Context: an optimization exercise on an open-source flow, tuned for small area, a short achievable clock period and few clock cycles per item. The choices shown serve that exercise and are no tape-out recipe. Where RTL was checked, it was by simulation tests only, not by an equivalence proof against the original. The series may have gaps, and a smaller design here may also do less where the tests do not look. Function not checked in runs 2, 5 to 7 and 10: the RTL went through the layout flow alone.

[design/flow/design.v]
module mod_exp(
    input clk,
    input rst,
    input start,
    input [31:0] base,
    input [31:0] exponent,
    input [31:0] modulus,
    output reg [31:0] result,
    output reg done
);
    reg [31:0] temp;
    reg [31:0] exp;
    reg [31:0] base_reg;  
    reg [4:0] bit_idx;
    reg [1:0] state;
    always @(posedge clk or posedge rst) begin
        if (rst) begin
            done <= 0;
            state <= 0;
            result <= 0;
        end else begin
            case (state)
                0: begin
                    if (start) begin
                        temp <= 1;
                        exp <= exponent;
                        base_reg <= base;  
                        bit_idx <= 0;
                        done <= 0;
                        state <= 1;
                    end
                end
                1: begin
                    if (exp[bit_idx]) begin
                        temp <= (temp * base_reg) % modulus;
                    end
                    base_reg <= (base_reg * base_reg) % modulus;  
                    if (bit_idx == 31) begin
                        result <= exp[bit_idx] ? (temp * base_reg) % modulus : temp;
                        done <= 1;
                        state <= 0;
                    end else begin
                        bit_idx <= bit_idx + 1;
                    end
                end
                default: state <= 0;
            endcase
        end
    end
endmodule
[design/flow/run.sh]
#!/bin/bash
# synth_recipe.tcl (not shown) runs the flow's synth.tcl, then flattens the netlist and writes it again
# the make line also repeats each setting of config.mk as NAME=value (left out here)
make -C /OpenROAD-flow-scripts/flow DESIGN_CONFIG=/design/flow/config.mk WORK_HOME=/design/flow/orfs CLKGATE_MAP_FILE= SYNTH_SCRIPT=/design/flow/synth_recipe.tcl finish
[design/flow/config.mk]
export PLATFORM = sky130hd
export DESIGN_NAME = mod_exp
export DESIGN_NICKNAME = mod_exp
export VERILOG_FILES = /design/flow/design.v
export SDC_FILE = /design/flow/constraint.sdc
export NUM_CORES = 4
export LEC_CHECK = 0
export CAP_MARGIN = 20
export CORE_MARGIN = 2
export CORE_UTILIZATION = 40
export SLEW_MARGIN = 20
[design/flow/constraint.sdc]
create_clock -name core_clock -period 95.0 [get_ports {clk}]
set_input_delay 19.0000 -clock core_clock [delete_from_list [all_inputs] [get_ports {clk}]]
set_output_delay 19.0000 -clock core_clock [all_outputs]
set_load 0.01 [all_outputs]
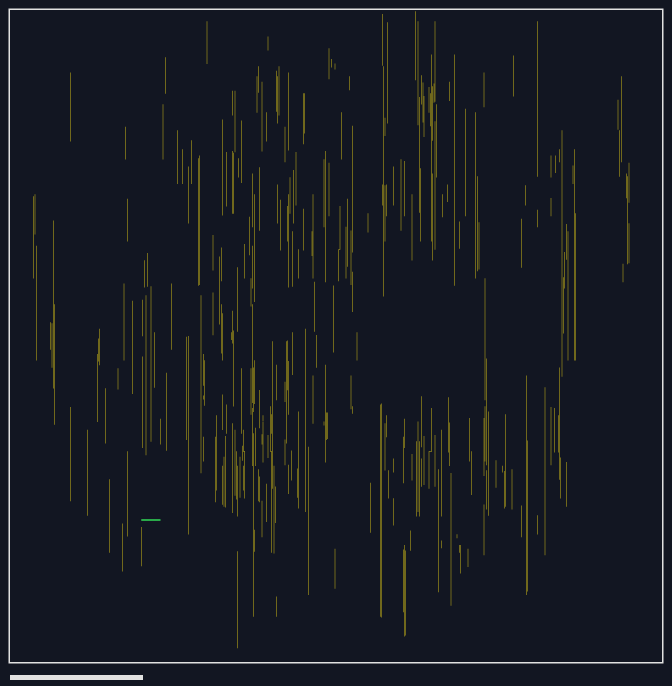
Fig. 1. Wiring by layer (run 1).
Scale bar: 100 µm. Only two layers are drawn.
legend:
  M5:
    colour: green
    wire_length: 12.9 µm
  M4:
    colour: yellow
    wire_length: 13600 µm

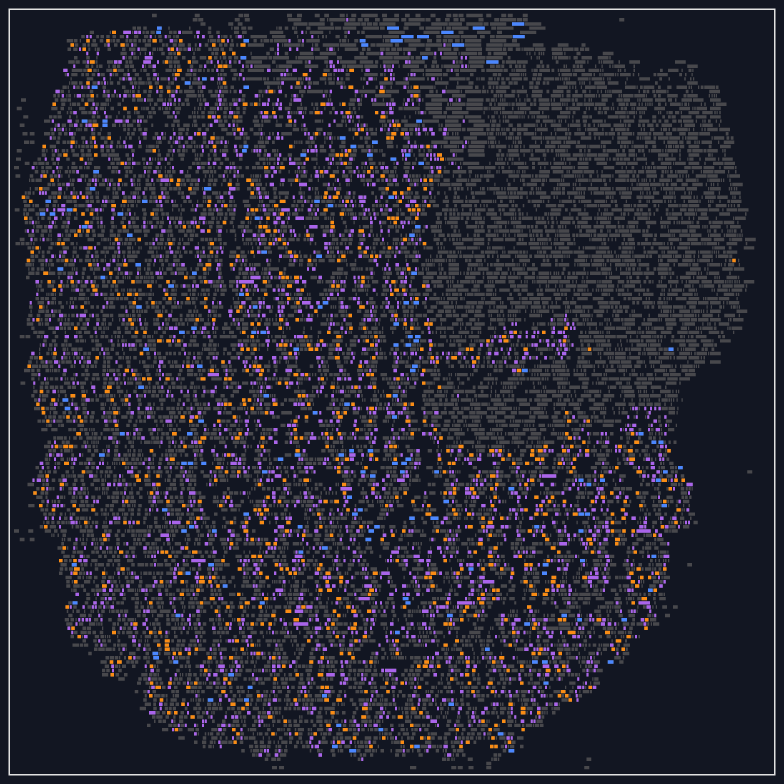
Fig. 2. Gate families picked out (run 1).
legend:
  non-inverting ao/oa cells:
    colour: orange
    cells: 932
    most_used: a21o_1
  mux cells:
    colour: blue
    cells: 186
    most_used: mux2_2
    where: spread over the die
  aoi and oai cells:
    colour: purple
    cells: 2385
    most_used: a21oi_1

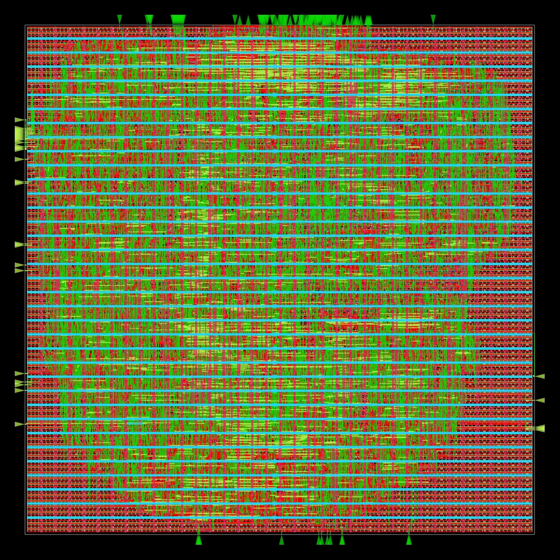
Fig. 3. The whole layout, all layers (run 1).
die area: 0.242 mm²
number of I/O pins: 132

==> out/qor.txt, run 1 <==
outcome - no timing/DRC/antenna violations
met2 wire length - 172000 µm
CP endpoint kind - register
top-area cell type share of the netlist area - 17.3%
setup bufs post-CTS - 0
Slew headroom - 20.0%
antenna violations before repair - 12
Fillers - 23800
Synth Area per Inst - 7.45 µm²
DR vias/cell - 5.66
IO Port Bufs - 131
TritonRoute pass-1 iters - 6
wire length on met3 - 26700 µm
Sum Neg Setup Slack - 0 ps
Placeable Area - 0.237 mm²
number of synthesis warnings - 1
clock buffer count from CTS - 17
Post-Synth Simple-Gate Area - 22.1%
Resized Gates After CTS - 5
share of cells above drive strength 1 - 17.4%
top cells by instance count after synthesis - nand2_1, inv_1, ha_1
clock latency on the worst-skew pair - 430 ps
critical path's slowest cell - or4_4
WHS Path Cells - 2
Critical Path RT - 95320 ps
post-synth top area cell - ha_1
Hold Path Class - reg2reg
Post-Syn Instances - 12800
cells on worst reg2reg path - 354
critical path depth - 316
Longest Clk Path Bufs - 2
area of the multi-input gates - 0.0852 mm²
Post-Synth Adder-Cell Area - 33.6%
Final Cycle Share - 96.0%
upper clock frequency limit - 0.0110 GHz
Synth async-reset ratio - 25.2%
ys flop type - edfxtp_1
most frequent cells in the layout - buf_4, nand2_1, inv_1, ha_1, nor2_1
post-synthesis compound-gate area fraction - 22.9%
pins over their slew limit - 0
most common cell after layout, fill and taps aside - buf_4
Testbench counts for the RTL of run 1, summed over its fixed seeds: cycles 10,560, ops 320.
-- run 1: worst reg2reg max path: cells and delay by family (launching register included) --
kind / cells / cell delay, ps
AND/OR/NAND/NOR: 105 / 20440
adder cells (fa/ha/maj): 42 / 14230
XOR/XNOR: 2 / 360
flip-flops: 1 / 1050
AO/OA/AOI/OAI: 142 / 32260
multiplexers: 6 / 1840
buffers and inverters: 57 / 8830
-- run 1: through the flow --
stage	utilization (%)	instance area [µm²]	instances	worst slack, ps
after floorplan	-	95200	12800	3570
after global placement	48.0	114000	17600	377
after detailed placement	48.0	114000	17600	-913
after CTS	48.2	114000	17700	52.8
after global routing	48.6	115000	17700	-266
final	48.6	115000	17700	3810
-- run 1: area by class of cell --
type                            instances  area share [%]
Multi-Input combinational cell      10900            73.9
Timing Repair Buffer                 2127            14.3
Inverter                             1344            4.39
Tap cell                             3167            3.44
Sequential cell                       135            3.37
Clock buffer                           17           0.369
Clock inverter                         15           0.166
Antenna cell                            2         0.00434
==> inputs of run 2 (changes only) <==
==> design/flow/design.v (replaced) <==
module mod_exp(
    input clk,
    input rst,
    input start,
    input [31:0] base,
    input [31:0] exponent,
    input [31:0] modulus,
    output [31:0] result,
    output reg done
);
    localparam integer J1 = 2;               
    localparam integer J2 = 5;               
    localparam integer DW = 32 + J2 - J1;    
    reg        busy;
    reg        ph;        
    reg        indiv;     
    reg        tone;      
    reg [31:0] s, t, e, M;
    reg [DW-1:0] D;       
    reg [5:0]  L0;        
    reg [5:0]  lim;       
    assign result = t;
    wire tcp = ph && tone && !indiv;    
    wire [31:0] A = (ph && !tcp) ? t : s;
    wire [31:0] P = A * s;
    wire [31:0] x [0:J2];
    assign x[0] = A;
    genvar k;
    generate
        for (k = 1; k <= J2; k = k + 1) begin : g_step
            wire [31:0] xin = (k == J2 - J1 + 1) ? ((indiv || tcp) ? x[k-1] : P) : x[k-1];
            wire [DW-1:0] dk = D >> (k - 1);
            wire [DW:0] diff = {1'b0, {(DW-32){1'b0}}, xin} - {1'b0, dk};
            wire act = (lim >= k) && !diff[DW];
            assign x[k] = act ? diff[31:0] : xin;
        end
    endgenerate
    wire norm = !M[31];
    wire nz4 = (M[31:28] == 4'd0);
    wire [31:0] Mn = !busy ? modulus : norm ? (nz4 ? {M[27:0], 4'd0} : {M[30:0], 1'b0}) : M;
    wire fin = (lim <= J2);
    wire ehz = (e[31:1] == 31'd0);
    wire fin_all = (!ph && ehz) || (!norm && fin && ph && ehz);
    always @(posedge clk) begin
        M <= Mn;
        if (!busy || norm || fin)
            D <= {Mn, {(J2-J1){1'b0}}};
        else
            D <= D >> J2;
        if (!busy) begin
            s <= base;
            e <= exponent;
            ph <= exponent[0];
            indiv <= 1'b0;
            tone <= 1'b1;
            L0 <= 6'd1 + J2 - J1;
            lim <= 6'd1 + J2 - J1;
        end else if (!ph && ehz) begin
            t <= 32'd1;            
        end else if (norm) begin
            L0 <= L0 + (nz4 ? 6'd4 : 6'd1);
            lim <= L0 + (nz4 ? 6'd4 : 6'd1);
        end else begin
            if (ph) t <= x[J2]; else s <= x[J2];
            if (fin) begin
                lim <= L0;
                indiv <= 1'b0;
                if (!ph) begin
                    e <= e >> 1;
                    ph <= e[1];
                end else begin
                    ph <= 1'b0;
                    tone <= 1'b0;
                end
            end else begin
                lim <= lim - J2;
                indiv <= 1'b1;
            end
        end
    end
    always @(posedge clk or posedge rst) begin
        if (rst) begin
            busy <= 1'b0;
            done <= 1'b0;
        end else if (start) begin
            busy <= 1'b1;
            done <= 1'b0;
        end else if (busy && fin_all) begin
            busy <= 1'b0;
            done <= 1'b1;
        end
    end
endmodule
==> out/qor.txt, run 2 <==
wire length on met3 - 7440 µm (-72%)
post-route ant nets - 1
SO Viols - antenna rules
fin cells - 5226 (-70%)
setup bufs post-CTS - 0 (unchanged)
critical path's slowest cell - clkdlybuf4s50_1
outcome - failed layout checks
ys flop type - edfxtp_1
most common cell after layout, fill and taps aside - inv_1
die area - 0.0872 mm² (-64%)
CP endpoint kind - output port
placed cells - 5187 (-71%)
Cell Area, Placed - 0.0365 mm² (-68%)
IO Port Bufs - 131 (unchanged)
clock buffer count from CTS - 17 (unchanged)
antenna violations before repair - 3 (-9)
final core area utilization - 44.3% (-4.3 points)
DR vias/cell - 5.48 (-3.2%)
Place WS - 74980 ps (+75890 ps)
WHS Path Cells - 2 (unchanged)
clock latency on the worst-skew pair - 530 ps (+100 ps)
top-area cell type share of the netlist area - 24.4% (+7.1 points)
TritonRoute pass-1 iters - 6 (unchanged)
Resized Gates After CTS - 0 (-5)
Slew headroom - 24.5% (+4.6 points)
Longest Clk Path Bufs - 2 (unchanged)
critical path depth - 1 (-99.7%)
number of synthesis warnings - 1 (unchanged)
Hold Path Class - reg2reg
Critical Path RT - 76000 ps (-19320 ps)
Fillers - 8455 (-65%)
final instance area - 0.0372 mm² (-68%)
Post-Syn Instances - 4035 (-68%)
Synth async-reset ratio - 1.12% (-24 points)
share of cells above drive strength 1 - 7.15% (-10 points)
Synth Area per Inst - 8.41 µm² (+13%)
## run 2: cell type report
class,count,area (µm²),share of cell area [%]
diodes,6,15.0,0.0404
clock buffers,20,489,1.32
clock inverters,12,123,0.330
inverters,599,2250,6.05
multi-input cells,3078,26500,71.3
flip-flops and latches,179,4560,12.3
well taps,1134,1420,3.82
repair buffers,198,1820,4.90
## run 2: final timing paths
path	start	end
max	t[0]	result[0]
min	L0[0]	L0[0]
max reg2reg	tone	t[20]
min reg2reg	L0[0]	L0[0]
max in group asynchronous	rst	busy
min in group asynchronous	rst	busy
## run 2: cells by family after synthesis
kind of cell	share of synthesized area (%)
muxes	6.90
xor gates and xnor gates	5.46
DFF	13.4
and+or+nand+nor	15.7
adders and majority gates	35.0
buffers and inverters	8.84
AOI/OAI and AO/OA	14.6
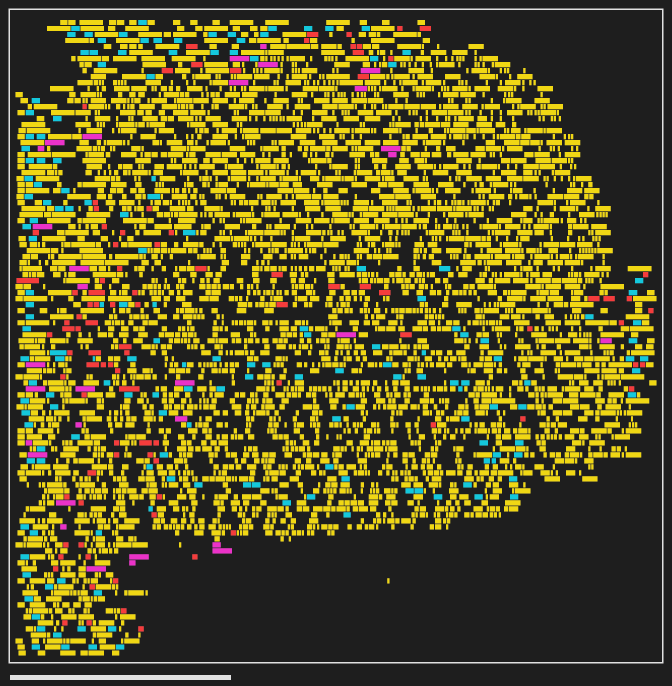
Fig. 4. Drive-strength map (run 2).
Scale bar: 100 µm.
legend:
  x2:
    colour: cyan
    cells: 166
    share: 4.1%
  x6 and larger:
    colour: magenta
    cells: 31
    share: 0.76%
  x1 and smaller:
    colour: yellow
    cells: 3794
    share: 93%
  x3 and x4:
    colour: red
    cells: 95
    share: 2.3%

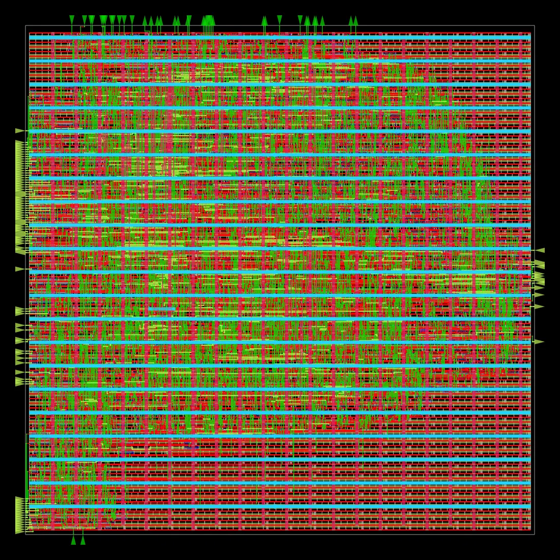
Fig. 5. The whole layout, all layers (run 2).
Chip Width: 295 µm
chip height: 295 µm

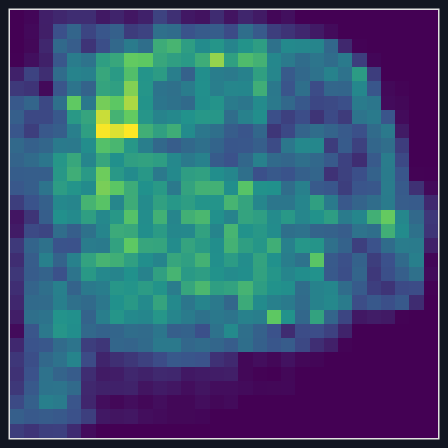
Fig. 6. Wiring heat map (run 2).
30 x 30 tiles, from dark purple (low) to yellow (high), scaled to the fullest tile. Values are wire area over tile area, all layers added.
nearly empty tiles: 18%
mean over tiles: 0.21
fullest tile: 0.70
emptiest ninth of the die: bottom right
tiles over half the peak: 19%
densest ninth of the die: middle

==> inputs of run 3 (changes only) <==
--- a/design/flow/design.v
+++ b/design/flow/design.v
@@ -24,3 +24,4 @@
     wire [31:0] A = (ph && !tcp) ? t : s;
-    wire [31:0] P = A * s;
+    wire [31:0] P;
+    booth32 u_mul(.a(A), .b(s), .p(P));
     wire [31:0] x [0:J2];
@@ -93 +94,20 @@
 endmodule
+module booth32(input [31:0] a, input [31:0] b, output [31:0] p);
+  wire [32:0] bb = {b, 1'b0};
+  wire [31:0] rows [0:15];
+  wire [31:0] negv;
+  genvar i;
+  generate for (i = 0; i < 16; i = i + 1) begin : g
+    wire b0 = bb[2*i], b1 = bb[2*i+1], b2 = bb[2*i+2];
+    wire neg = b2 & ~(b1 & b0);
+    wire one = b1 ^ b0;
+    wire two = (b2 & ~b1 & ~b0) | (~b2 & b1 & b0);
+    wire [32:0] a2 = {a, 1'b0};
+    wire [31:0] mag = ({32{one}} & a) | ({32{two}} & a2[31:0]);
+    wire [31:0] r = (mag ^ {32{neg}});
+    assign rows[i] = r << (2*i);
+    assign negv[2*i] = neg;
+    assign negv[2*i+1] = 1'b0;
+  end endgenerate
+  assign p = rows[0] + rows[1] + rows[2] + rows[3] + rows[4] + rows[5] + rows[6] + rows[7] + rows[8] + rows[9] + rows[10] + rows[11] + rows[12] + rows[13] + rows[14] + rows[15] + negv;
+endmodule
==> out/qor.txt, run 3 <==
antenna violations before repair - 0 (-3)
area of the multi-input gates - 0.0248 mm² (-6.4%)
placed cells - 4694 (-9.5%)
Synth Area per Inst - 8.44 µm² (+0.26%)
Synth-to-Final Area Change - 9.57%
RSZ-0062 raised after global routing - false
final core area utilization - 44.1% (-0.23 points)
Period minus WS final - 20450 ps
Synth area leaders - fa_1, ha_1, edfxtp_1
Resized Gates After CTS - 0 (unchanged)
CTS H-tree lvls - 4
pins over their slew limit - 0
setup bufs post-CTS - 0 (unchanged)
number of synthesis warnings - 2 (+1)
most common cell after layout, fill and taps aside - ha_1
per-cell routed wire length - 23.8 µm
TritonRoute pass-1 iters - 6 (unchanged)
sequential area share after synthesis - 14.7%
CP endpoint kind - output port
post-route ant nets - 0 (-1)
Post-CTS Hold Buffers - 0
top cells by instance count after synthesis - ha_1, xnor2_1, inv_1
Worst-path clk slew - 90 ps
clock latency on the worst-skew pair - 480 ps (-50 ps)
ys flop type - edfxtp_1
Synth async-reset ratio - 1.12% (unchanged)
DR vias/cell - 6.03 (+10%)
Final Hold Viols - 0
Cell Area, Placed - 0.0334 mm² (-8.6%)
wire length on met3 - 7730 µm (+3.9%)
clock root buffer - clkbuf_16
top-area cell type share of the netlist area - 12.4% (-12 points)
clock buffer count from CTS - 17 (unchanged)
Fillers - 7786 (-7.9%)
Critical Path RT - 76000 ps (about the same)
IO Port Bufs - 131 (unchanged)
Hold Path Class - reg2reg
met3 usage - 3.58%
Slew headroom - 27.0% (+2.5 points)
upper clock frequency limit - 0.0489 GHz
outcome - no timing/DRC/antenna violations
actual slew at the worst max-slew pin - 1060 ps
Place WS - 75000 ps (+20.7 ps)
antenna fix cells - 0 (-6)
final setup skew - 22.0 ps
critical path's slowest cell - clkdlybuf4s50_1
die area - 0.0798 mm² (-8.5%)
Crit Path Max Fanout - 2
Sequential cell area - 0.00456 mm² (unchanged)
critical path depth - 1 (unchanged)
# nets final - 4245
share of cells above drive strength 1 - 7.41% (+0.26 points)
WHS Path Cells - 2 (unchanged)
CTS tree - built
Post-Syn Instances - 3678 (-8.8%)
Longest Clk Path Bufs - 2 (unchanged)
setup ws final - 74550 ps
critical path's largest stage delay - 620 ps
Testbench counts for the RTL of run 3, summed over its fixed seeds: cycles 32,174, ops 320.
[run 3: cell count changes in the layout (fill, tap and decap cells not counted), moves of 136 or more]
cell and delta:
nand2_1 -353, a22oi_1 +231, fa_1 -221, and2_1 -142
xnor2_1 +136, inv_1 -352
[run 3: path summary, 6_finish.rpt]
check	slack [ps]	startpoint	end
max in group asynchronous	76200	rst	busy
min in group asynchronous	18680	rst	done
setup reg to reg	75550	ph	s[1]
setup / recovery	74550	t[6]	result[6]
hold / removal	500	L0[0]	L0[0]
hold reg to reg	500	L0[0]	L0[0]
[run 3: cell families after synthesis]
family                     Yosys count  synth area share (%)
buffers and inverters              471                  5.91
muxes                              198                  6.94
xor gates and xnor gates           413                  11.8
and+or+nand+nor                    800                  12.1
DFF                                179                  14.7
AOI/OAI and AO/OA                 1144                  24.8
adders and majority gates          473                  23.7
[run 3: cell type report]
class                   instances  area share [%]
clock buffers                  18            1.26
multi-input cells            3028            72.9
inverters                     249            2.75
repair buffers                198            5.34
flip-flops and latches        179            13.4
well taps                    1040            3.83
clock inverters                14           0.534
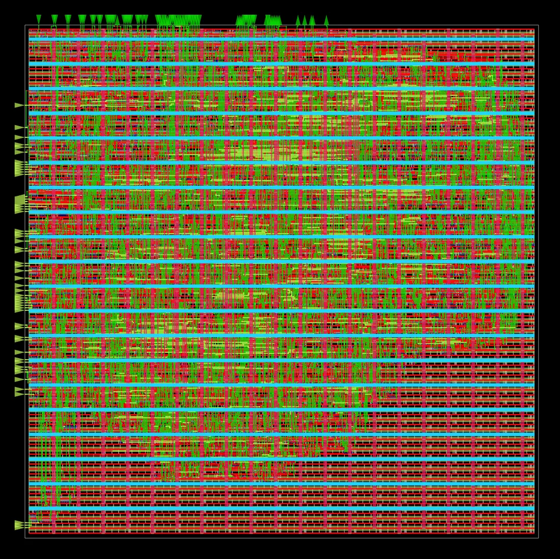
Fig. 7. The whole layout, all layers (run 3).
Site Rows: 102
Post-Route WL: 112000 µm
final instance area: 0.0340 mm²
fin cells: 4726
Chip Width: 283 µm

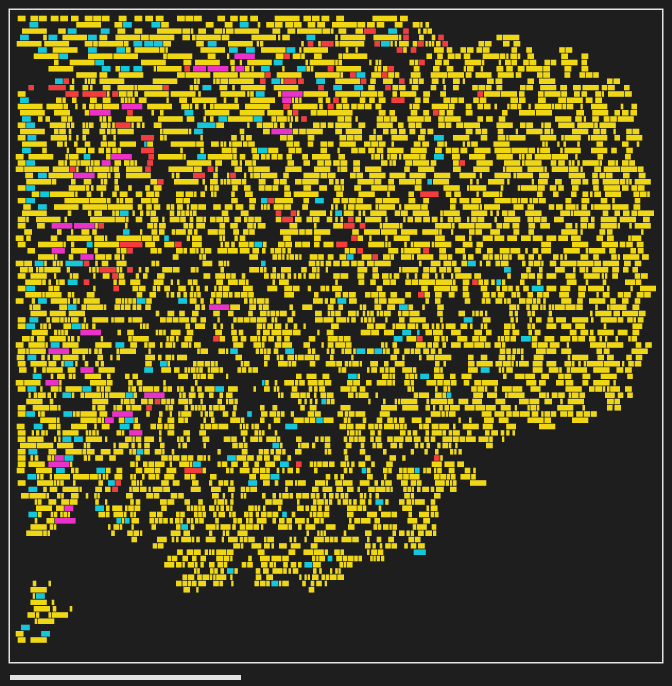
Fig. 8. Drive-strength map (run 3).
Scale bar: 100 µm.
legend:
  x3 and x4:
    colour: red
    cells: 88
    share: 2.4%
  x2:
    colour: cyan
    cells: 156
    share: 4.2%
  x1 and smaller:
    colour: yellow
    cells: 3413
    share: 93%
  x6 and larger:
    colour: magenta
    cells: 29
    share: 0.79%

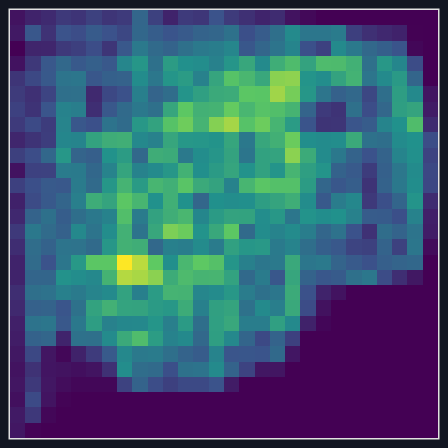
Fig. 9. Wiring heat map (run 3).
28 x 28 tiles, from dark purple (low) to yellow (high), scaled to the fullest tile. Values are wire area over tile area, all layers added.
tiles over half the peak: 24%
densest ninth of the die: middle
mean over tiles: 0.23
emptiest ninth of the die: bottom right
fullest tile: 0.74
nearly empty tiles: 21%

==> inputs of run 4 (changes only) <==
--- a/design/flow/design.v
+++ b/design/flow/design.v
@@ -10,3 +10,3 @@
 );
-    localparam integer J1 = 2;               
+    localparam integer J1 = 3;               
     localparam integer J2 = 5;               
--- a/design/flow/config.mk
+++ b/design/flow/config.mk
@@ -7,2 +7,3 @@
 export LEC_CHECK = 0
+export ABC_AREA = 1
 export CAP_MARGIN = 20
==> out/qor.txt, run 4 <==
Worst-path clk slew - 90 ps (about the same)
final setup skew - 18.4 ps (-3.59 ps)
Place WS - 74960 ps (-43.2 ps)
sequential area share after synthesis - 14.9% (+0.23 points)
wire length on met3 - 8090 µm (+4.7%)
Resized Gates After CTS - 0 (unchanged)
Hold Path Class - reg2reg
top cells by instance count after synthesis - nand2_1, inv_1, xor2_1
upper clock frequency limit - 0.0489 GHz (+0.12%)
per-cell routed wire length - 21.7 µm (-8.7%)
Post-Syn Instances - 4325 (+18%)
post-synthesis compound-gate area fraction - 18.2% (-6.6 points)
Post-CTS Hold Buffers - 0 (unchanged)
critical path's largest stage delay - 590 ps (-30 ps)
Synth async-reset ratio - 1.12% (+0.0063 points)
outcome - no timing/DRC/antenna violations
number of synthesis warnings - 2 (unchanged)
Final Hold Viols - 0 (unchanged)
Post-Synth Simple-Gate Area - 20.3% (+8.2 points)
clock latency on the worst-skew pair - 460 ps (-20 ps)
critical path's slowest cell - clkdlybuf4s50_1
RR Startpoint - ph
pins over their slew limit - 0 (unchanged)
Period minus WS final - 20430 ps (-24.3 ps)
ys flop type - edfxtp_1
CP startpoint - t[20]
DR vias/cell - 5.65 (-6.4%)
most common cell after layout, fill and taps aside - nand2_1
setup bufs post-CTS - 0 (unchanged)
actual slew at the worst max-slew pin - 1160 ps (+97.5 ps)
clock root buffer - clkbuf_16
CP endpoint kind - output port
CTS tree - built
Chip Width - 280 µm (-0.99%)
mux share of post-synthesis cell area - 0.169% (-6.8 points)
Synth area leaders - fa_1, nand2_1, ha_1
Cell Area, Placed - 0.0327 mm² (-1.9%)
antenna violations before repair - 1 (+1)
Critical Path RT - 76000 ps (about the same)
Crit Path Max Fanout - 2 (unchanged)
Testbench counts for the RTL of run 4, summed over its fixed seeds: cycles 30,693, ops 320.
-- run 4: changes by cell type after synthesis, sizes merged, moves of 91 or more --
cell and delta:
mux2 -105, xnor2 -180, xor2 +186, o22ai +224, nand2 +768, nand3 +156, a22oi -244, inv +358
o21ai +91
-- run 4: cell type report --
| cell class | count | area [µm²] | area share, % |
|---|---|---|---|
| multi-input cells | 3342 | 22800 | 68.3 |
| flip-flops and latches | 178 | 4540 | 13.6 |
| clock inverters | 15 | 201 | 0.603 |
| inverters | 624 | 2340 | 7.02 |
| repair buffers | 199 | 1840 | 5.51 |
| clock buffers | 17 | 425 | 1.27 |
| well taps | 978 | 1220 | 3.66 |
-- run 4: cells by family after synthesis --
| kind of cell | after synthesis |
|---|---|
| xor+xnor | 417 |
| fa+ha+maj | 471 |
| compound gates | 954 |
| simple gates | 1495 |
| buf+inv | 805 |
| flops | 178 |
| mux | 5 |
-- run 4: final timing paths --
kind,endpoint,slack [ps],cells after the start
min,L0[5],480,2
min reg2reg,L0[5],480,2
max,result[20],74570,1
min in group asynchronous,done,18690,2
max reg2reg,t[31],75020,81
max in group asynchronous,busy,76190,2
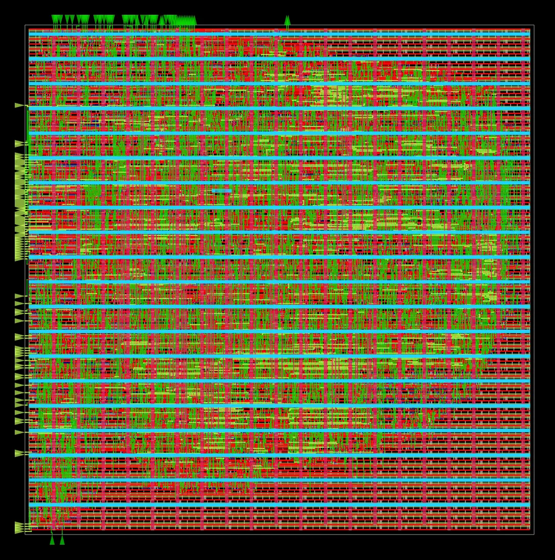
Fig. 10. The whole layout, all layers (run 4).
chip height: 280 µm
die area: 0.0782 mm²
Post-Route WL: 116000 µm
fin cells: 5353

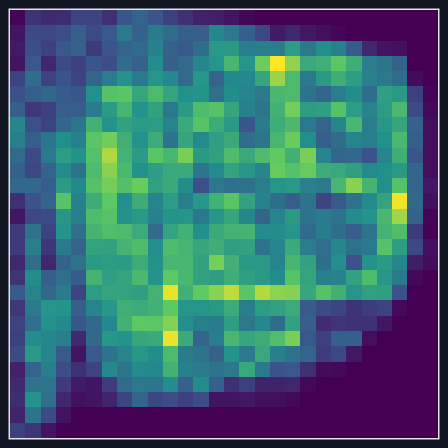
Fig. 11. Wiring heat map (run 4).
28 x 28 tiles, from dark purple (low) to yellow (high), scaled to the fullest tile. Values are wire area over tile area, all layers added.
nearly empty tiles: 15%
mean over tiles: 0.25
emptiest ninth of the die: bottom right
fullest tile: 0.67
densest ninth of the die: middle

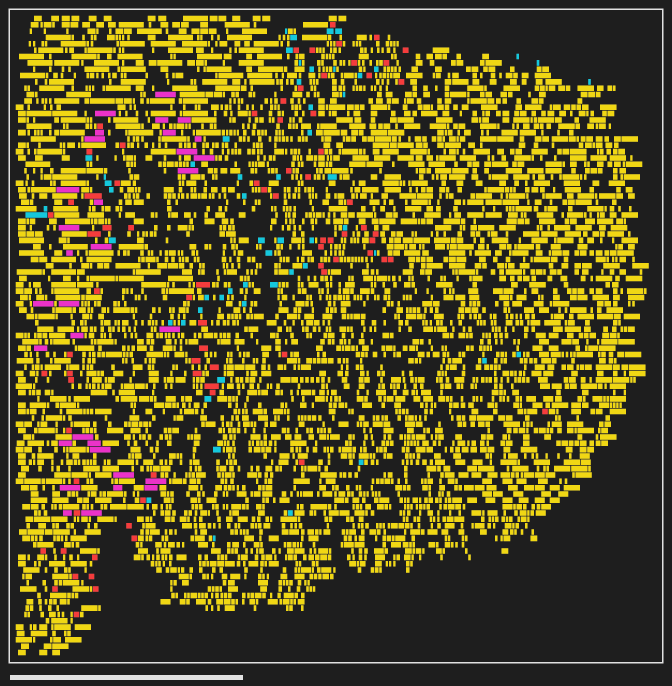
Fig. 12. Drive-strength map (run 4).
Scale bar: 100 µm.
legend:
  x6 and larger:
    colour: magenta
    cells: 32
    share: 0.73%
  x2:
    colour: cyan
    cells: 56
    share: 1.3%
  x1 and smaller:
    colour: yellow
    cells: 4209
    share: 96%
  x3 and x4:
    colour: red
    cells: 78
    share: 1.8%

==> inputs of run 5 (changes only) <==
--- a/design/flow/design.v
+++ b/design/flow/design.v
@@ -11,3 +11,3 @@
     localparam integer J1 = 3;               
-    localparam integer J2 = 5;               
+    localparam integer J2 = 6;               
     localparam integer DW = 32 + J2 - J1;    
==> design/flow/flow/run.sh (new file) <==
#!/bin/bash
# The standard layout, with timing repair aimed at a 20.2 ns cycle
# (the design's 95 ns clock less a 74.8 ns setup margin) instead of 95 ns.
set -euo pipefail
bash standard.sh SETUP_SLACK_MARGIN=74.8 finish > standard_flow.log 2>&1
==> design/flow/standard.sh (new file) <==
#!/bin/bash
# synth_recipe.tcl (not shown) runs the flow's synth.tcl, then flattens the netlist and writes it again
# the make line also repeats each setting of config.mk as NAME=value (left out here)
make -C /OpenROAD-flow-scripts/flow DESIGN_CONFIG=/design/flow/config.mk WORK_HOME=/design/flow/orfs CLKGATE_MAP_FILE= SYNTH_SCRIPT=/design/flow/synth_recipe.tcl "${@:-finish}"
--- a/design/flow/config.mk
+++ b/design/flow/config.mk
@@ -7,3 +7,2 @@
 export LEC_CHECK = 0
-export ABC_AREA = 1
 export CAP_MARGIN = 20
removed: design/flow/run.sh
==> out/qor.txt, run 5 <==
outcome - no timing/DRC/antenna violations
worst reg2reg endpoint - t[0]
# nets final - 4483
CP endpoint kind - output port
clock buffer count from CTS - 17
critical path's largest stage delay - 460 ps (-130 ps)
RR Startpoint - tone
Resized Gates After CTS - 99 (+99)
critical path's slowest cell - edfxtp_1
top cells by instance count after synthesis - xnor2_1, ha_1, a21oi_1
DPL Wire Length - 91400 µm
pins over their slew limit - 0 (unchanged)
fin cells - 4957 (-7.4%)
Post-synth EDFFs - 96
Cell Area, Placed - 0.0347 mm² (+5.8%)
most common cell after layout, fill and taps aside - xnor2_1
CP startpoint - t[8]
DR vias/cell - 6.04 (+6.9%)
Synth async-reset ratio - 1.12% (-0.0063 points)
clock latency on the worst-skew pair - 470 ps (about the same)
Worst Setup EP - result[8]
Mapped Area - 0.0323 mm²
number of synthesis warnings - 2 (unchanged)
per-cell routed wire length - 24.2 µm (+11%)
critical path depth - 1 (unchanged)
Crit Path Max Fanout - 2 (unchanged)
ys flop type - edfxtp_1
GPL Wtd Cong - 0.998
Synth area leaders - ha_1, fa_1, edfxtp_1
Worst-path clk slew - 80 ps (about the same)
Post-Syn Instances - 3845 (-11%)
crit path launch type - register
Critical Path RT - 76000 ps (about the same)
actual slew at the worst max-slew pin - 1120 ps (-43.6 ps)
Hold Crit Endpoint - D[8]
sequential area share after synthesis - 14.1% (-0.79 points)
clock root buffer - clkbuf_16
Final Hold Viols - 0 (unchanged)
post-synth cell types - 87
Post-CTS Hold Buffers - 0 (unchanged)
Period minus WS final - 20180 ps (-249 ps)
flop-to-flop setup slack - 75910 ps (+890 ps)
placed cells - 4882
final setup skew - 23.3 ps (+4.83 ps)
Max-Cap Viols - 0
most frequent cells in the layout - xnor2_1, ha_1, a21oi_1, inv_1, nand2_1
CTS tree - built
Hold Path Class - reg2reg
WHS Path Cells - 1 (-1)
Chip Width - 288 µm (+3.0%)
Place WS - 73750 ps (-1200 ps)
critical path buffer and inverter count - 1
post-synth top area cell - ha_1
Sink Count - 179
upper clock frequency limit - 0.0496 GHz (+1.2%)
chip height - 288 µm (+3.0%)
cells on worst reg2reg path - 75 (-7.4%)
run 5: cell types whose count changed after synthesis, moves of 75 or more:
cell,change
xnor2_1,+222
xor2_1,-194
a21o_1,+86
nand3_1,-125
mux2_2,+154
o22ai_1,-224
inv_1,-336
nand2_1,-734
a22oi_1,+237
mux2i_1,+75
run 5: cell families after synthesis:
kind of cell / count (synthesis) / synth area share (%)
AO/OA/AOI/OAI: 1178 / 24.0
multiplexers: 242 / 8.26
adder cells (fa/ha/maj): 502 / 24.0
XOR/XNOR: 448 / 12.3
flip-flops: 179 / 14.1
buffers and inverters: 488 / 5.87
AND/OR/NAND/NOR: 808 / 11.5
run 5: area by class of cell:
class | instances | area, µm²
diodes | 2 | 5.00
clock buffers | 17 | 425
clock inverters | 15 | 199
fillers | 8179 | 44500
inverters | 262 | 983
multi-input cells | 3181 | 26100
flip-flops and latches | 179 | 4560
well taps | 1060 | 1330
repair buffers | 241 | 2080
run 5: per-layer routing:
metal | part of all wire [%] | global-route usage [%] | vias to the layer above
li1 | - | - | 13900
met1 | 41 | 36.7 | 14500
met2 | 46 | 45.8 | 1280
met3 | 8.1 | 4.82 | 269
met4 | 5.3 | 13.3 | 0
met5 | 0 | 0 | -
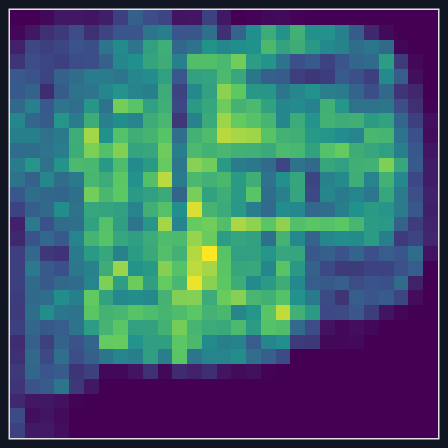
Fig. 13. Wiring heat map (run 5).
29 x 29 tiles, from dark purple (low) to yellow (high), scaled to the fullest tile. Values are wire area over tile area, all layers added.
tiles over half the peak: 33%
densest ninth of the die: middle
fullest tile: 0.68

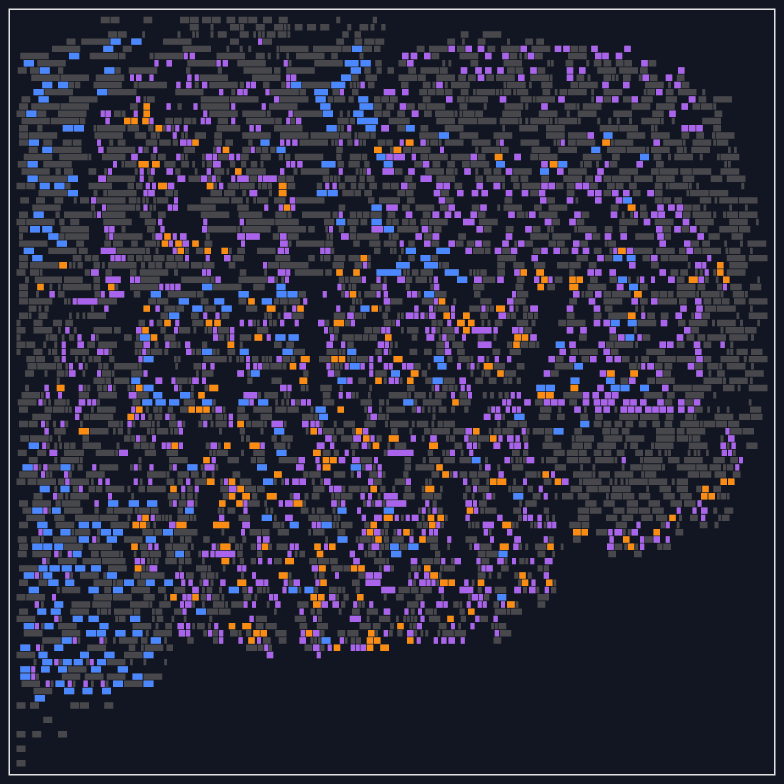
Fig. 14. Gate families picked out (run 5).
legend:
  mux cells:
    colour: blue
    cells: 242
    most_used: mux2_2
    where: spread over the die
  non-inverting ao/oa cells:
    colour: orange
    cells: 214
    most_used: a21o_1
  aoi and oai cells:
    colour: purple
    cells: 965
    most_used: a21oi_1

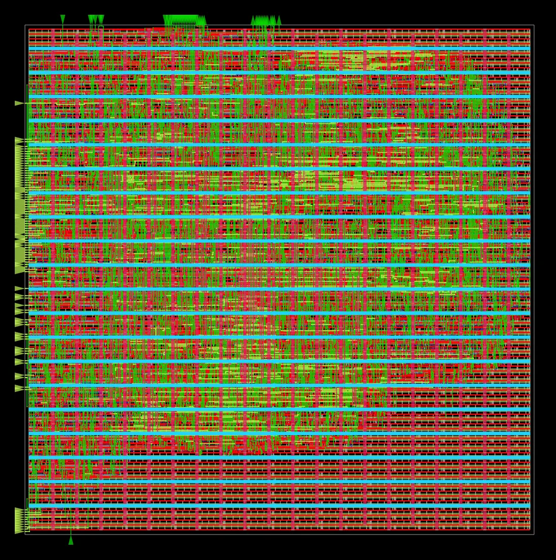
Fig. 15. The whole layout, all layers (run 5).
Post-Route WL: 120000 µm
die area: 0.0829 mm²

==> inputs of run 6 (changes only) <==
--- a/design/flow/design.v
+++ b/design/flow/design.v
@@ -10,4 +10,4 @@
 );
-    localparam integer J1 = 3;               
-    localparam integer J2 = 6;               
+    localparam integer J1 = 4;               
+    localparam integer J2 = 7;               
     localparam integer DW = 32 + J2 - J1;    
--- a/design/flow/config.mk
+++ b/design/flow/config.mk
@@ -7,2 +7,3 @@
 export LEC_CHECK = 0
+export ABC_AREA = 1
 export CAP_MARGIN = 20
==> out/qor.txt, run 6 <==
DPL Wire Length - 100000 µm (+9.6%)
clock latency on the worst-skew pair - 470 ps (about the same)
top-area cell type share of the netlist area - 12.8%
clock root buffer - clkbuf_16
CTS H-tree lvls - 4
Resized Gates After CTS - 205 (+110%)
top cells by instance count after synthesis - nand2_1, inv_1, o21ai_0
vias in the first global route - 32900
RSZ-0062 raised after global routing - true
Placeable Area - 0.0833 mm²
upper clock frequency limit - 0.0496 GHz (about the same)
initial DRC count - 3447
Site Rows - 106
remaining global-route overflow - 0
critical path's slowest cell - edfxtp_1
Critical Path AT - 1180 ps
Post-CTS Hold Buffers - 0 (unchanged)
Post-synth EDFFs - 96 (unchanged)
hold slack - 485 ps
per-cell routed wire length - 21.7 µm (-10%)
Chip Width - 293 µm (+1.9%)
fraction of area in non-clock buffers - 7.26% (+1.4 points)
Post-Route WL - 132000 µm (+10%)
critical path's largest stage delay - 450 ps (about the same)
Layout clock buffers - 18 (+1)
outcome - no timing/DRC/antenna violations
final core area utilization - 46.1%
Synth-to-Final Area Change - 14.7%
clk cell area share - 1.51% (-0.24 points)
CTS tree - built
area of the multi-input gates - 0.0267 mm² (+2.4%)
sequential area share after synthesis - 13.6% (-0.52 points)
Top Metal Used - met5
most frequent cells in the layout - nand2_1, inv_1, xor2_1, ha_1, o21ai_0
Sum Neg Setup Slack - 0 ps
pins over their slew limit - 0 (unchanged)
multi-input combinational area share - 69.6% (-3.6 points)
most common cell after layout, fill and taps aside - nand2_1
Synth area leaders - nand2_1, ha_1, fa_1
# nets final - 5608 (+25%)
Period minus WS final - 20180 ps (-1.20 ps)
die area - 0.0861 mm² (+3.8%)
sequential cell area share - 11.9% (-0.92 points)
num sequential - 179 (unchanged)
Final Hold Viols - 0 (unchanged)
Top reg by flops - D
antenna violations before repair - 1
Tapcells - 1080 (+1.9%)
wire length on met3 - 10800 µm (+11%)
CP endpoint kind - output port
antenna fix cells - 3 (+1)
chip height - 293 µm (+1.9%)
M1 wire length - 54000 µm (+9.6%)
met2 Usage GRT - 49.1% (+3.4 points)
multi-input gates - 3853 (+21%)
final setup skew - 23.2 ps (-0.0188 ps)
ys flop type - edfxtp_1
Critical Path RT - 76000 ps (about the same)
Fillers - 8571 (+4.8%)
Post-Syn Instances - 4841 (+26%)
Sequential cell area - 0.00456 mm² (about the same)
gate family responsible for the most delay along the worst path - flip-flops
All-Layer GR Usage - 29.6%
Mapped Area - 0.0335 mm² (+3.8%)
Synth async-reset ratio - 1.12% (unchanged)
Worst-path clk slew - 70 ps (about the same)
Leading cell kind - multi-input combinational cells
met1 usage - 38.1% (+1.4 points)
Max-Cap Viols - 0 (unchanged)
Longest Clk Path Bufs - 2
Slew headroom - 31.9%
Hold Path Class - reg2reg
number of I/O pins - 132
critical path buffer and inverter count - 1 (unchanged)
DR vias/cell - 5.71 (-5.5%)
Synth Area per Inst - 6.92 µm²
Most Crowded Layer GR - met2
clock buffer count from CTS - 17 (unchanged)
Crit Path Max Fanout - 2 (unchanged)
Final Setup Violations - 0
met2 wire length - 61300 µm (+12%)
Buffers excl. clock - 290 (+20%)
setup bufs post-CTS - 26
number of synthesis warnings - 2 (unchanged)
crit path launch type - register
actual slew at the worst max-slew pin - 1020 ps (-98.4 ps)
kind of critical path - reg2out
met3 usage - 4.33% (-0.49 points)
post-synth cell types - 58 (-33%)
Sink Count - 179 (unchanged)
GPL Wtd Cong - 0.969 (-2.9%)
post-synth top area cell - nand2_1
Initial Util - 40.2%
Logic inverters - 634 (+140%)
-- run 6: cell count changes after synthesis, sizes merged, moves of 86 or more --
cell | previous run | this run
o21ai | 227 | 388
a22oi | 247 | 2
nand2 | 252 | 1154
mux2 | 162 | 2
nand3 | 70 | 208
o22ai | 9 | 235
inv | 261 | 618
xnor2 | 313 | 118
xor2 | 131 | 364
a21o | 99 | 13
-- run 6: stage by stage --
step / cells / instance area [µm²] / setup WS (ps)
detailed placement: 5943 / 36000 / 69810
global route: 6068 / 38400 / 74630
floorplan: 4841 / 33500 / 75430
CTS: 6011 / 37200 / 74800
finish: 6071 / 38400 / 74820
global placement: 5943 / 36000 / 70330
-- run 6: final timing paths --
path,start,to,slack [ps],cells past startpoint
max in group asynchronous,rst,busy,76200,2
min in group asynchronous,rst,done,18680,2
min reg2reg,L0[2],L0[2],480,2
min,L0[2],L0[2],480,2
max reg2reg,ph,s[31],75950,120
max,t[11],result[11],74820,1
-- run 6: logic make-up after synthesis --
kind of cell	after synthesis	synth area share, %
compound gates	1120	19.0
xor+xnor	482	12.6
fa+ha+maj	534	24.3
buf+inv	819	9.35
flops	179	13.6
mux	9	0.276
simple gates	1698	20.8
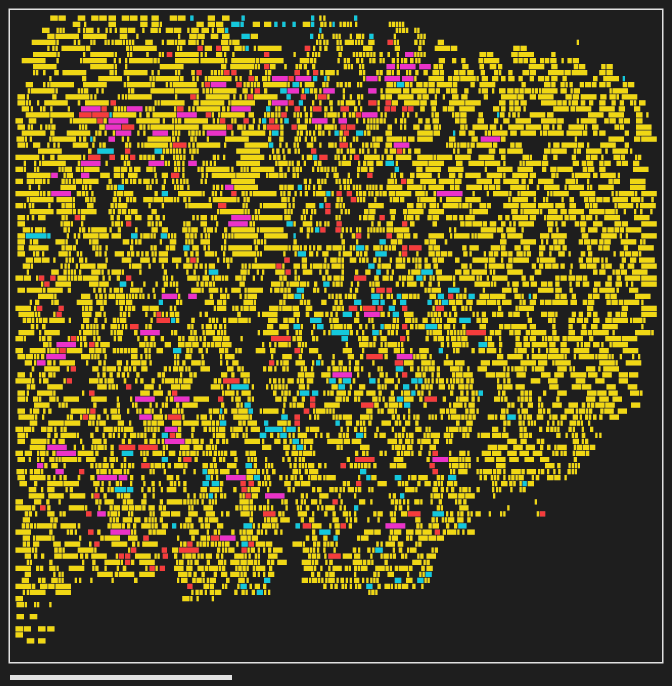
Fig. 16. Drive-strength map (run 6).
Scale bar: 100 µm.
legend:
  x2:
    colour: cyan
    cells: 163
    share: 3.3%
  x1 and smaller:
    colour: yellow
    cells: 4581
    share: 92%
  x6 and larger:
    colour: magenta
    cells: 66
    share: 1.3%
  x3 and x4:
    colour: red
    cells: 178
    share: 3.6%

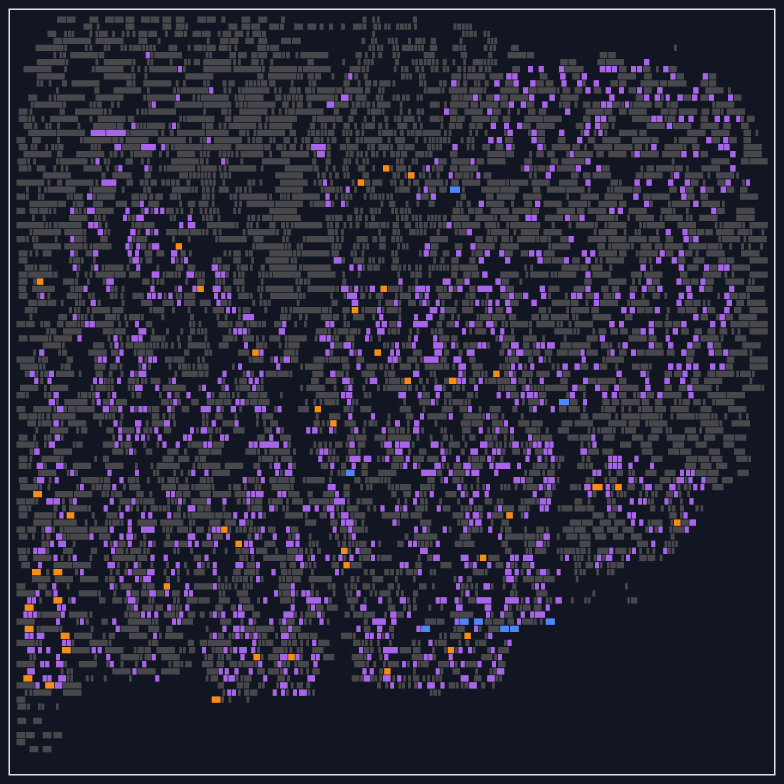
Fig. 17. Gate families picked out (run 6).
legend:
  non-inverting ao/oa cells:
    colour: orange
    cells: 42
    most_used: o21a_1
  aoi and oai cells:
    colour: purple
    cells: 1078
    most_used: o21ai_0
    where: spread over the die
  mux cells:
    colour: blue
    cells: 9
    most_used: mux2i_1
    where: bottom middle

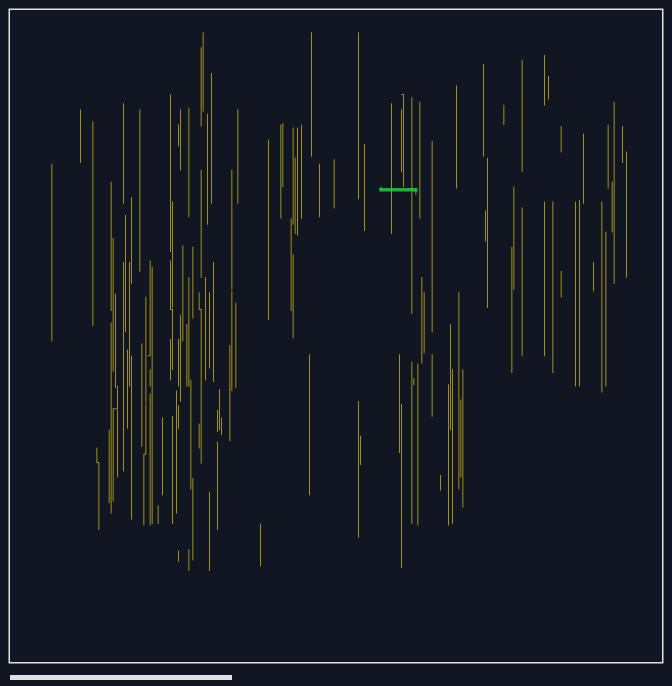
Fig. 18. Wiring by layer (run 6).
Scale bar: 100 µm. Only two layers are drawn.
legend:
  M5:
    colour: green
    wire_length: 15.6 µm
  M4:
    colour: yellow
    wire_length: 6000 µm

==> inputs of run 7 (changes only) <==
--- a/design/flow/design.v
+++ b/design/flow/design.v
@@ -10,4 +10,4 @@
 );
-    localparam integer J1 = 4;               
-    localparam integer J2 = 7;               
+    localparam integer J1 = 5;               
+    localparam integer J2 = 8;               
     localparam integer DW = 32 + J2 - J1;    
@@ -32,6 +32,3 @@
             wire [31:0] xin = (k == J2 - J1 + 1) ? ((indiv || tcp) ? x[k-1] : P) : x[k-1];
-            wire [DW-1:0] dk = D >> (k - 1);
-            wire [DW:0] diff = {1'b0, {(DW-32){1'b0}}, xin} - {1'b0, dk};
-            wire act = (lim >= k) && !diff[DW];
-            assign x[k] = act ? diff[31:0] : xin;
+            csub #(.DW(DW)) u_cs(.x(xin), .d(D >> (k - 1)), .en(lim >= k), .y(x[k]));
         end
@@ -113 +110,31 @@
 endmodule
+module csub #(parameter DW = 35) (input [31:0] x, input [DW-1:0] d, input en, output [31:0] y);
+  reg [31:0] g, p, G, P, c;
+  integer l, i, j;
+  always @* begin
+    for (i = 0; i < 32; i = i + 1) begin
+      g[i] = x[i] & ~d[i];
+      p[i] = x[i] ^ ~d[i];
+    end
+    G = g; P = p;
+    G[0] = g[0] | p[0];    
+    for (l = 0; l < 5; l = l + 1)
+      for (i = 0; i < 32; i = i + 1)
+        if (((i + 1) % (2 << l)) == 0) begin
+          j = i - (1 << l);
+          G[i] = G[i] | (P[i] & G[j]);
+          P[i] = P[i] & P[j];
+        end
+    for (l = 3; l >= 0; l = l - 1)
+      for (i = 0; i < 32; i = i + 1)
+        if (((i + 1) % (2 << l)) == (1 << l) && i >= (2 << l)) begin
+          j = i - (1 << l);
+          G[i] = G[i] | (P[i] & G[j]);
+          P[i] = P[i] & P[j];
+        end
+    c[0] = 1'b1;
+    for (i = 1; i < 32; i = i + 1) c[i] = G[i-1];
+  end
+  wire ge = G[31] & ~(|d[DW-1:32]) & en;
+  assign y = ge ? (p ^ c) : x;
+endmodule
==> out/qor.txt, run 7 <==
outcome - no timing/DRC/antenna violations
Synth area leaders - fa_1, ha_1, nand2_1
cells on worst reg2reg path - 138 (+15%)
CTS H-tree lvls - 4 (unchanged)
top-area cell type share of the netlist area - 18.4% (+5.6 points)
worst reg2reg endpoint - s[12]
Longest Clk Path Bufs - 2 (unchanged)
CTS tree - built
actual slew at the worst max-slew pin - 1040 ps (+16.2 ps)
Post-synth EDFFs - 96 (unchanged)
number of synthesis warnings - 3 (+1)
antenna violations before repair - 1 (unchanged)
number of I/O pins - 132 (unchanged)
Post-Syn Instances - 4480 (-7.5%)
Period minus WS final - 20610 ps (+429 ps)
Placeable Area - 0.0837 mm² (+0.48%)
Hold Path Class - reg2reg
Max-Cap Viols - 0 (unchanged)
CP endpoint kind - register
placed cells - 5623 (-5.4%)
Sum Neg Setup Slack - 0 ps (unchanged)
Sink Count - 179 (unchanged)
initial DRC count - 3968 (+15%)
die area - 0.0868 mm² (+0.87%)
critical path's slowest cell - fa_1
critical path's largest stage delay - 450 ps (about the same)
gate family responsible for the most delay along the worst path - compound AO/OA/AOI/OAI gates
clock root buffer - clkbuf_16
CP startpoint - ph
RR Startpoint - ph
Fillers - 7959 (-7.1%)
Worst Setup EP - s[12]
vias in the first global route - 33800 (+2.6%)
upper clock frequency limit - 0.0485 GHz (-2.1%)
Critical Path RT - 95230 ps (+19230 ps)
crit path launch type - register
DR vias/cell - 5.84 (+2.3%)
Initial Util - 40.4% (+0.16 points)
sequential area share after synthesis - 13.5% (-0.12 points)
Final Setup Violations - 0 (unchanged)
area of the multi-input gates - 0.0288 mm² (+7.7%)
most common cell after layout, fill and taps aside - nand2_1
kind of critical path - reg2reg
most frequent cells in the layout - nand2_1, inv_1, xor2_1, ha_1, buf_4
ys flop type - edfxtp_1
post-synth cell types - 67 (+16%)
DPL Wire Length - 99200 µm (-0.96%)
clock buffer count from CTS - 17 (unchanged)
WHS Path Cells - 2 (unchanged)
Post-CTS Hold Buffers - 0 (unchanged)
Synth Area per Inst - 7.54 µm² (+9.0%)
Crit Path Max Fanout - 8 (+6)
setup bufs post-CTS - 191 (+630%)
Critical Path AT - 20840 ps (+19660 ps)
Sequential cell area - 0.00457 mm² (+0.19%)
flop-to-flop setup slack - 74390 ps (-1560 ps)
Synth-to-Final Area Change - 26.7%
Hold Crit Endpoint - L0[0]
final setup skew - 19.2 ps (-4.02 ps)
remaining global-route overflow - 0 (unchanged)
post-synth top area cell - fa_1
Mapped Area - 0.0338 mm² (+0.89%)
Final Hold Viols - 0 (unchanged)
Slew headroom - 30.8% (-1.1 points)
Cell Area, Placed - 0.0367 mm² (+1.8%)
GPL Wtd Cong - 0.962 (-0.69%)
Resized Gates After CTS - 463 (+130%)
All-Layer GR Usage - 32.2% (+2.6 points)
# nets final - 5609 (+0.018%)
Synth async-reset ratio - 1.12% (unchanged)
pins over their slew limit - 0 (unchanged)
post-route ant nets - 0
Worst-path clk slew - 80 ps (about the same)
antenna fix cells - 0 (-3)
final core area utilization - 51.2% (+5.0 points)
[run 7: metal layers]
| layer | share of wire, % | wire length, µm | global-route usage, % | vias to the layer above |
|---|---|---|---|---|
| li1 | - | - | - | 15600 |
| met1 | 38 | 54800 | 40.3 | 16800 |
| met2 | 45 | 64600 | 51.3 | 2010 |
| met3 | 9.6 | 13800 | 5.70 | 520 |
| met4 | 7.5 | 10800 | 20.3 | 2 |
| met5 | 0.0083 | 12 | 0 | - |
[run 7: cell families (layout without fill, tap and decap cells)]
kind of cell    count (synthesis)  count (layout)  synth area share [%]
compound gates                879             879                  15.7
xor+xnor                      391             391                  10.1
fa+ha+maj                     672             672                  31.8
buf+inv                       855            1195                  9.75
flops                         179             179                  13.5
mux                             2               2                0.0629
simple gates                 1502            1533                  19.1
[run 7: cell type report]
class                           instances  share of cell area (%)
Clock buffer                           17                   0.994
Clock inverter                         15                   0.418
Inverter                              659                    6.03
Multi-Input combinational cell       3477                    67.3
Sequential cell                       179                    10.7
Tap cell                             1134                    3.31
Timing Repair Buffer                  501                    11.2
Timing Repair inverter                  3                  0.0818
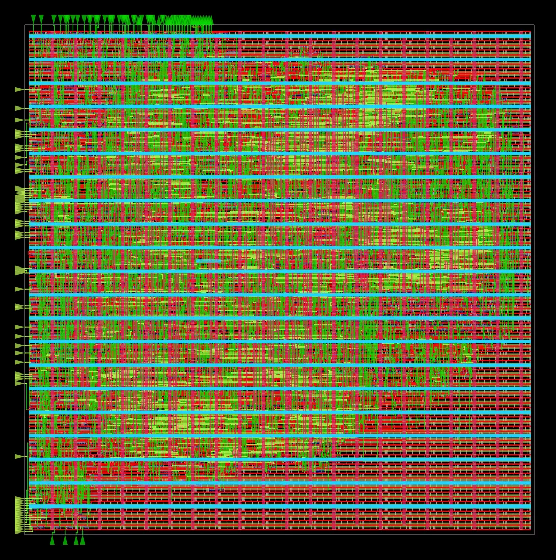
Fig. 19. The whole layout, all layers (run 7).
final instance area: 0.0428 mm²
chip height: 295 µm
fin cells: 5985
Post-Route WL: 144000 µm
Chip Width: 295 µm

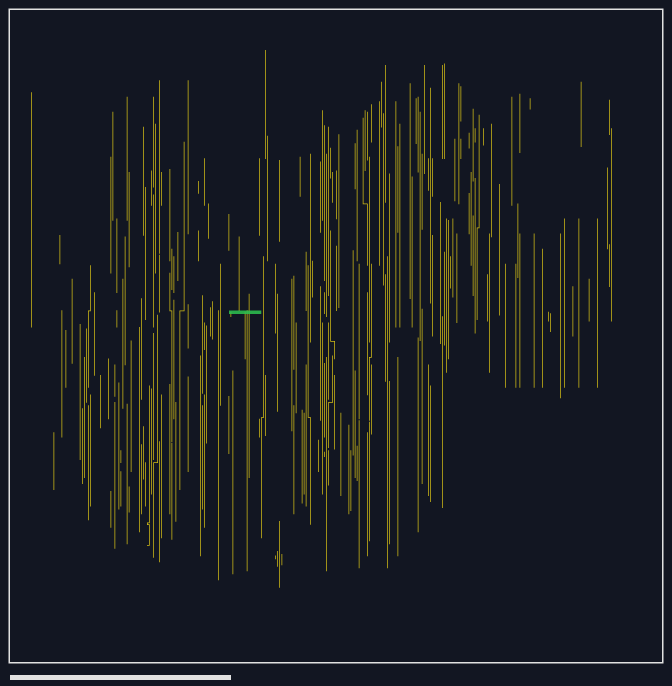
Fig. 20. Wiring by layer (run 7).
Scale bar: 100 µm. Only two layers are drawn.
legend:
  M4:
    colour: yellow
    wire_length: 10800 µm
  M5:
    colour: green
    wire_length: 12.9 µm

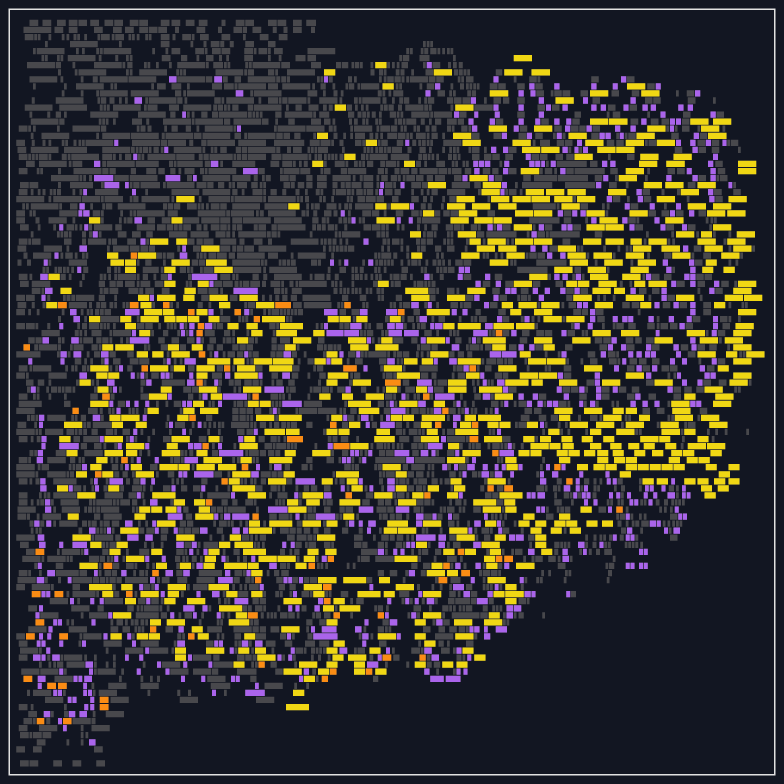
Fig. 21. Gate families picked out (run 7).
legend:
  non-inverting ao/oa cells:
    colour: orange
    cells: 86
    most_used: a21o_1
  aoi and oai cells:
    colour: purple
    cells: 793
    most_used: o22ai_1
    where: spread over the die
  fa/ha/maj cells:
    colour: yellow
    cells: 672
    most_used: ha_1

==> inputs of run 8 (changes only) <==
--- a/design/flow/design.v
+++ b/design/flow/design.v
@@ -10,4 +10,4 @@
 );
-    localparam integer J1 = 5;               
-    localparam integer J2 = 8;               
+    localparam integer J1 = 4;               
+    localparam integer J2 = 7;               
     localparam integer DW = 32 + J2 - J1;    
==> out/qor.txt, run 8 <==
outcome - no timing/DRC/antenna violations
Max-Cap Viols - 0 (unchanged)
pins over their slew limit - 0 (unchanged)
gate family responsible for the most delay along the worst path - flip-flops
wire length on met3 - 11700 µm (-15%)
top-area cell type share of the netlist area - 18.6% (+0.18 points)
DR vias/cell - 5.71 (-2.2%)
met2 Usage GRT - 47.5% (-3.8 points)
die area - 0.0822 mm² (-5.3%)
most common cell after layout, fill and taps aside - nand2_1
CP endpoint kind - output port
initial DRC count - 3302 (-17%)
most frequent cells in the layout - nand2_1, inv_1, ha_1, xor2_1, fa_1
Post-Syn Instances - 4212 (-6.0%)
sequential area share after synthesis - 14.2% (+0.77 points)
Worst-path clk slew - 80 ps (about the same)
Mapped Area - 0.0320 mm² (-5.4%)
number of I/O pins - 132 (unchanged)
clock buffer count from CTS - 17 (unchanged)
CTS H-tree lvls - 4 (unchanged)
remaining global-route overflow - 0 (unchanged)
Synth-to-Final Area Change - 15.7%
Sum Neg Setup Slack - 0 ps (unchanged)
Most Crowded Layer GR - met2
post-synth cell types - 60 (-10%)
final setup skew - 9.14 ps (-10.1 ps)
clock root buffer - clkbuf_16
M1 wire length - 49100 µm (-10%)
WHS Path Cells - 2 (unchanged)
crit path launch type - register
RR Startpoint - ph
cells on worst reg2reg path - 119 (-14%)
flop-to-flop setup slack - 75920 ps (+1530 ps)
post-synth top area cell - fa_1
actual slew at the worst max-slew pin - 1200 ps (+168 ps)
setup bufs post-CTS - 30 (-84%)
CP startpoint - t[31]
post-route ant nets - 0 (unchanged)
Period minus WS final - 20180 ps (-428 ps)
GPL Wtd Cong - 0.999 (+3.8%)
mux share of post-synthesis cell area - 0.0626% (-0.00031 points)
vias in the first global route - 29600 (-12%)
post-synthesis compound-gate area fraction - 15.8% (+0.11 points)
Synth Area per Inst - 7.59 µm² (+0.61%)
Critical Path RT - 76000 ps (-19230 ps)
Critical Path AT - 1180 ps (-19660 ps)
Crit Path Max Fanout - 2 (-6)
Initial Util - 40.5% (+0.083 points)
Synth area leaders - fa_1, ha_1, nand2_1
# nets final - 5103 (-9.0%)
ys flop type - edfxtp_1
Post-Synth Simple-Gate Area - 18.2% (-0.90 points)
Synth async-reset ratio - 1.12% (unchanged)
Chip Width - 287 µm (-2.7%)
CTS tree - built
antenna violations before repair - 2 (+1)
final core area utilization - 46.8% (-4.4 points)
worst reg2reg endpoint - s[13]
placed cells - 5275 (-6.2%)
Fillers - 7872 (-1.1%)
Hold Crit Endpoint - L0[5]
critical path's slowest cell - edfxtp_1
Post-Route WL - 125000 µm (-13%)
Worst Setup EP - result[31]
Sink Count - 179 (unchanged)
xor/xnor share of the synthesized area - 10.4% (+0.31 points)
Cell Area, Placed - 0.0344 mm² (-6.3%)
Final Setup Violations - 0 (unchanged)
All-Layer GR Usage - 29.2% (-3.0 points)
Resized Gates After CTS - 145 (-69%)
Post-Synth Adder-Cell Area - 31.7% (-0.077 points)
met1 usage - 38.0% (-2.3 points)
Hold Path Class - reg2reg
fin cells - 5436 (-9.2%)
Post-synth EDFFs - 96 (unchanged)
DPL Wire Length - 93500 µm (-5.7%)
critical path's largest stage delay - 460 ps (about the same)
met2 wire length - 56900 µm (-12%)
number of synthesis warnings - 3 (unchanged)
Placeable Area - 0.0790 mm² (-5.6%)
met3 usage - 3.88% (-1.8 points)
combinational family with the most area after synthesis - adder cells
kind of critical path - reg2out
Final Hold Viols - 0 (unchanged)
Testbench counts for the RTL of run 8, summed over its fixed seeds: cycles 25,883, ops 320.
run 8: cell types whose count changed after synthesis, moves of 11 or more:
| cell | delta |
|---|---|
| nand2_1 | -49 |
| fa_1 | -14 |
| nand3_1 | -23 |
| ha_1 | -26 |
| xor2_1 | -19 |
| inv_1 | -53 |
| o21ai_1 | +14 |
| or2_2 | -11 |
| o21ai_0 | -36 |
run 8: layout make-up:
class | count | area (µm²) | area share (%)
clock inverter | 15 | 169 | 0.457
antenna | 1 | 2.50 | 0.00677
multi-input combinational | 3254 | 25200 | 68.0
timing repair buffer | 313 | 3020 | 8.17
timing repair inverter | 5 | 32.5 | 0.0880
tap | 1050 | 1310 | 3.55
sequential | 179 | 4560 | 12.3
clock buffer | 17 | 425 | 1.15
inverter | 602 | 2290 | 6.20
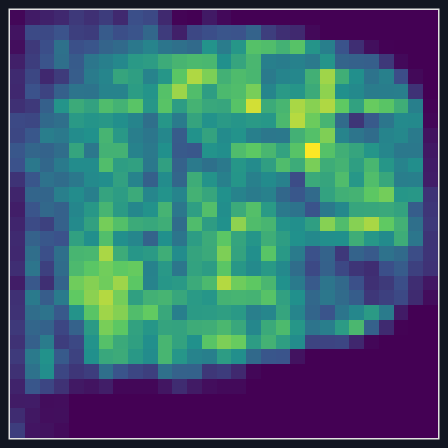
Fig. 22. Wiring heat map (run 8).
29 x 29 tiles, from dark purple (low) to yellow (high), scaled to the fullest tile. Values are wire area over tile area, all layers added.
emptiest ninth of the die: bottom right
tiles over half the peak: 34%
nearly empty tiles: 19%
fullest tile: 0.72
densest ninth of the die: middle
mean over tiles: 0.26

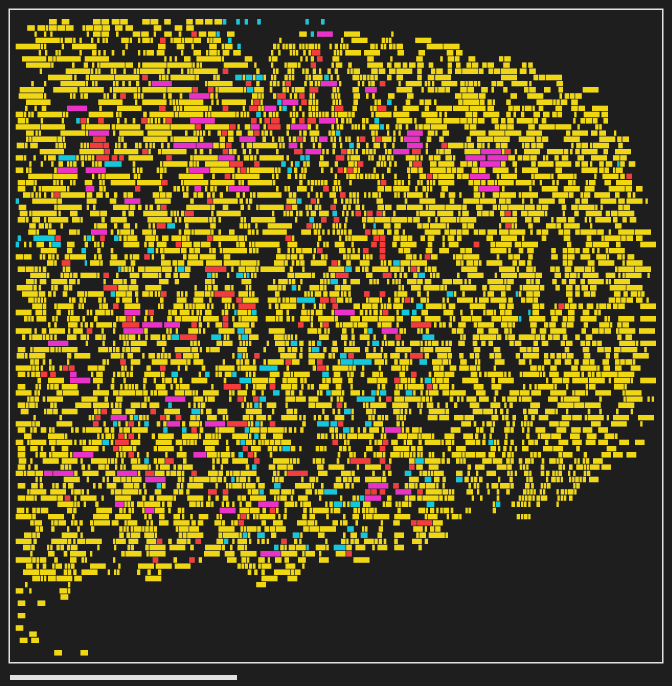
Fig. 23. Drive-strength map (run 8).
Scale bar: 100 µm.
legend:
  x3 and x4:
    colour: red
    cells: 209
    share: 4.8%
  x1 and smaller:
    colour: yellow
    cells: 3967
    share: 90%
  x6 and larger:
    colour: magenta
    cells: 66
    share: 1.5%
  x2:
    colour: cyan
    cells: 143
    share: 3.3%

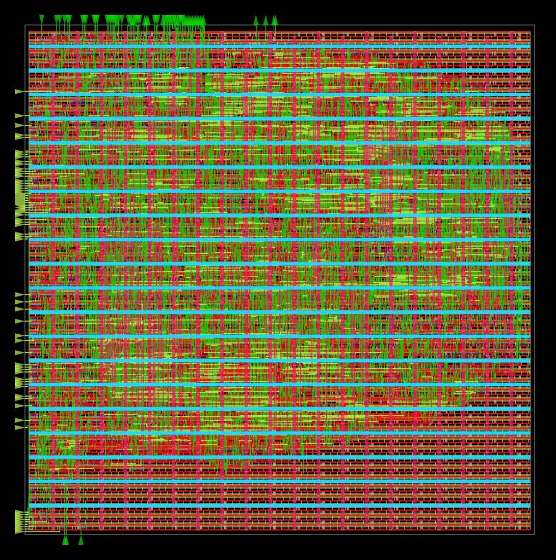
Fig. 24. The whole layout, all layers (run 8).
chip height: 287 µm
final instance area: 0.0370 mm²
Site Rows: 103

==> inputs of run 9 (changes only) <==
--- a/design/flow/config.mk
+++ b/design/flow/config.mk
@@ -10,3 +10,4 @@
 export CORE_MARGIN = 2
-export CORE_UTILIZATION = 40
+export CORE_UTILIZATION = 60
+export PLACE_DENSITY = 0.68
 export SLEW_MARGIN = 20
==> out/qor.txt, run 9 <==
fin cells - 5050 (-7.1%)
Mapped Area - 0.0320 mm² (unchanged)
Longest Clk Path Bufs - 2
met2 wire length - 53500 µm (-5.9%)
placed cells - 4914 (-6.8%)
worst reg2reg endpoint - s[12]
vias in the first global route - 30000 (+1.2%)
Sink Count - 179 (unchanged)
Hold Crit Endpoint - L0[0]
wire length on met3 - 13300 µm (+13%)
largest net degree at the start of global routing - 74
critical path's largest stage delay - 470 ps (about the same)
multi-input combinational area share - 69.5% (+1.4 points)
final setup skew - 13.4 ps (+4.30 ps)
flop-to-flop setup slack - 75670 ps (-250 ps)
Synth-to-Final Area Change - 13.2%
post-synth cell types - 60 (unchanged)
Critical Path RT - 76000 ps (about the same)
post-route ant nets - 0 (unchanged)
clk cell area share - 1.65% (+0.039 points)
final instance area - 0.0362 mm² (-2.1%)
Fillers - 4536 (-42%)
top cells by instance count after synthesis - nand2_1, inv_1, ha_1
RR Startpoint - indiv
cells on worst reg2reg path - 125 (+5.0%)
Logic inverters - 605 (-0.33%)
Post-Syn Instances - 4212 (unchanged)
met2 Usage GRT - 66.4% (+19 points)
Final Hold Viols - 0 (unchanged)
Initial Util - 60.7% (+20 points)
CTS H-tree lvls - 4 (unchanged)
Synth Area per Inst - 7.59 µm² (unchanged)
Max-Cap Viols - 0 (unchanged)
post-synth top area cell - fa_1
Final Setup Violations - 0 (unchanged)
Tapcells - 688 (-34%)
outcome - no timing/DRC/antenna violations
Chip Width - 235 µm (-18%)
number of I/O pins - 132 (unchanged)
DR vias/cell - 6.23 (+9.0%)
upper clock frequency limit - 0.0495 GHz
Cell Area, Placed - 0.0339 mm² (-1.3%)
Post-Route WL - 122000 µm (-2.8%)
Critical Path AT - 1190 ps (about the same)
M1 wire length - 45000 µm (-8.5%)
actual slew at the worst max-slew pin - 1080 ps (-120 ps)
Leading cell kind - multi-input combinational cells
Site Rows - 84 (-18%)
# nets final - 5080 (-0.45%)
sequential area share after synthesis - 14.2% (unchanged)
Most Crowded Layer GR - met2
num sequential - 179 (unchanged)
GPL Wtd Cong - 1.03 (+2.9%)
initial DRC count - 3713 (+12%)
most common cell after layout, fill and taps aside - nand2_1
Post-synth EDFFs - 96 (unchanged)
gate family responsible for the most delay along the worst path - flip-flops
clock root buffer - clkbuf_16
met1 usage - 54.7% (+17 points)
Layout clock buffers - 17 (unchanged)
clock buffer count from CTS - 17 (unchanged)
Synth async-reset ratio - 1.12% (unchanged)
crit path launch type - register
pins over their slew limit - 0 (unchanged)
sequential cell area share - 12.6% (+0.27 points)
number of synthesis warnings - 3 (unchanged)
Sum Neg Setup Slack - 0 ps (unchanged)
hold slack - 484 ps
antenna fix cells - 0 (-1)
Sequential cell area - 0.00456 mm² (about the same)
remaining global-route overflow - 0 (unchanged)
Crit Path Max Fanout - 2 (unchanged)
multi-input gates - 3256 (+0.061%)
fraction of area in non-clock buffers - 7.53% (-0.64 points)
met3 usage - 8.65% (+4.8 points)
area of the multi-input gates - 0.0251 mm² (about the same)
Synth area leaders - fa_1, ha_1, nand2_1
Placeable Area - 0.0527 mm² (-33%)
Buffers excl. clock - 290 (-7.3%)
CTS tree - built
-- run 9: changes by cell type in the layout (fill, tap and decap cells not counted), sizes merged, moves of 4 or more --
cell	change
clkdlybuf4s15	+7
clkbuf	-4
inv	+5
clkinvlp	-6
buf	-24
-- run 9: cell families after synthesis --
kind of cell,Yosys count,synth area share (%)
AND/OR/NAND/NOR,1385,18.2
XOR/XNOR,381,10.4
buffers and inverters,790,9.54
adder cells (fa/ha/maj),632,31.7
multiplexers,2,0.0626
AO/OA/AOI/OAI,843,15.8
flip-flops,179,14.2
-- run 9: how the worst max path moves through the flow --
stage,start,to,slack [ps],depth (start not counted)
final,t[7],result[7],74810,1
after CTS,t[3],result[3],74800,1
after global placement,ph,s[25],71390,125
after detailed placement,ph,s[14],70940,125
after floorplan,modulus[20],D[23],75420,3
after global routing,indiv,s[12],74600,130
-- run 9: what timing repair did --
action | CTS | global route
cloned | 10 | 10
setup buffers | 36 | 46
endpoints found under the setup margin | 97 | 75
pin swaps | 5 | 42
resized for setup | 131 | 145
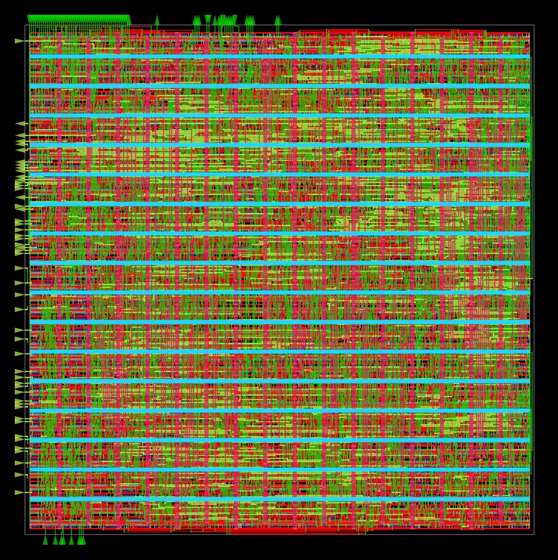
Fig. 25. The whole layout, all layers (run 9).
final core area utilization: 68.7%
die area: 0.0551 mm²
chip height: 235 µm

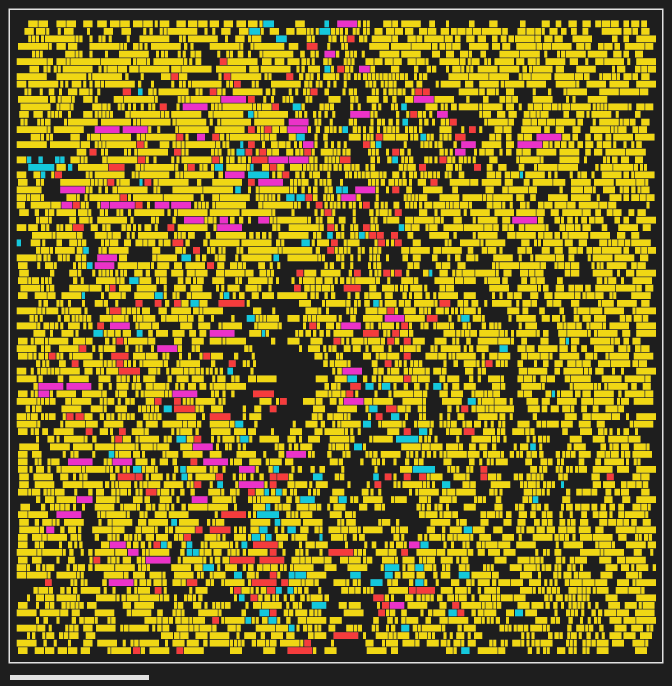
Fig. 26. Drive-strength map (run 9).
Scale bar: 50 µm.
legend:
  x1 and smaller:
    colour: yellow
    cells: 3985
    share: 91%
  x6 and larger:
    colour: magenta
    cells: 65
    share: 1.5%
  x2:
    colour: cyan
    cells: 131
    share: 3.0%
  x3 and x4:
    colour: red
    cells: 181
    share: 4.1%

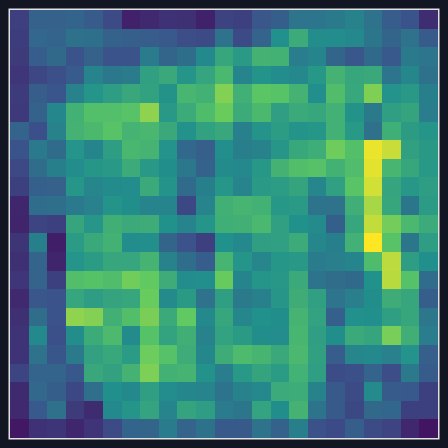
Fig. 27. Wiring heat map (run 9).
23 x 23 tiles, from dark purple (low) to yellow (high), scaled to the fullest tile. Values are wire area over tile area, all layers added.
fullest tile: 0.83
mean over tiles: 0.39
tiles over half the peak: 46%
densest ninth of the die: right middle

==> inputs of run 10 (changes only) <==
--- a/design/flow/design.v
+++ b/design/flow/design.v
@@ -10,3 +10,3 @@
 );
-    localparam integer J1 = 4;               
+    localparam integer J1 = 5;               
     localparam integer J2 = 7;               
==> out/qor.txt, run 10 <==
first-pass GRT wire length - 190000 µm
number of synthesis warnings - 3 (unchanged)
hold slack - 489 ps (+5.21 ps)
most common cell after layout, fill and taps aside - nand2_1
Max-Cap Viols - 0 (unchanged)
final setup skew - 12.7 ps (-0.783 ps)
Final Hold Viols - 0 (unchanged)
setup bufs post-CTS - 137 (+280%)
kind of critical path - reg2reg
CTS tree - built
Synth-to-Final Area Change - 25.1%
Initial Util - 60.9% (+0.19 points)
Slew headroom - 5.74%
CP endpoint kind - register
Synth Register Bits - 178
ys flop type - edfxtp_1
Resized Gates After CTS - 339 (+160%)
post-synth top area cell - fa_1
Synth Area per Inst - 7.61 µm² (+0.26%)
TritonRoute pass-1 iters - 22
initial DRC count - 5009 (+35%)
post-route ant nets - 0 (unchanged)
Synth area leaders - fa_1, ha_1, nand2_1
Place WS - 69520 ps
area of the multi-input gates - 0.0269 mm² (+7.1%)
chip height - 235 µm (+0.15%)
Worst Setup EP - s[10]
Period minus WS final - 20560 ps
Top reg by flops - D
largest net degree at the start of global routing - 77 (+4.1%)
critical path's slowest cell - fa_2
top-area cell type share of the netlist area - 18.4%
Longest Clk Path Bufs - 2 (unchanged)
Cell Area, Placed - 0.0339 mm² (about the same)
fin cells - 5252 (+4.0%)
Sink Count - 178 (-0.56%)
Final Setup Violations - 0 (unchanged)
clock latency on the worst-skew pair - 470 ps
GPL Wtd Cong - 1.01 (-1.8%)
DR vias/cell - 6.52 (+4.7%)
flop-to-flop setup slack - 74440 ps (-1230 ps)
DPL Wire Length - 89100 µm
Chip Width - 235 µm (+0.15%)
RSZ-0062 raised after global routing - false
critical path's largest stage delay - 840 ps (+370 ps)
Worst-path clk slew - 80 ps
clock buffer count from CTS - 17 (unchanged)
vias in the first global route - 31600 (+5.3%)
worst reg2reg endpoint - s[10]
upper clock frequency limit - 0.0486 GHz (-1.8%)
Post-Syn Instances - 4214 (+0.047%)
clock root buffer - clkbuf_16
# nets final - 5277 (+3.9%)
pins over their slew limit - 0 (unchanged)
Post-CTS Hold Buffers - 0
CP dominant cell by count - nand2_1
number of I/O pins - 132 (unchanged)
Critical Path AT - 20770 ps (+19580 ps)
gate family responsible for the most delay along the worst path - simple AND/OR/NAND/NOR gates
antenna violations before repair - 5
Hold Crit Start - L0[0]
Final Cycle Share - 21.6%
top cells by instance count after synthesis - nand2_1, inv_1, ha_1
critical path depth - 128 (+127)
All-Layer GR Usage - 45.3%
cells on worst reg2reg path - 128 (+2.4%)
most common cell in the netlist - nand2_1
post-synth cell types - 61 (+1.7%)
Sum Neg Setup Slack - 0 ps (unchanged)
crit path launch type - register
outcome - no timing/DRC/antenna violations
remaining global-route overflow - 0 (unchanged)
placed cells - 4901 (-0.26%)
DRC - 0
Hold Path Class - reg2reg
sequential area share after synthesis - 14.1% (-0.11 points)
Placeable Area - 0.0527 mm² (unchanged)
DR vias - 34300
critical path buffer and inverter count - 18
setup ws final - 74440 ps
Fillers - 3939 (-13%)
WHS Path Cells - 2
Synth async-reset ratio - 1.12% (+0.0063 points)
actual slew at the worst max-slew pin - 1410 ps (+325 ps)
CP startpoint - s[5]
Crit Path Max Fanout - 8 (+6)
RR Startpoint - s[5]
most frequent cells in the layout - nand2_1, inv_1, xor2_1, ha_1, fa_1
Hold Crit Endpoint - L0[0]
CTS H-tree lvls - 4 (unchanged)
Sequential cell area - 0.00454 mm² (-0.36%)
IO Port Bufs - 131
Mapped Area - 0.0321 mm² (+0.31%)
per-cell routed wire length - 26.6 µm
Largest register FFs - 34
share of cells above drive strength 1 - 19.3%
Critical Path RT - 95210 ps (+19210 ps)
Post-synth EDFFs - 96 (unchanged)
-- run 10: cell count changes in the layout (fill, tap and decap cells not counted), moves of 40 or more --
cell | before | now
buf_4 | 134 | 262
ha_1 | 327 | 285
inv_1 | 572 | 532
nand2_1 | 921 | 852
nand2_2 | 14 | 54
-- run 10: cells by family after synthesis --
kind of cell / Yosys count / share of synthesized area (%)
mux: 3 / 0.0937
fa+ha+maj: 628 / 31.4
buf+inv: 805 / 9.70
simple gates: 1410 / 19.0
flops: 178 / 14.1
compound gates: 812 / 15.4
xor+xnor: 378 / 10.3
-- run 10: layout make-up --
class	count	area share, %
well taps	688	2.15
clock inverters	14	0.303
diodes	1	0.00624
repair inverters	15	0.268
inverters	619	6.17
clock buffers	18	1.07
multi-input cells	3255	67.1
repair buffers	464	11.6
flip-flops and latches	178	11.3
-- run 10: layer usage --
metal / global-route usage, % / share of wire, %
met2: 69.7 / 42
met5: 0 / 0.28
met4: 31.7 / 10
met3: 12.3 / 14
met1: 55.2 / 33
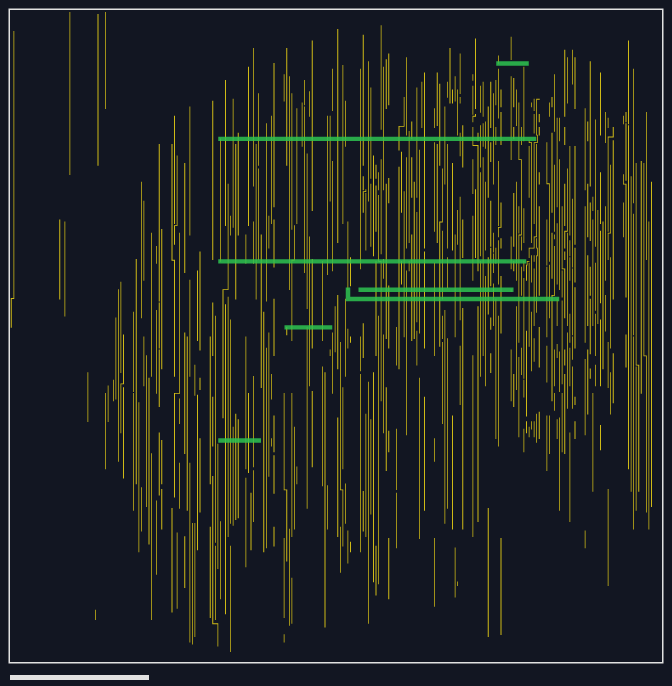
Fig. 28. Wiring by layer (run 10).
Scale bar: 50 µm. Only two layers are drawn.
legend:
  M4:
    colour: yellow
    wire_length: 14200 µm
  M5:
    colour: green
    wire_length: 395 µm

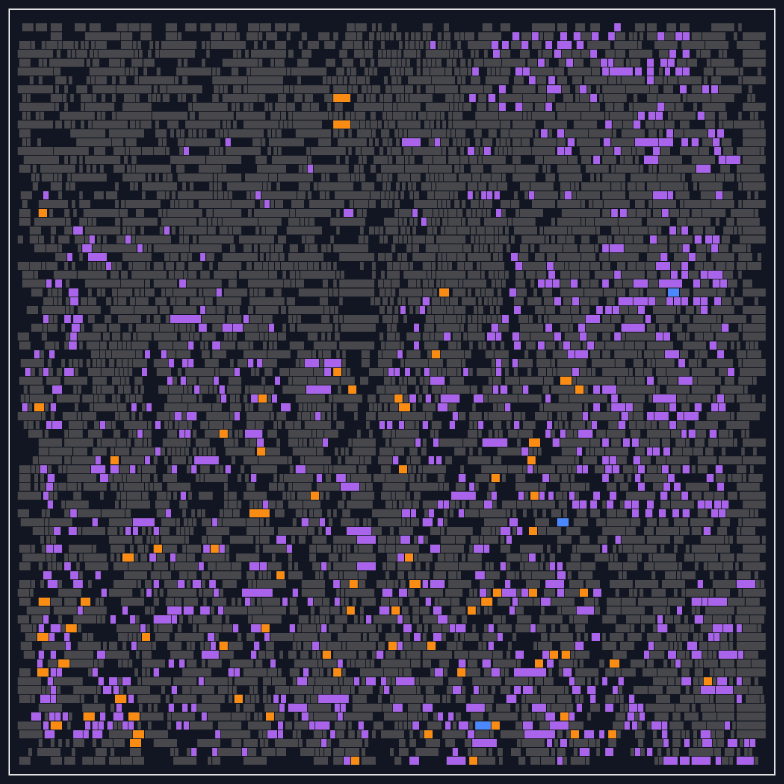
Fig. 29. Gate families picked out (run 10).
legend:
  non-inverting ao/oa cells:
    colour: orange
    cells: 72
    most_used: a21o_1
  aoi and oai cells:
    colour: purple
    cells: 740
    most_used: o22ai_1
    where: spread over the die
  mux cells:
    colour: blue
    cells: 3
    most_used: mux2i_1

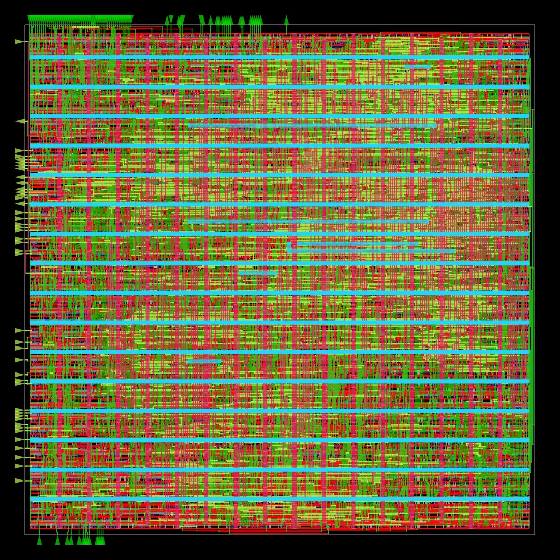
Fig. 30. The whole layout, all layers (run 10).
die area: 0.0553 mm²
Post-Route WL: 140000 µm
final instance area: 0.0401 mm²
Site Rows: 84
final core area utilization: 76.2%

==> inputs of run 11 (changes only) <==
--- a/design/flow/design.v
+++ b/design/flow/design.v
@@ -10,5 +10,6 @@
 );
-    localparam integer J1 = 5;               
+    localparam integer J1 = 4;               
     localparam integer J2 = 7;               
     localparam integer DW = 32 + J2 - J1;    
+    localparam integer CR = 18;              
     reg        busy;
@@ -17,2 +18,4 @@
     reg        tone;      
+    reg        sred;      
+    reg        rn;        
     reg [31:0] s, t, e, M;
@@ -22,4 +25,6 @@
     assign result = t;
-    wire tcp = ph && tone && !indiv;    
-    wire [31:0] A = (ph && !tcp) ? t : s;
+    wire tcp = ph && tone && !sred && !indiv;
+    wire cp  = ph && tone && sred && !indiv && !rn;
+    wire eph = ph && !cp;                   
+    wire [31:0] A = (eph && !tcp) ? t : s;
     wire [31:0] P;
@@ -35,11 +40,19 @@
     endgenerate
-    wire norm = !M[31];
+    wire norm = !M[31] && !sred;
+    wire nz16 = (M[31:16] == 16'd0);
     wire nz4 = (M[31:28] == 4'd0);
-    wire [31:0] Mn = !busy ? modulus : norm ? (nz4 ? {M[27:0], 4'd0} : {M[30:0], 1'b0}) : M;
+    wire [5:0] nsh = nz16 ? 6'd16 : nz4 ? 6'd4 : 6'd1;
+    wire rn4 = (lim >= 6'd4);
+    wire [5:0] rsh = rn4 ? 6'd4 : 6'd1;
+    wire [31:0] Mn = !busy ? modulus :
+                     norm ? (nz16 ? {M[15:0], 16'd0} : nz4 ? {M[27:0], 4'd0} : {M[30:0], 1'b0}) :
+                     rn ? (rn4 ? {4'd0, M[31:4]} : {1'b0, M[31:1]}) : M;
     wire fin = (lim <= J2);
     wire ehz = (e[31:1] == 31'd0);
-    wire fin_all = (!ph && ehz) || (!norm && fin && ph && ehz);
+    wire step = !norm && !rn && !(cp && ehz);
+    wire fin_all = (!ph && ehz) || (!norm && cp && ehz) || (step && fin && eph && ehz);
+    wire [6:0] k0 = {L0, 1'b0} - 7'd2 * (1 + J2 - J1) - 7'd32;    
     always @(posedge clk) begin
         M <= Mn;
-        if (!busy || norm || fin)
+        if (!busy || norm || rn || fin)
             D <= {Mn, {(J2-J1){1'b0}}};
@@ -53,2 +66,4 @@
             tone <= 1'b1;
+            sred <= 1'b0;
+            rn <= 1'b0;
             L0 <= 6'd1 + J2 - J1;
@@ -58,6 +73,20 @@
         end else if (norm) begin
-            L0 <= L0 + (nz4 ? 6'd4 : 6'd1);
-            lim <= L0 + (nz4 ? 6'd4 : 6'd1);
+            L0 <= L0 + nsh;
+            lim <= L0 + nsh;
+        end else if (rn) begin
+            L0 <= L0 - rsh;
+            if (lim == rsh) begin
+                rn <= 1'b0;
+                lim <= L0 - rsh;
+            end else begin
+                lim <= lim - rsh;
+            end
+        end else if (cp && ehz) begin
+            t <= s;                
         end else begin
-            if (ph) t <= x[J2]; else s <= x[J2];
+            if (eph) t <= x[J2]; else s <= x[J2];
+            if (cp) begin
+                t <= s;
+                tone <= 1'b0;
+            end
             if (fin) begin
@@ -65,5 +94,10 @@
                 indiv <= 1'b0;
-                if (!ph) begin
+                if (!eph) begin
                     e <= e >> 1;
                     ph <= e[1];
+                    sred <= 1'b1;
+                    if (!sred && L0 >= CR + 1 + J2 - J1) begin
+                        rn <= 1'b1;
+                        lim <= k0[5:0];
+                    end
                 end else begin
@@ -75,2 +109,3 @@
                 indiv <= 1'b1;
+                if (cp) ph <= 1'b0;
             end
==> design/flow/flow/run.sh (replaced) <==
#!/bin/bash
# The standard layout, with timing repair aimed at a 20.5 ns cycle
# (the design's 95 ns clock less a 74.5 ns setup margin) instead of 95 ns.
set -euo pipefail
bash standard.sh SETUP_SLACK_MARGIN=74.5 finish > standard_flow.log 2>&1
==> out/qor.txt, run 11 <==
pins over their slew limit - 8 (+8)
Longest Clk Path Bufs - 2 (unchanged)
hold slack - 509 ps (+19.5 ps)
final core area utilization - 68.8% (-7.4 points)
critical path buffer and inverter count - 1 (-17)
Synth Register Bits - 181 (+1.7%)
top-area cell type share of the netlist area - 17.6% (-0.82 points)
met3 usage - 9.04% (-3.3 points)
chip height - 241 µm (+2.6%)
largest net degree at the start of global routing - 83 (+7.8%)
upper clock frequency limit - 0.0488 GHz (+0.24%)
Most Crowded Layer GR - met2
remaining global-route overflow - 0 (unchanged)
IO Port Bufs - 131 (unchanged)
met1 usage - 55.1% (about the same)
number of I/O pins - 132 (unchanged)
per-cell routed wire length - 23.9 µm (-10%)
placed cells - 5302 (+8.2%)
TritonRoute pass-1 iters - 7 (-68%)
GPL Wtd Cong - 1.03 (+2.2%)
post-synth cell types - 62 (+1.6%)
CTS H-tree lvls - 4 (unchanged)
ys flop type - edfxtp_1
worst reg2reg endpoint - s[24]
RR Startpoint - ph
met2 Usage GRT - 67.2% (-2.5 points)
CP startpoint - t[27]
most common cell in the netlist - nand2_1
gate family responsible for the most delay along the worst path - buffers and inverters
Final Hold Viols - 0 (unchanged)
Synth Area per Inst - 7.39 µm² (-2.8%)
# nets final - 5402 (+2.4%)
Synth-to-Final Area Change - 12.8%
antenna violations before repair - 4 (-1)
most frequent cells in the layout - nand2_1, inv_1, ha_1, xor2_1, fa_1
Largest register FFs - 35 (+2.9%)
Hold Crit Endpoint - tone
Mapped Area - 0.0338 mm² (+5.4%)
flop-to-flop setup slack - 75380 ps (+940 ps)
Initial Util - 61.0% (+0.083 points)
initial DRC count - 3946 (-21%)
Place WS - 69400 ps (-116 ps)
Critical Path AT - 1510 ps (-19260 ps)
Top reg by flops - D
clock buffer count from CTS - 17 (unchanged)
post-synth top area cell - fa_1
Final Cycle Share - 21.6% (-0.052 points)
die area - 0.0582 mm² (+5.3%)
setup ws final - 74490 ps (+49.3 ps)
critical path depth - 1 (-99%)
kind of critical path - reg2out
Post-synth EDFFs - 96 (unchanged)
Critical Path RT - 76000 ps (-19210 ps)
Final Setup Violations - 0 (unchanged)
outcome - failed layout checks
vias in the first global route - 32200 (+2.2%)
DR vias/cell - 6.32 (-3.1%)
SO Viols - capacitance limit, slew limit
share of cells above drive strength 1 - 8.71% (-11 points)
Chip Width - 241 µm (+2.6%)
sequential area share after synthesis - 13.6% (-0.54 points)
Worst-path clk slew - 80 ps (about the same)
cells on worst reg2reg path - 121 (-5.5%)
clock root buffer - clkbuf_16
Synth async-reset ratio - 1.10% (-0.019 points)
All-Layer GR Usage - 43.6% (-1.7 points)
actual slew at the worst max-slew pin - 1790 ps (+380 ps)
Synth area leaders - fa_1, ha_1, nand2_1
Slew headroom - -19.8% (-26 points)
CTS tree - built
crit path launch type - register
CP endpoint kind - output port
post-route ant nets - 0 (unchanged)
Fillers - 4898 (+24%)
top cells by instance count after synthesis - nand2_1, inv_1, ha_1
Max-Cap Viols - 1 (+1)
number of synthesis warnings - 3 (unchanged)
Testbench counts for the RTL of run 11, summed over its fixed seeds: cycles 24,137, ops 320.
## run 11: cell count changes after synthesis, sizes merged, moves of 15 or more
cell,change
a21oi,+76
inv,+42
nand3b,-25
nand2,+54
or2,-15
o21ai,+87
clkbuf,+28
nand4,+26
nand3,+29
## run 11: logic make-up after synthesis
family | share of synthesized area, %
mux | 0.118
buf+inv | 10.2
xor+xnor | 9.98
flops | 13.6
simple gates | 18.4
compound gates | 17.4
fa+ha+maj | 30.3
## run 11: final cells by class
type / count / area [µm²] / area share, %
antenna: 2 / 5.00 / 0.0131
clock buffer: 17 / 425 / 1.12
clock inverter: 15 / 194 / 0.509
inverter: 664 / 2520 / 6.62
multi-input combinational: 3518 / 26800 / 70.3
sequential: 181 / 4600 / 12.1
tap: 748 / 936 / 2.46
timing repair buffer: 279 / 2620 / 6.87
timing repair inverter: 1 / 6.26 / 0.0164
## run 11: timing repair
item / in CTS / in global routing
setup buffers: 21 / 49
cloned: 9 / 9
gates resized for setup: 91 / 191
setup endpoints to repair: 82 / 68
pin swaps: 9 / 45
## run 11: metal layers
layer  vias up  wire length [µm]
met2      2318             56200
met5         -                 0
met1     15900             47800
li1      15400                 -
met3       616             15000
met4         0             10500
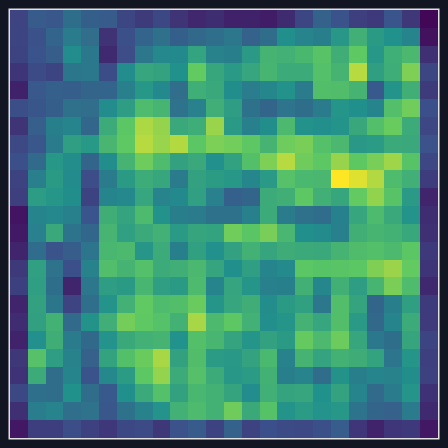
Fig. 31. Wiring heat map (run 11).
24 x 24 tiles, from dark purple (low) to yellow (high), scaled to the fullest tile. Values are wire area over tile area, all layers added.
fullest tile: 0.81
emptiest ninth of the die: top left
nearly empty tiles: 0.20%
tiles over half the peak: 52%

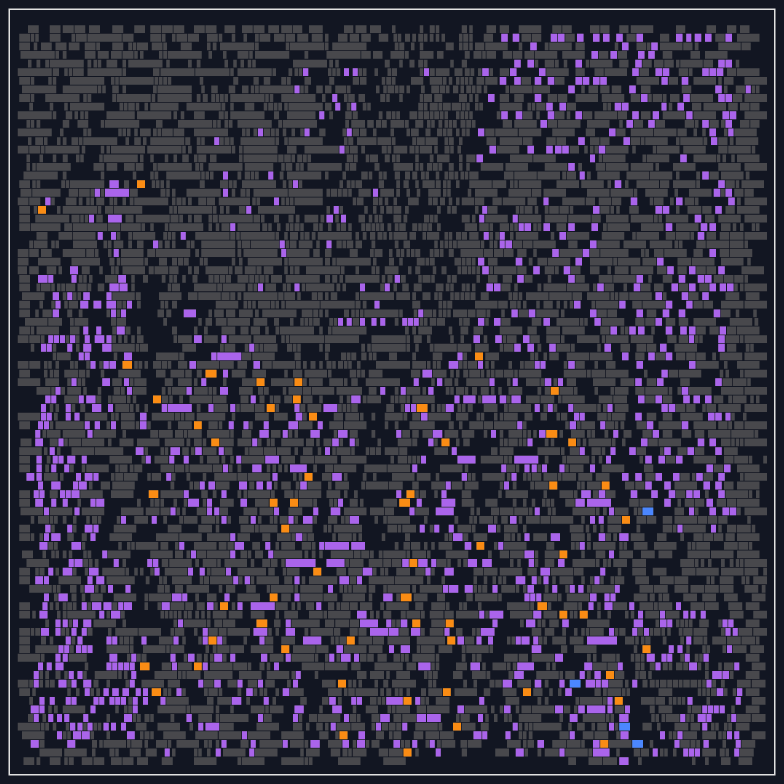
Fig. 32. Gate families picked out (run 11).
legend:
  aoi and oai cells:
    colour: purple
    cells: 938
    most_used: o21ai_0
    where: spread over the die
  non-inverting ao/oa cells:
    colour: orange
    cells: 59
    most_used: a21o_1
  mux cells:
    colour: blue
    cells: 4
    most_used: mux2i_1
    where: bottom right

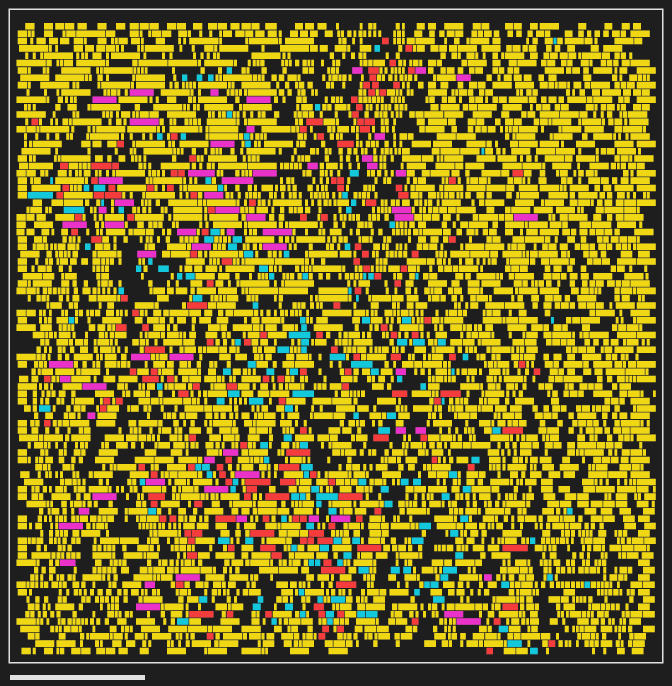
Fig. 33. Drive-strength map (run 11).
Scale bar: 50 µm.
legend:
  x6 and larger:
    colour: magenta
    cells: 62
    share: 1.3%
  x1 and smaller:
    colour: yellow
    cells: 4268
    share: 91%
  x2:
    colour: cyan
    cells: 164
    share: 3.5%
  x3 and x4:
    colour: red
    cells: 181
    share: 3.9%

==> inputs of run 12 (changes only) <==
==> design/flow/flow/run.sh (replaced) <==
#!/bin/bash
# The standard layout, with timing repair aimed at a 20.8 ns cycle
# (the design's 95 ns clock less a 74.2 ns setup margin) instead of 95 ns.
set -euo pipefail
bash standard.sh SETUP_SLACK_MARGIN=74.2 finish > standard_flow.log 2>&1
==> out/qor.txt, run 12 <==
upper clock frequency limit - 0.0484 GHz (-0.65%)
critical path depth - 1 (unchanged)
antenna fix cells - 2 (unchanged)
TritonRoute pass-1 iters - 8 (+1)
share of cells above drive strength 1 - 7.27% (-1.4 points)
kind of critical path - reg2out
Final Setup Violations - 0 (unchanged)
gate family responsible for the most delay along the worst path - buffers and inverters
clock buffer count from CTS - 17 (unchanged)
remaining global-route overflow - 0 (unchanged)
Top Metal Used - met4
met1 usage - 55.1% (about the same)
Buffers excl. clock - 251 (-10%)
CP endpoint kind - output port
All-Layer GR Usage - 43.6% (about the same)
# nets final - 5374 (-0.52%)
Post-synth EDFFs - 96 (unchanged)
Synth-to-Final Area Change - 11.4%
top cells by instance count after synthesis - nand2_1, inv_1, ha_1
Worst-path clk slew - 80 ps (about the same)
number of synthesis warnings - 3 (unchanged)
worst reg2reg endpoint - s[15]
post-synth cell types - 62 (unchanged)
per-cell routed wire length - 23.9 µm (+0.14%)
antenna violations before repair - 2 (-2)
clk cell area share - 1.65% (+0.020 points)
vias in the first global route - 32200 (-0.26%)
outcome - no timing/DRC/antenna violations
Mapped Area - 0.0338 mm² (unchanged)
Longest Clk Path Bufs - 2 (unchanged)
CTS tree - built
final core area utilization - 67.9% (-0.85 points)
ys flop type - edfxtp_1
chip height - 241 µm (unchanged)
flop-to-flop setup slack - 75220 ps (-160 ps)
Place WS - 69400 ps (unchanged)
met2 Usage GRT - 67.0% (-0.16 points)
DR vias/cell - 6.34 (+0.31%)
Resized Gates After CTS - 63 (-31%)
critical path buffer and inverter count - 1 (unchanged)
setup ws final - 74360 ps (-135 ps)
Fillers - 4954 (+1.1%)
crit path launch type - register
actual slew at the worst max-slew pin - 1370 ps (-416 ps)
Chip Width - 241 µm (unchanged)
most frequent cells in the layout - nand2_1, inv_1, ha_1, xor2_1, fa_1
setup bufs post-CTS - 10 (-52%)
post-route ant nets - 0 (unchanged)
pins over their slew limit - 0 (-8)
post-synth top area cell - fa_1
Layout clock buffers - 17 (unchanged)
Sequential cell area - 0.00460 mm² (unchanged)
multi-input gates - 3518 (unchanged)
area of the multi-input gates - 0.0266 mm² (-0.92%)
-- run 12: changes by cell type in the layout (fill, tap and decap cells not counted), sizes merged --
cell           previous run  this run
clkinv                   22        20
inv                     655       657
clkbuf                   21        20
buf                     143       116
clkdlybuf4s50           115       131
dlymetal6s2s              3         0
dlygate4sd2              13         0
-- run 12: kinds of logic after synthesis --
kind of cell,synth area share (%)
AO/OA/AOI/OAI,17.4
XOR/XNOR,9.98
adder cells (fa/ha/maj),30.3
buffers and inverters,10.2
flip-flops,13.6
multiplexers,0.118
AND/OR/NAND/NOR,18.4
-- run 12: metrics by stage --
step / cells / hold slack [ps]
finish: 5397 / 513
global route: 5395 / 531
detailed placement: 5302 / 497
floorplan: 4570 / 471
global placement: 5302 / 493
CTS: 5353 / 510
-- run 12: worst min-delay path: stages, from the launching register on --
cell	delay, ps
dfxtp_1	340
o21ai_0	80
nand2_1	50
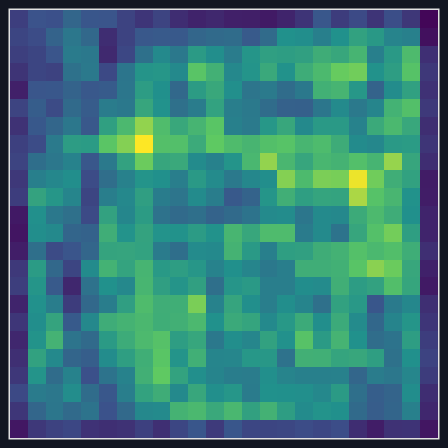
Fig. 34. Wiring heat map (run 12).
24 x 24 tiles, from dark purple (low) to yellow (high), scaled to the fullest tile. Values are wire area over tile area, all layers added.
emptiest ninth of the die: top left
tiles over half the peak: 41%
fullest tile: 0.89
mean over tiles: 0.40

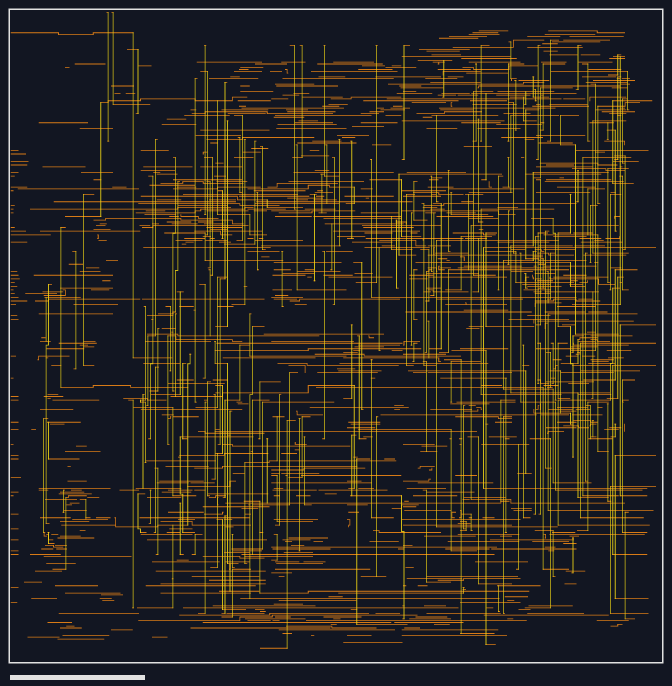
Fig. 35. Wiring by layer (run 12).
Scale bar: 50 µm. Only two layers are drawn.
legend:
  M3:
    colour: orange
    wire_length: 15100 µm
  M4:
    colour: yellow
    wire_length: 10400 µm

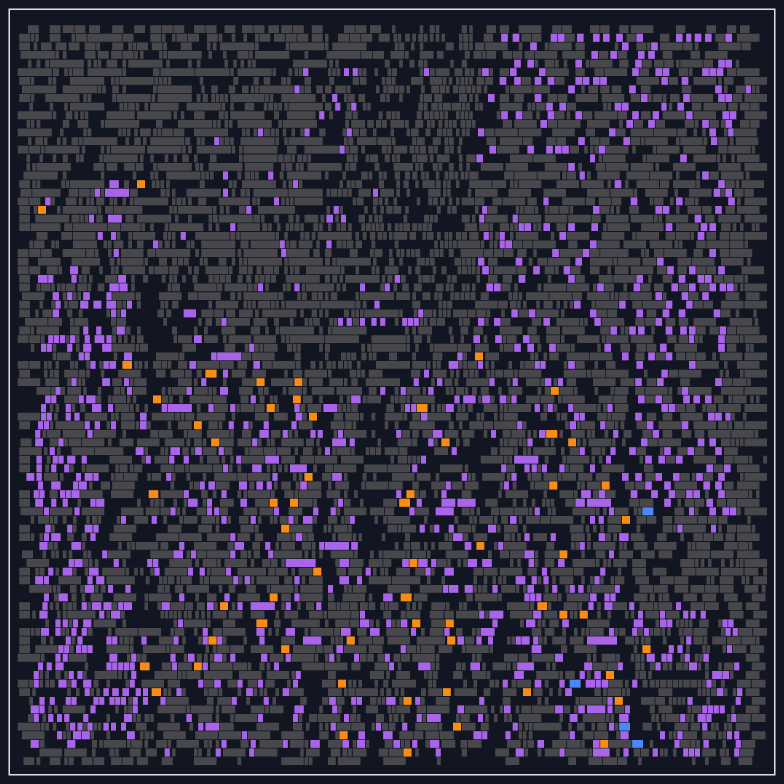
Fig. 36. Gate families picked out (run 12).
legend:
  aoi and oai cells:
    colour: purple
    cells: 938
    most_used: o21ai_0
    where: spread over the die
  mux cells:
    colour: blue
    cells: 4
    most_used: mux2i_1
    where: bottom right
  non-inverting ao/oa cells:
    colour: orange
    cells: 59
    most_used: a21o_1

==> inputs of run 13 (changes only) <==
==> design/flow/flow/run.sh (replaced) <==
#!/bin/bash
# The standard layout, with timing repair aimed at a 20.2 ns cycle
# (the design's 95 ns clock less a 74.8 ns setup margin) instead of 95 ns.
set -euo pipefail
bash standard.sh SETUP_SLACK_MARGIN=74.8 finish > standard_flow.log 2>&1
--- a/design/flow/config.mk
+++ b/design/flow/config.mk
@@ -7,3 +7,3 @@
 export LEC_CHECK = 0
-export ABC_AREA = 1
+export ABC_AREA = 0
 export CAP_MARGIN = 20
==> out/qor.txt, run 13 <==
number of I/O pins - 132
worst reg2reg endpoint - s[17]
CTS tree - built
met3 usage - 14.0%
critical path buffer and inverter count - 16 (+15)
outcome - no timing/DRC/antenna violations
remaining global-route overflow - 0 (unchanged)
Crit Path Max Fanout - 26
GPL Wtd Cong - 1.00
Site Rows - 86
Hold Path Class - reg2reg
Placeable Area - 0.0552 mm²
kind of critical path - reg2reg
met2 wire length - 60300 µm
crit path launch type - register
Post-synth EDFFs - 96 (unchanged)
Initial Util - 60.7%
TritonRoute pass-1 iters - 9 (+1)
clock root buffer - clkbuf_16
most frequent cells in the layout - ha_1, inv_1, nand2_1, fa_1, nor2_1
hold slack - 501 ps (-12.1 ps)
per-cell routed wire length - 28.0 µm (+17%)
post-route ant nets - 0 (unchanged)
pins over their slew limit - 0 (unchanged)
# nets final - 4849 (-9.8%)
Tapcells - 748
ys flop type - edfxtp_1
flop-to-flop setup slack - 73240 ps (-1980 ps)
critical path's largest stage delay - 570 ps
Period minus WS final - 21760 ps
sequential cell area share - 11.4%
Synth-to-Final Area Change - 21.1%
RSZ-0062 raised after global routing - true
Top Metal Used - met5
placed cells - 4595 (-13%)
met1 usage - 52.9% (-2.3 points)
post-synth cell types - 81 (+31%)
IO Port Bufs - 131
CTS H-tree lvls - 4
met2 Usage GRT - 73.0% (+6.0 points)
top cells by instance count after synthesis - ha_1, inv_1, nand2_1
critical path depth - 110 (+109)
DR vias - 33100
setup ws final - 73240 ps (-1110 ps)
CP endpoint kind - register
Most Crowded Layer GR - met2
Mapped Area - 0.0335 mm² (-0.82%)
Place WS - 69640 ps (+237 ps)
Cell Area, Placed - 0.0359 mm²
Final Setup Violations - 0 (unchanged)
share of cells above drive strength 1 - 20.2% (+13 points)
Sum Neg Setup Slack - 0 ps
Critical Path RT - 95320 ps
clock latency on the worst-skew pair - 470 ps
Final Cycle Share - 22.9%
area of the multi-input gates - 0.0288 mm² (+8.4%)
clock buffer count from CTS - 17 (unchanged)
Hold Crit Endpoint - done
All-Layer GR Usage - 46.6% (+3.0 points)
CP dominant cell by count - a21o_1
final core area utilization - 73.5% (+5.6 points)
final instance area - 0.0406 mm²
multi-input gates - 3141 (-11%)
chip height - 240 µm (-0.41%)
post-synth top area cell - fa_1
Fillers - 4046 (-18%)
fin cells - 4874 (-9.7%)
gate family responsible for the most delay along the worst path - compound AO/OA/AOI/OAI gates
first-pass GRT wire length - 199000 µm
DR vias/cell - 6.78 (+6.9%)
antenna fix cells - 4 (+2)
number of synthesis warnings - 3 (unchanged)
Synth async-reset ratio - 1.10%
Post-Syn Instances - 3878
Largest register FFs - 35
Top reg by flops - D
upper clock frequency limit - 0.0460 GHz (-5.1%)
clk cell area share - 1.50% (-0.15 points)
antenna violations before repair - 6 (+4)
Synth area leaders - fa_1, ha_1, edfxtp_1
actual slew at the worst max-slew pin - 1120 ps (-256 ps)
most common cell after layout, fill and taps aside - ha_1
RR Startpoint - rn
Buffers excl. clock - 451 (+80%)
Sequential cell area - 0.00461 mm² (+0.24%)
Chip Width - 240 µm (-0.41%)
Longest Clk Path Bufs - 2 (unchanged)
Worst-path clk slew - 80 ps (about the same)
vias in the first global route - 33100 (+3.0%)
Layout clock buffers - 17 (unchanged)
## run 13: changes by cell type after synthesis, sizes merged, moves of 156 or more
cell	before	now
nand2	991	304
inv	645	315
a22oi	10	239
nand3	242	21
o22ai	237	19
xnor2	63	265
o21ai	339	158
xor2	322	141
mux2	0	162
nor2	129	285
## run 13: kinds of logic (layout without fill, tap and decap cells)
family / Yosys count / in the layout / synth area share [%]
and+or+nand+nor: 802 / 803 / 10.5
xor gates and xnor gates: 407 / 407 / 10.7
other: 0 / 4 / 0
AOI/OAI and AO/OA: 1061 / 1062 / 20.7
DFF: 181 / 181 / 13.7
adders and majority gates: 641 / 641 / 30.6
buffers and inverters: 561 / 800 / 6.45
muxes: 225 / 228 / 7.41
## run 13: timing repair
action,in CTS,in global routing
endpoints found under the setup margin,97,78
setup buffers,167,55
hold buffers,0,0
cloned,21,0
pin swaps,95,93
gates resized for setup,385,123
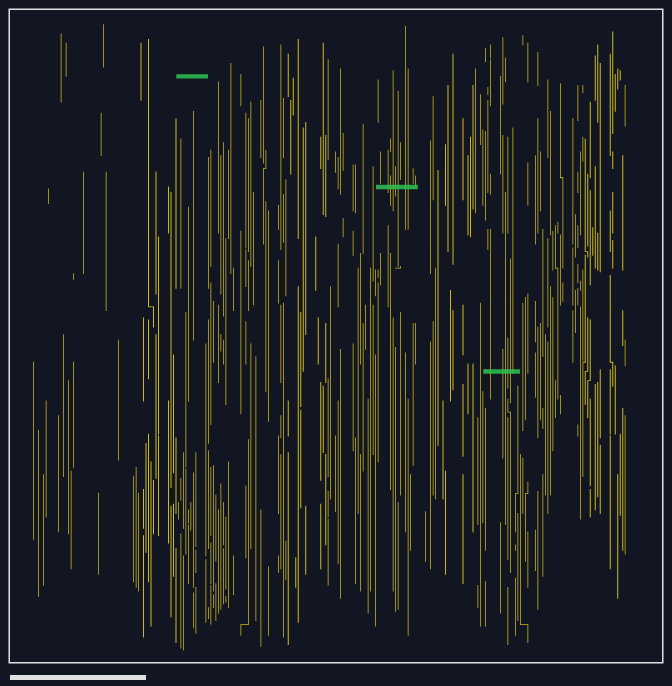
Fig. 37. Wiring by layer (run 13).
Scale bar: 50 µm. Only two layers are drawn.
legend:
  M5:
    colour: green
    wire_length: 35.9 µm
  M4:
    colour: yellow
    wire_length: 13300 µm

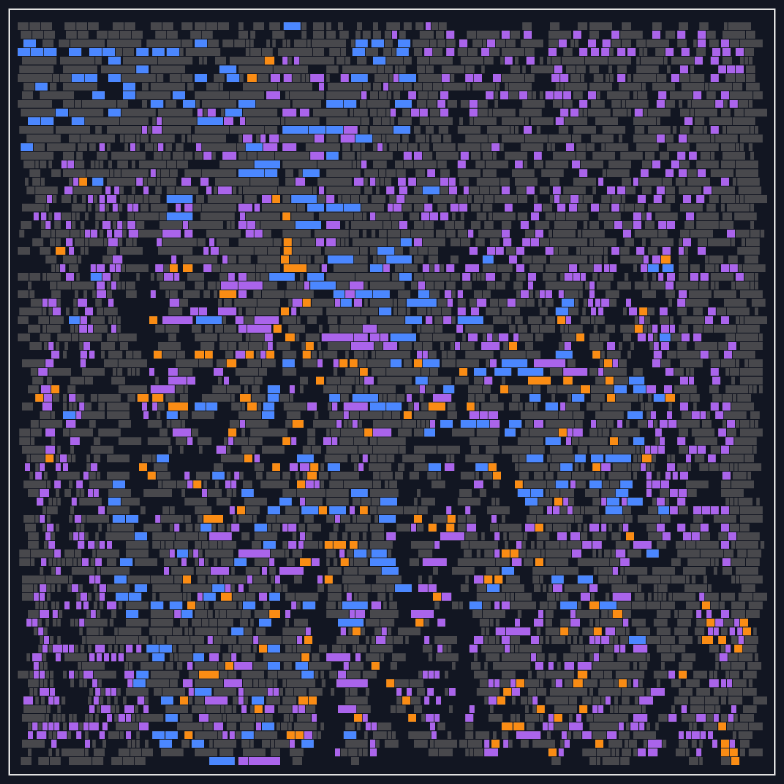
Fig. 38. Gate families picked out (run 13).
legend:
  mux cells:
    colour: blue
    cells: 228
    most_used: mux2_2
    where: spread over the die
  non-inverting ao/oa cells:
    colour: orange
    cells: 154
    most_used: a21o_1
  aoi and oai cells:
    colour: purple
    cells: 908
    most_used: a22oi_1
    where: spread over the die

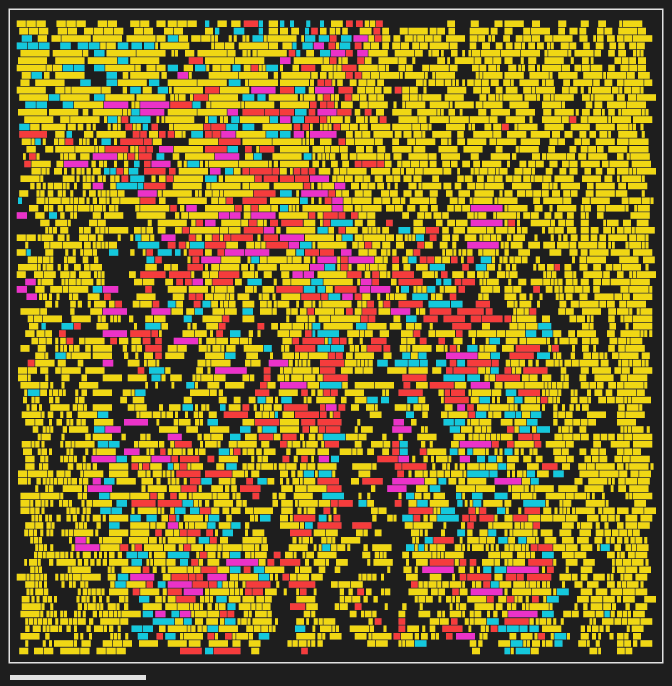
Fig. 39. Drive-strength map (run 13).
Scale bar: 50 µm.
legend:
  x3 and x4:
    colour: red
    cells: 411
    share: 10%
  x2:
    colour: cyan
    cells: 317
    share: 7.7%
  x1 and smaller:
    colour: yellow
    cells: 3288
    share: 80%
  x6 and larger:
    colour: magenta
    cells: 106
    share: 2.6%

==> inputs of run 14 (changes only) <==
--- a/design/flow/config.mk
+++ b/design/flow/config.mk
@@ -7,3 +7,3 @@
 export LEC_CHECK = 0
-export ABC_AREA = 0
+export ABC_AREA = 1
 export CAP_MARGIN = 20
@@ -13 +13,2 @@
 export SLEW_MARGIN = 20
+export SYNTH_HIERARCHICAL = 1
==> out/qor.txt, run 14 <==
met1 usage - 54.4% (+1.5 points)
most frequent cells in the layout - nand2_1, inv_1, ha_1, xor2_1, nand3_1
number of synthesis warnings - 9 (+6)
Final Setup Violations - 0 (unchanged)
antenna fix cells - 0 (-4)
outcome - no timing/DRC/antenna violations
met3 usage - 8.30% (-5.7 points)
xor/xnor share of the synthesized area - 9.50% (-1.2 points)
Sum Neg Setup Slack - 0 ps (unchanged)
pins over their slew limit - 0 (unchanged)
Synth async-reset ratio - 1.10% (unchanged)
Chip Width - 250 µm (+4.2%)
post-synthesis compound-gate area fraction - 11.7% (-9.0 points)
first-pass GRT wire length - 200000 µm (+0.57%)
actual slew at the worst max-slew pin - 1150 ps (+36.1 ps)
Top reg by flops - D
Place WS - 74850 ps (+5210 ps)
RSZ-0062 raised after global routing - true
placed cells - 5855 (+27%)
kind of critical path - reg2out
upper clock frequency limit - 0.0494 GHz (+7.5%)
Synth-to-Final Area Change - 6.84%
Mapped Area - 0.0364 mm² (+8.6%)
Period minus WS final - 20230 ps (-1520 ps)
chip height - 250 µm (+4.2%)
Most Crowded Layer GR - met2
mux share of post-synthesis cell area - 2.13% (-5.3 points)
Longest Clk Path Bufs - 2 (unchanged)
combinational family with the most area after synthesis - adder cells
post-route ant nets - 0 (unchanged)
DR vias/cell - 6.00 (-11%)
Crit Path Max Fanout - 2 (-92%)
final core area utilization - 64.7% (-8.8 points)
post-synth cell types - 55 (-32%)
fin cells - 5897 (+21%)
number of I/O pins - 132 (unchanged)
Critical Path RT - 76000 ps (-19320 ps)
Largest register FFs - 35 (unchanged)
setup ws final - 74770 ps (+1520 ps)
critical path's largest stage delay - 580 ps (about the same)
Worst-path clk slew - 80 ps (about the same)
Sequential cell area - 0.00460 mm² (-0.27%)
GPL Wtd Cong - 1.02 (+1.9%)
antenna violations before repair - 3 (-3)
hold slack - 496 ps (-4.69 ps)
share of cells above drive strength 1 - 5.34% (-15 points)
top cells by instance count after synthesis - nand2_1, inv_1, ha_1
critical path buffer and inverter count - 1 (-15)
Post-Synth Simple-Gate Area - 24.1% (+14 points)
gate family responsible for the most delay along the worst path - flip-flops
CP endpoint kind - output port
Post-synth EDFFs - 96 (unchanged)
TritonRoute pass-1 iters - 8 (-1)
met2 Usage GRT - 65.3% (-7.7 points)
Fillers - 5638 (+39%)
DR vias - 35400 (+7.1%)
Post-Syn Instances - 5080 (+31%)
## run 14: per-module statistics from Yosys (local to each module, per instance), a selection
module | cells inside | times used | area [µm²] | flip-flops and latches
booth32 | 1587 | 1 | 12500 | 0
mod_exp | 1302 | 1 | 10100 | 181
## run 14: area by class of cell
class                           instances  area share, %
Clock buffer                           17           1.09
Clock inverter                         15          0.521
Inverter                              797           7.71
Multi-Input combinational cell       3898           71.7
Sequential cell                       181           11.8
Tap cell                              782           2.52
Timing Repair Buffer                  207           4.65
## run 14: repair_timing
item                                   4_1_cts  5_1_grt
gates cloned                                 0        1
gates resized for setup                     60       21
setup endpoints to repair                   33       77
setup buffers                                5        4
pin swaps                                    0        1
hold buffers                                 0        0
endpoints found under the hold margin        0        0
## run 14: routing by layer
layer	part of all wire (%)	vias up
met5	0	-
met4	7.3	0
met3	11	442
met2	44	2043
met1	39	16600
li1	-	16400
## run 14: final timing paths
check	from	end	cells after the start	slack (ps)
hold reg to reg	tone	tone	2	500
setup / recovery	t[4]	result[4]	1	74770
max in group asynchronous	rst	busy	2	76170
hold / removal	tone	tone	2	500
min in group asynchronous	rst	busy	2	18700
setup reg to reg	rn	t[27]	87	76100
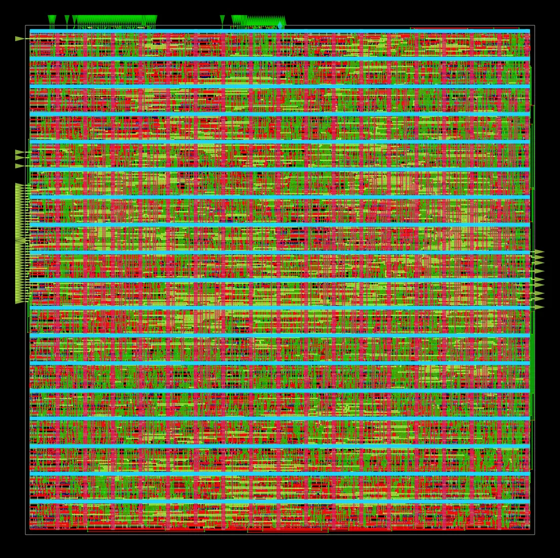
Fig. 40. The whole layout, all layers (run 14).
Site Rows: 90
die area: 0.0627 mm²

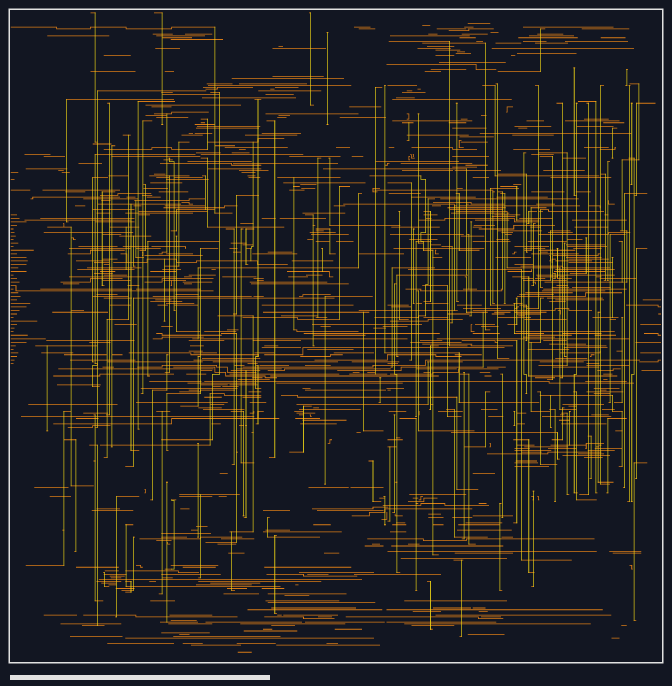
Fig. 41. Wiring by layer (run 14).
Scale bar: 100 µm. Only two layers are drawn.
legend:
  M4:
    colour: yellow
    wire_length: 9640 µm
  M3:
    colour: orange
    wire_length: 14100 µm

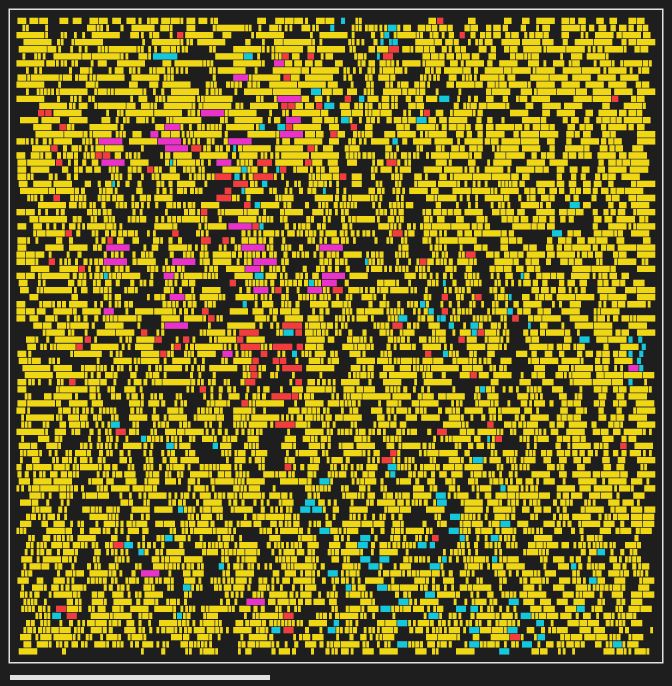
Fig. 42. Drive-strength map (run 14).
Scale bar: 100 µm.
legend:
  x1 and smaller:
    colour: yellow
    cells: 4842
    share: 95%
  x2:
    colour: cyan
    cells: 130
    share: 2.5%
  x6 and larger:
    colour: magenta
    cells: 34
    share: 0.66%
  x3 and x4:
    colour: red
    cells: 109
    share: 2.1%

## separate check: timing with driven ports
No port has a modelled driver above. Below, the same layouts with a new extraction and two added sets of constraints.
Step 1, drivers: a clkbuf_16 drives clk and a buf_2 each remaining input, both assumed.
Step 2 times the ports against the registers' clock, not the clock port: input delays grow and output delays shrink by t, the midpoint of the rising clock arrivals with the driver on.
Three values: ideal, step 1, step 2; two values: the first two.
| run | shift t [ns] | setup WS [ns] | hold slack, ns | latest minus earliest clock arrival (ns) | worst slew at a driven data input, ns |
|---|---|---|---|---|---|
| run 1 | 0.468 | 3.813 / 3.800 / 3.332 | 0.505 / 0.505 / 0.505 | 0.010 / 0.010 | 0.12 |
| run 2 | 0.573 | 74.454 / 74.387 / 74.950 | 0.492 / 0.492 / 0.492 | 0.046 / 0.045 | 0.06 |
| run 3 | 0.524 | 74.547 / 74.492 / 74.984 | 0.496 / 0.496 / 0.496 | 0.022 / 0.022 | 0.05 |
| run 4 | 0.506 | 74.571 / 74.520 / 74.953 | 0.478 / 0.478 / 0.478 | 0.020 / 0.020 | 0.06 |
| run 5 | 0.510 | 74.820 / 74.768 / 74.860 | 0.486 / 0.486 / 0.486 | 0.023 / 0.023 | 0.06 |
| run 6 | 0.516 | 74.821 / 74.768 / 74.844 | 0.485 / 0.485 / 0.485 | 0.024 / 0.024 | 0.06 |
| run 7 | 0.510 | 74.392 / 74.392 / 74.392 | 0.491 / 0.491 / 0.491 | 0.019 / 0.019 | 0.06 |
| run 8 | 0.510 | 74.820 / 74.768 / 74.855 | 0.491 / 0.491 / 0.491 | 0.010 / 0.010 | 0.05 |
| run 9 | 0.522 | 74.805 / 74.747 / 74.889 | 0.484 / 0.484 / 0.484 | 0.017 / 0.017 | 0.08 |
| run 10 | 0.510 | 74.444 / 74.444 / 74.444 | 0.489 / 0.489 / 0.489 | 0.013 / 0.012 | 0.08 |
| run 11 | 0.526 | 74.493 / 74.435 / 74.931 | 0.509 / 0.509 / 0.509 | 0.015 / 0.015 | 0.08 |
| run 12 | 0.528 | 74.359 / 74.301 / 74.830 | 0.513 / 0.513 / 0.513 | 0.017 / 0.017 | 0.09 |
| run 13 | 0.512 | 73.245 / 73.245 / 73.245 | 0.501 / 0.501 / 0.501 | 0.027 / 0.027 | 0.10 |
| run 14 | 0.493 | 74.766 / 74.715 / 74.925 | 0.496 / 0.496 / 0.496 | 0.025 / 0.024 | 0.07 |
The setup slack of run 1, which loses most, moves by -0.013 ns with the drivers and by -0.481 ns with both steps.
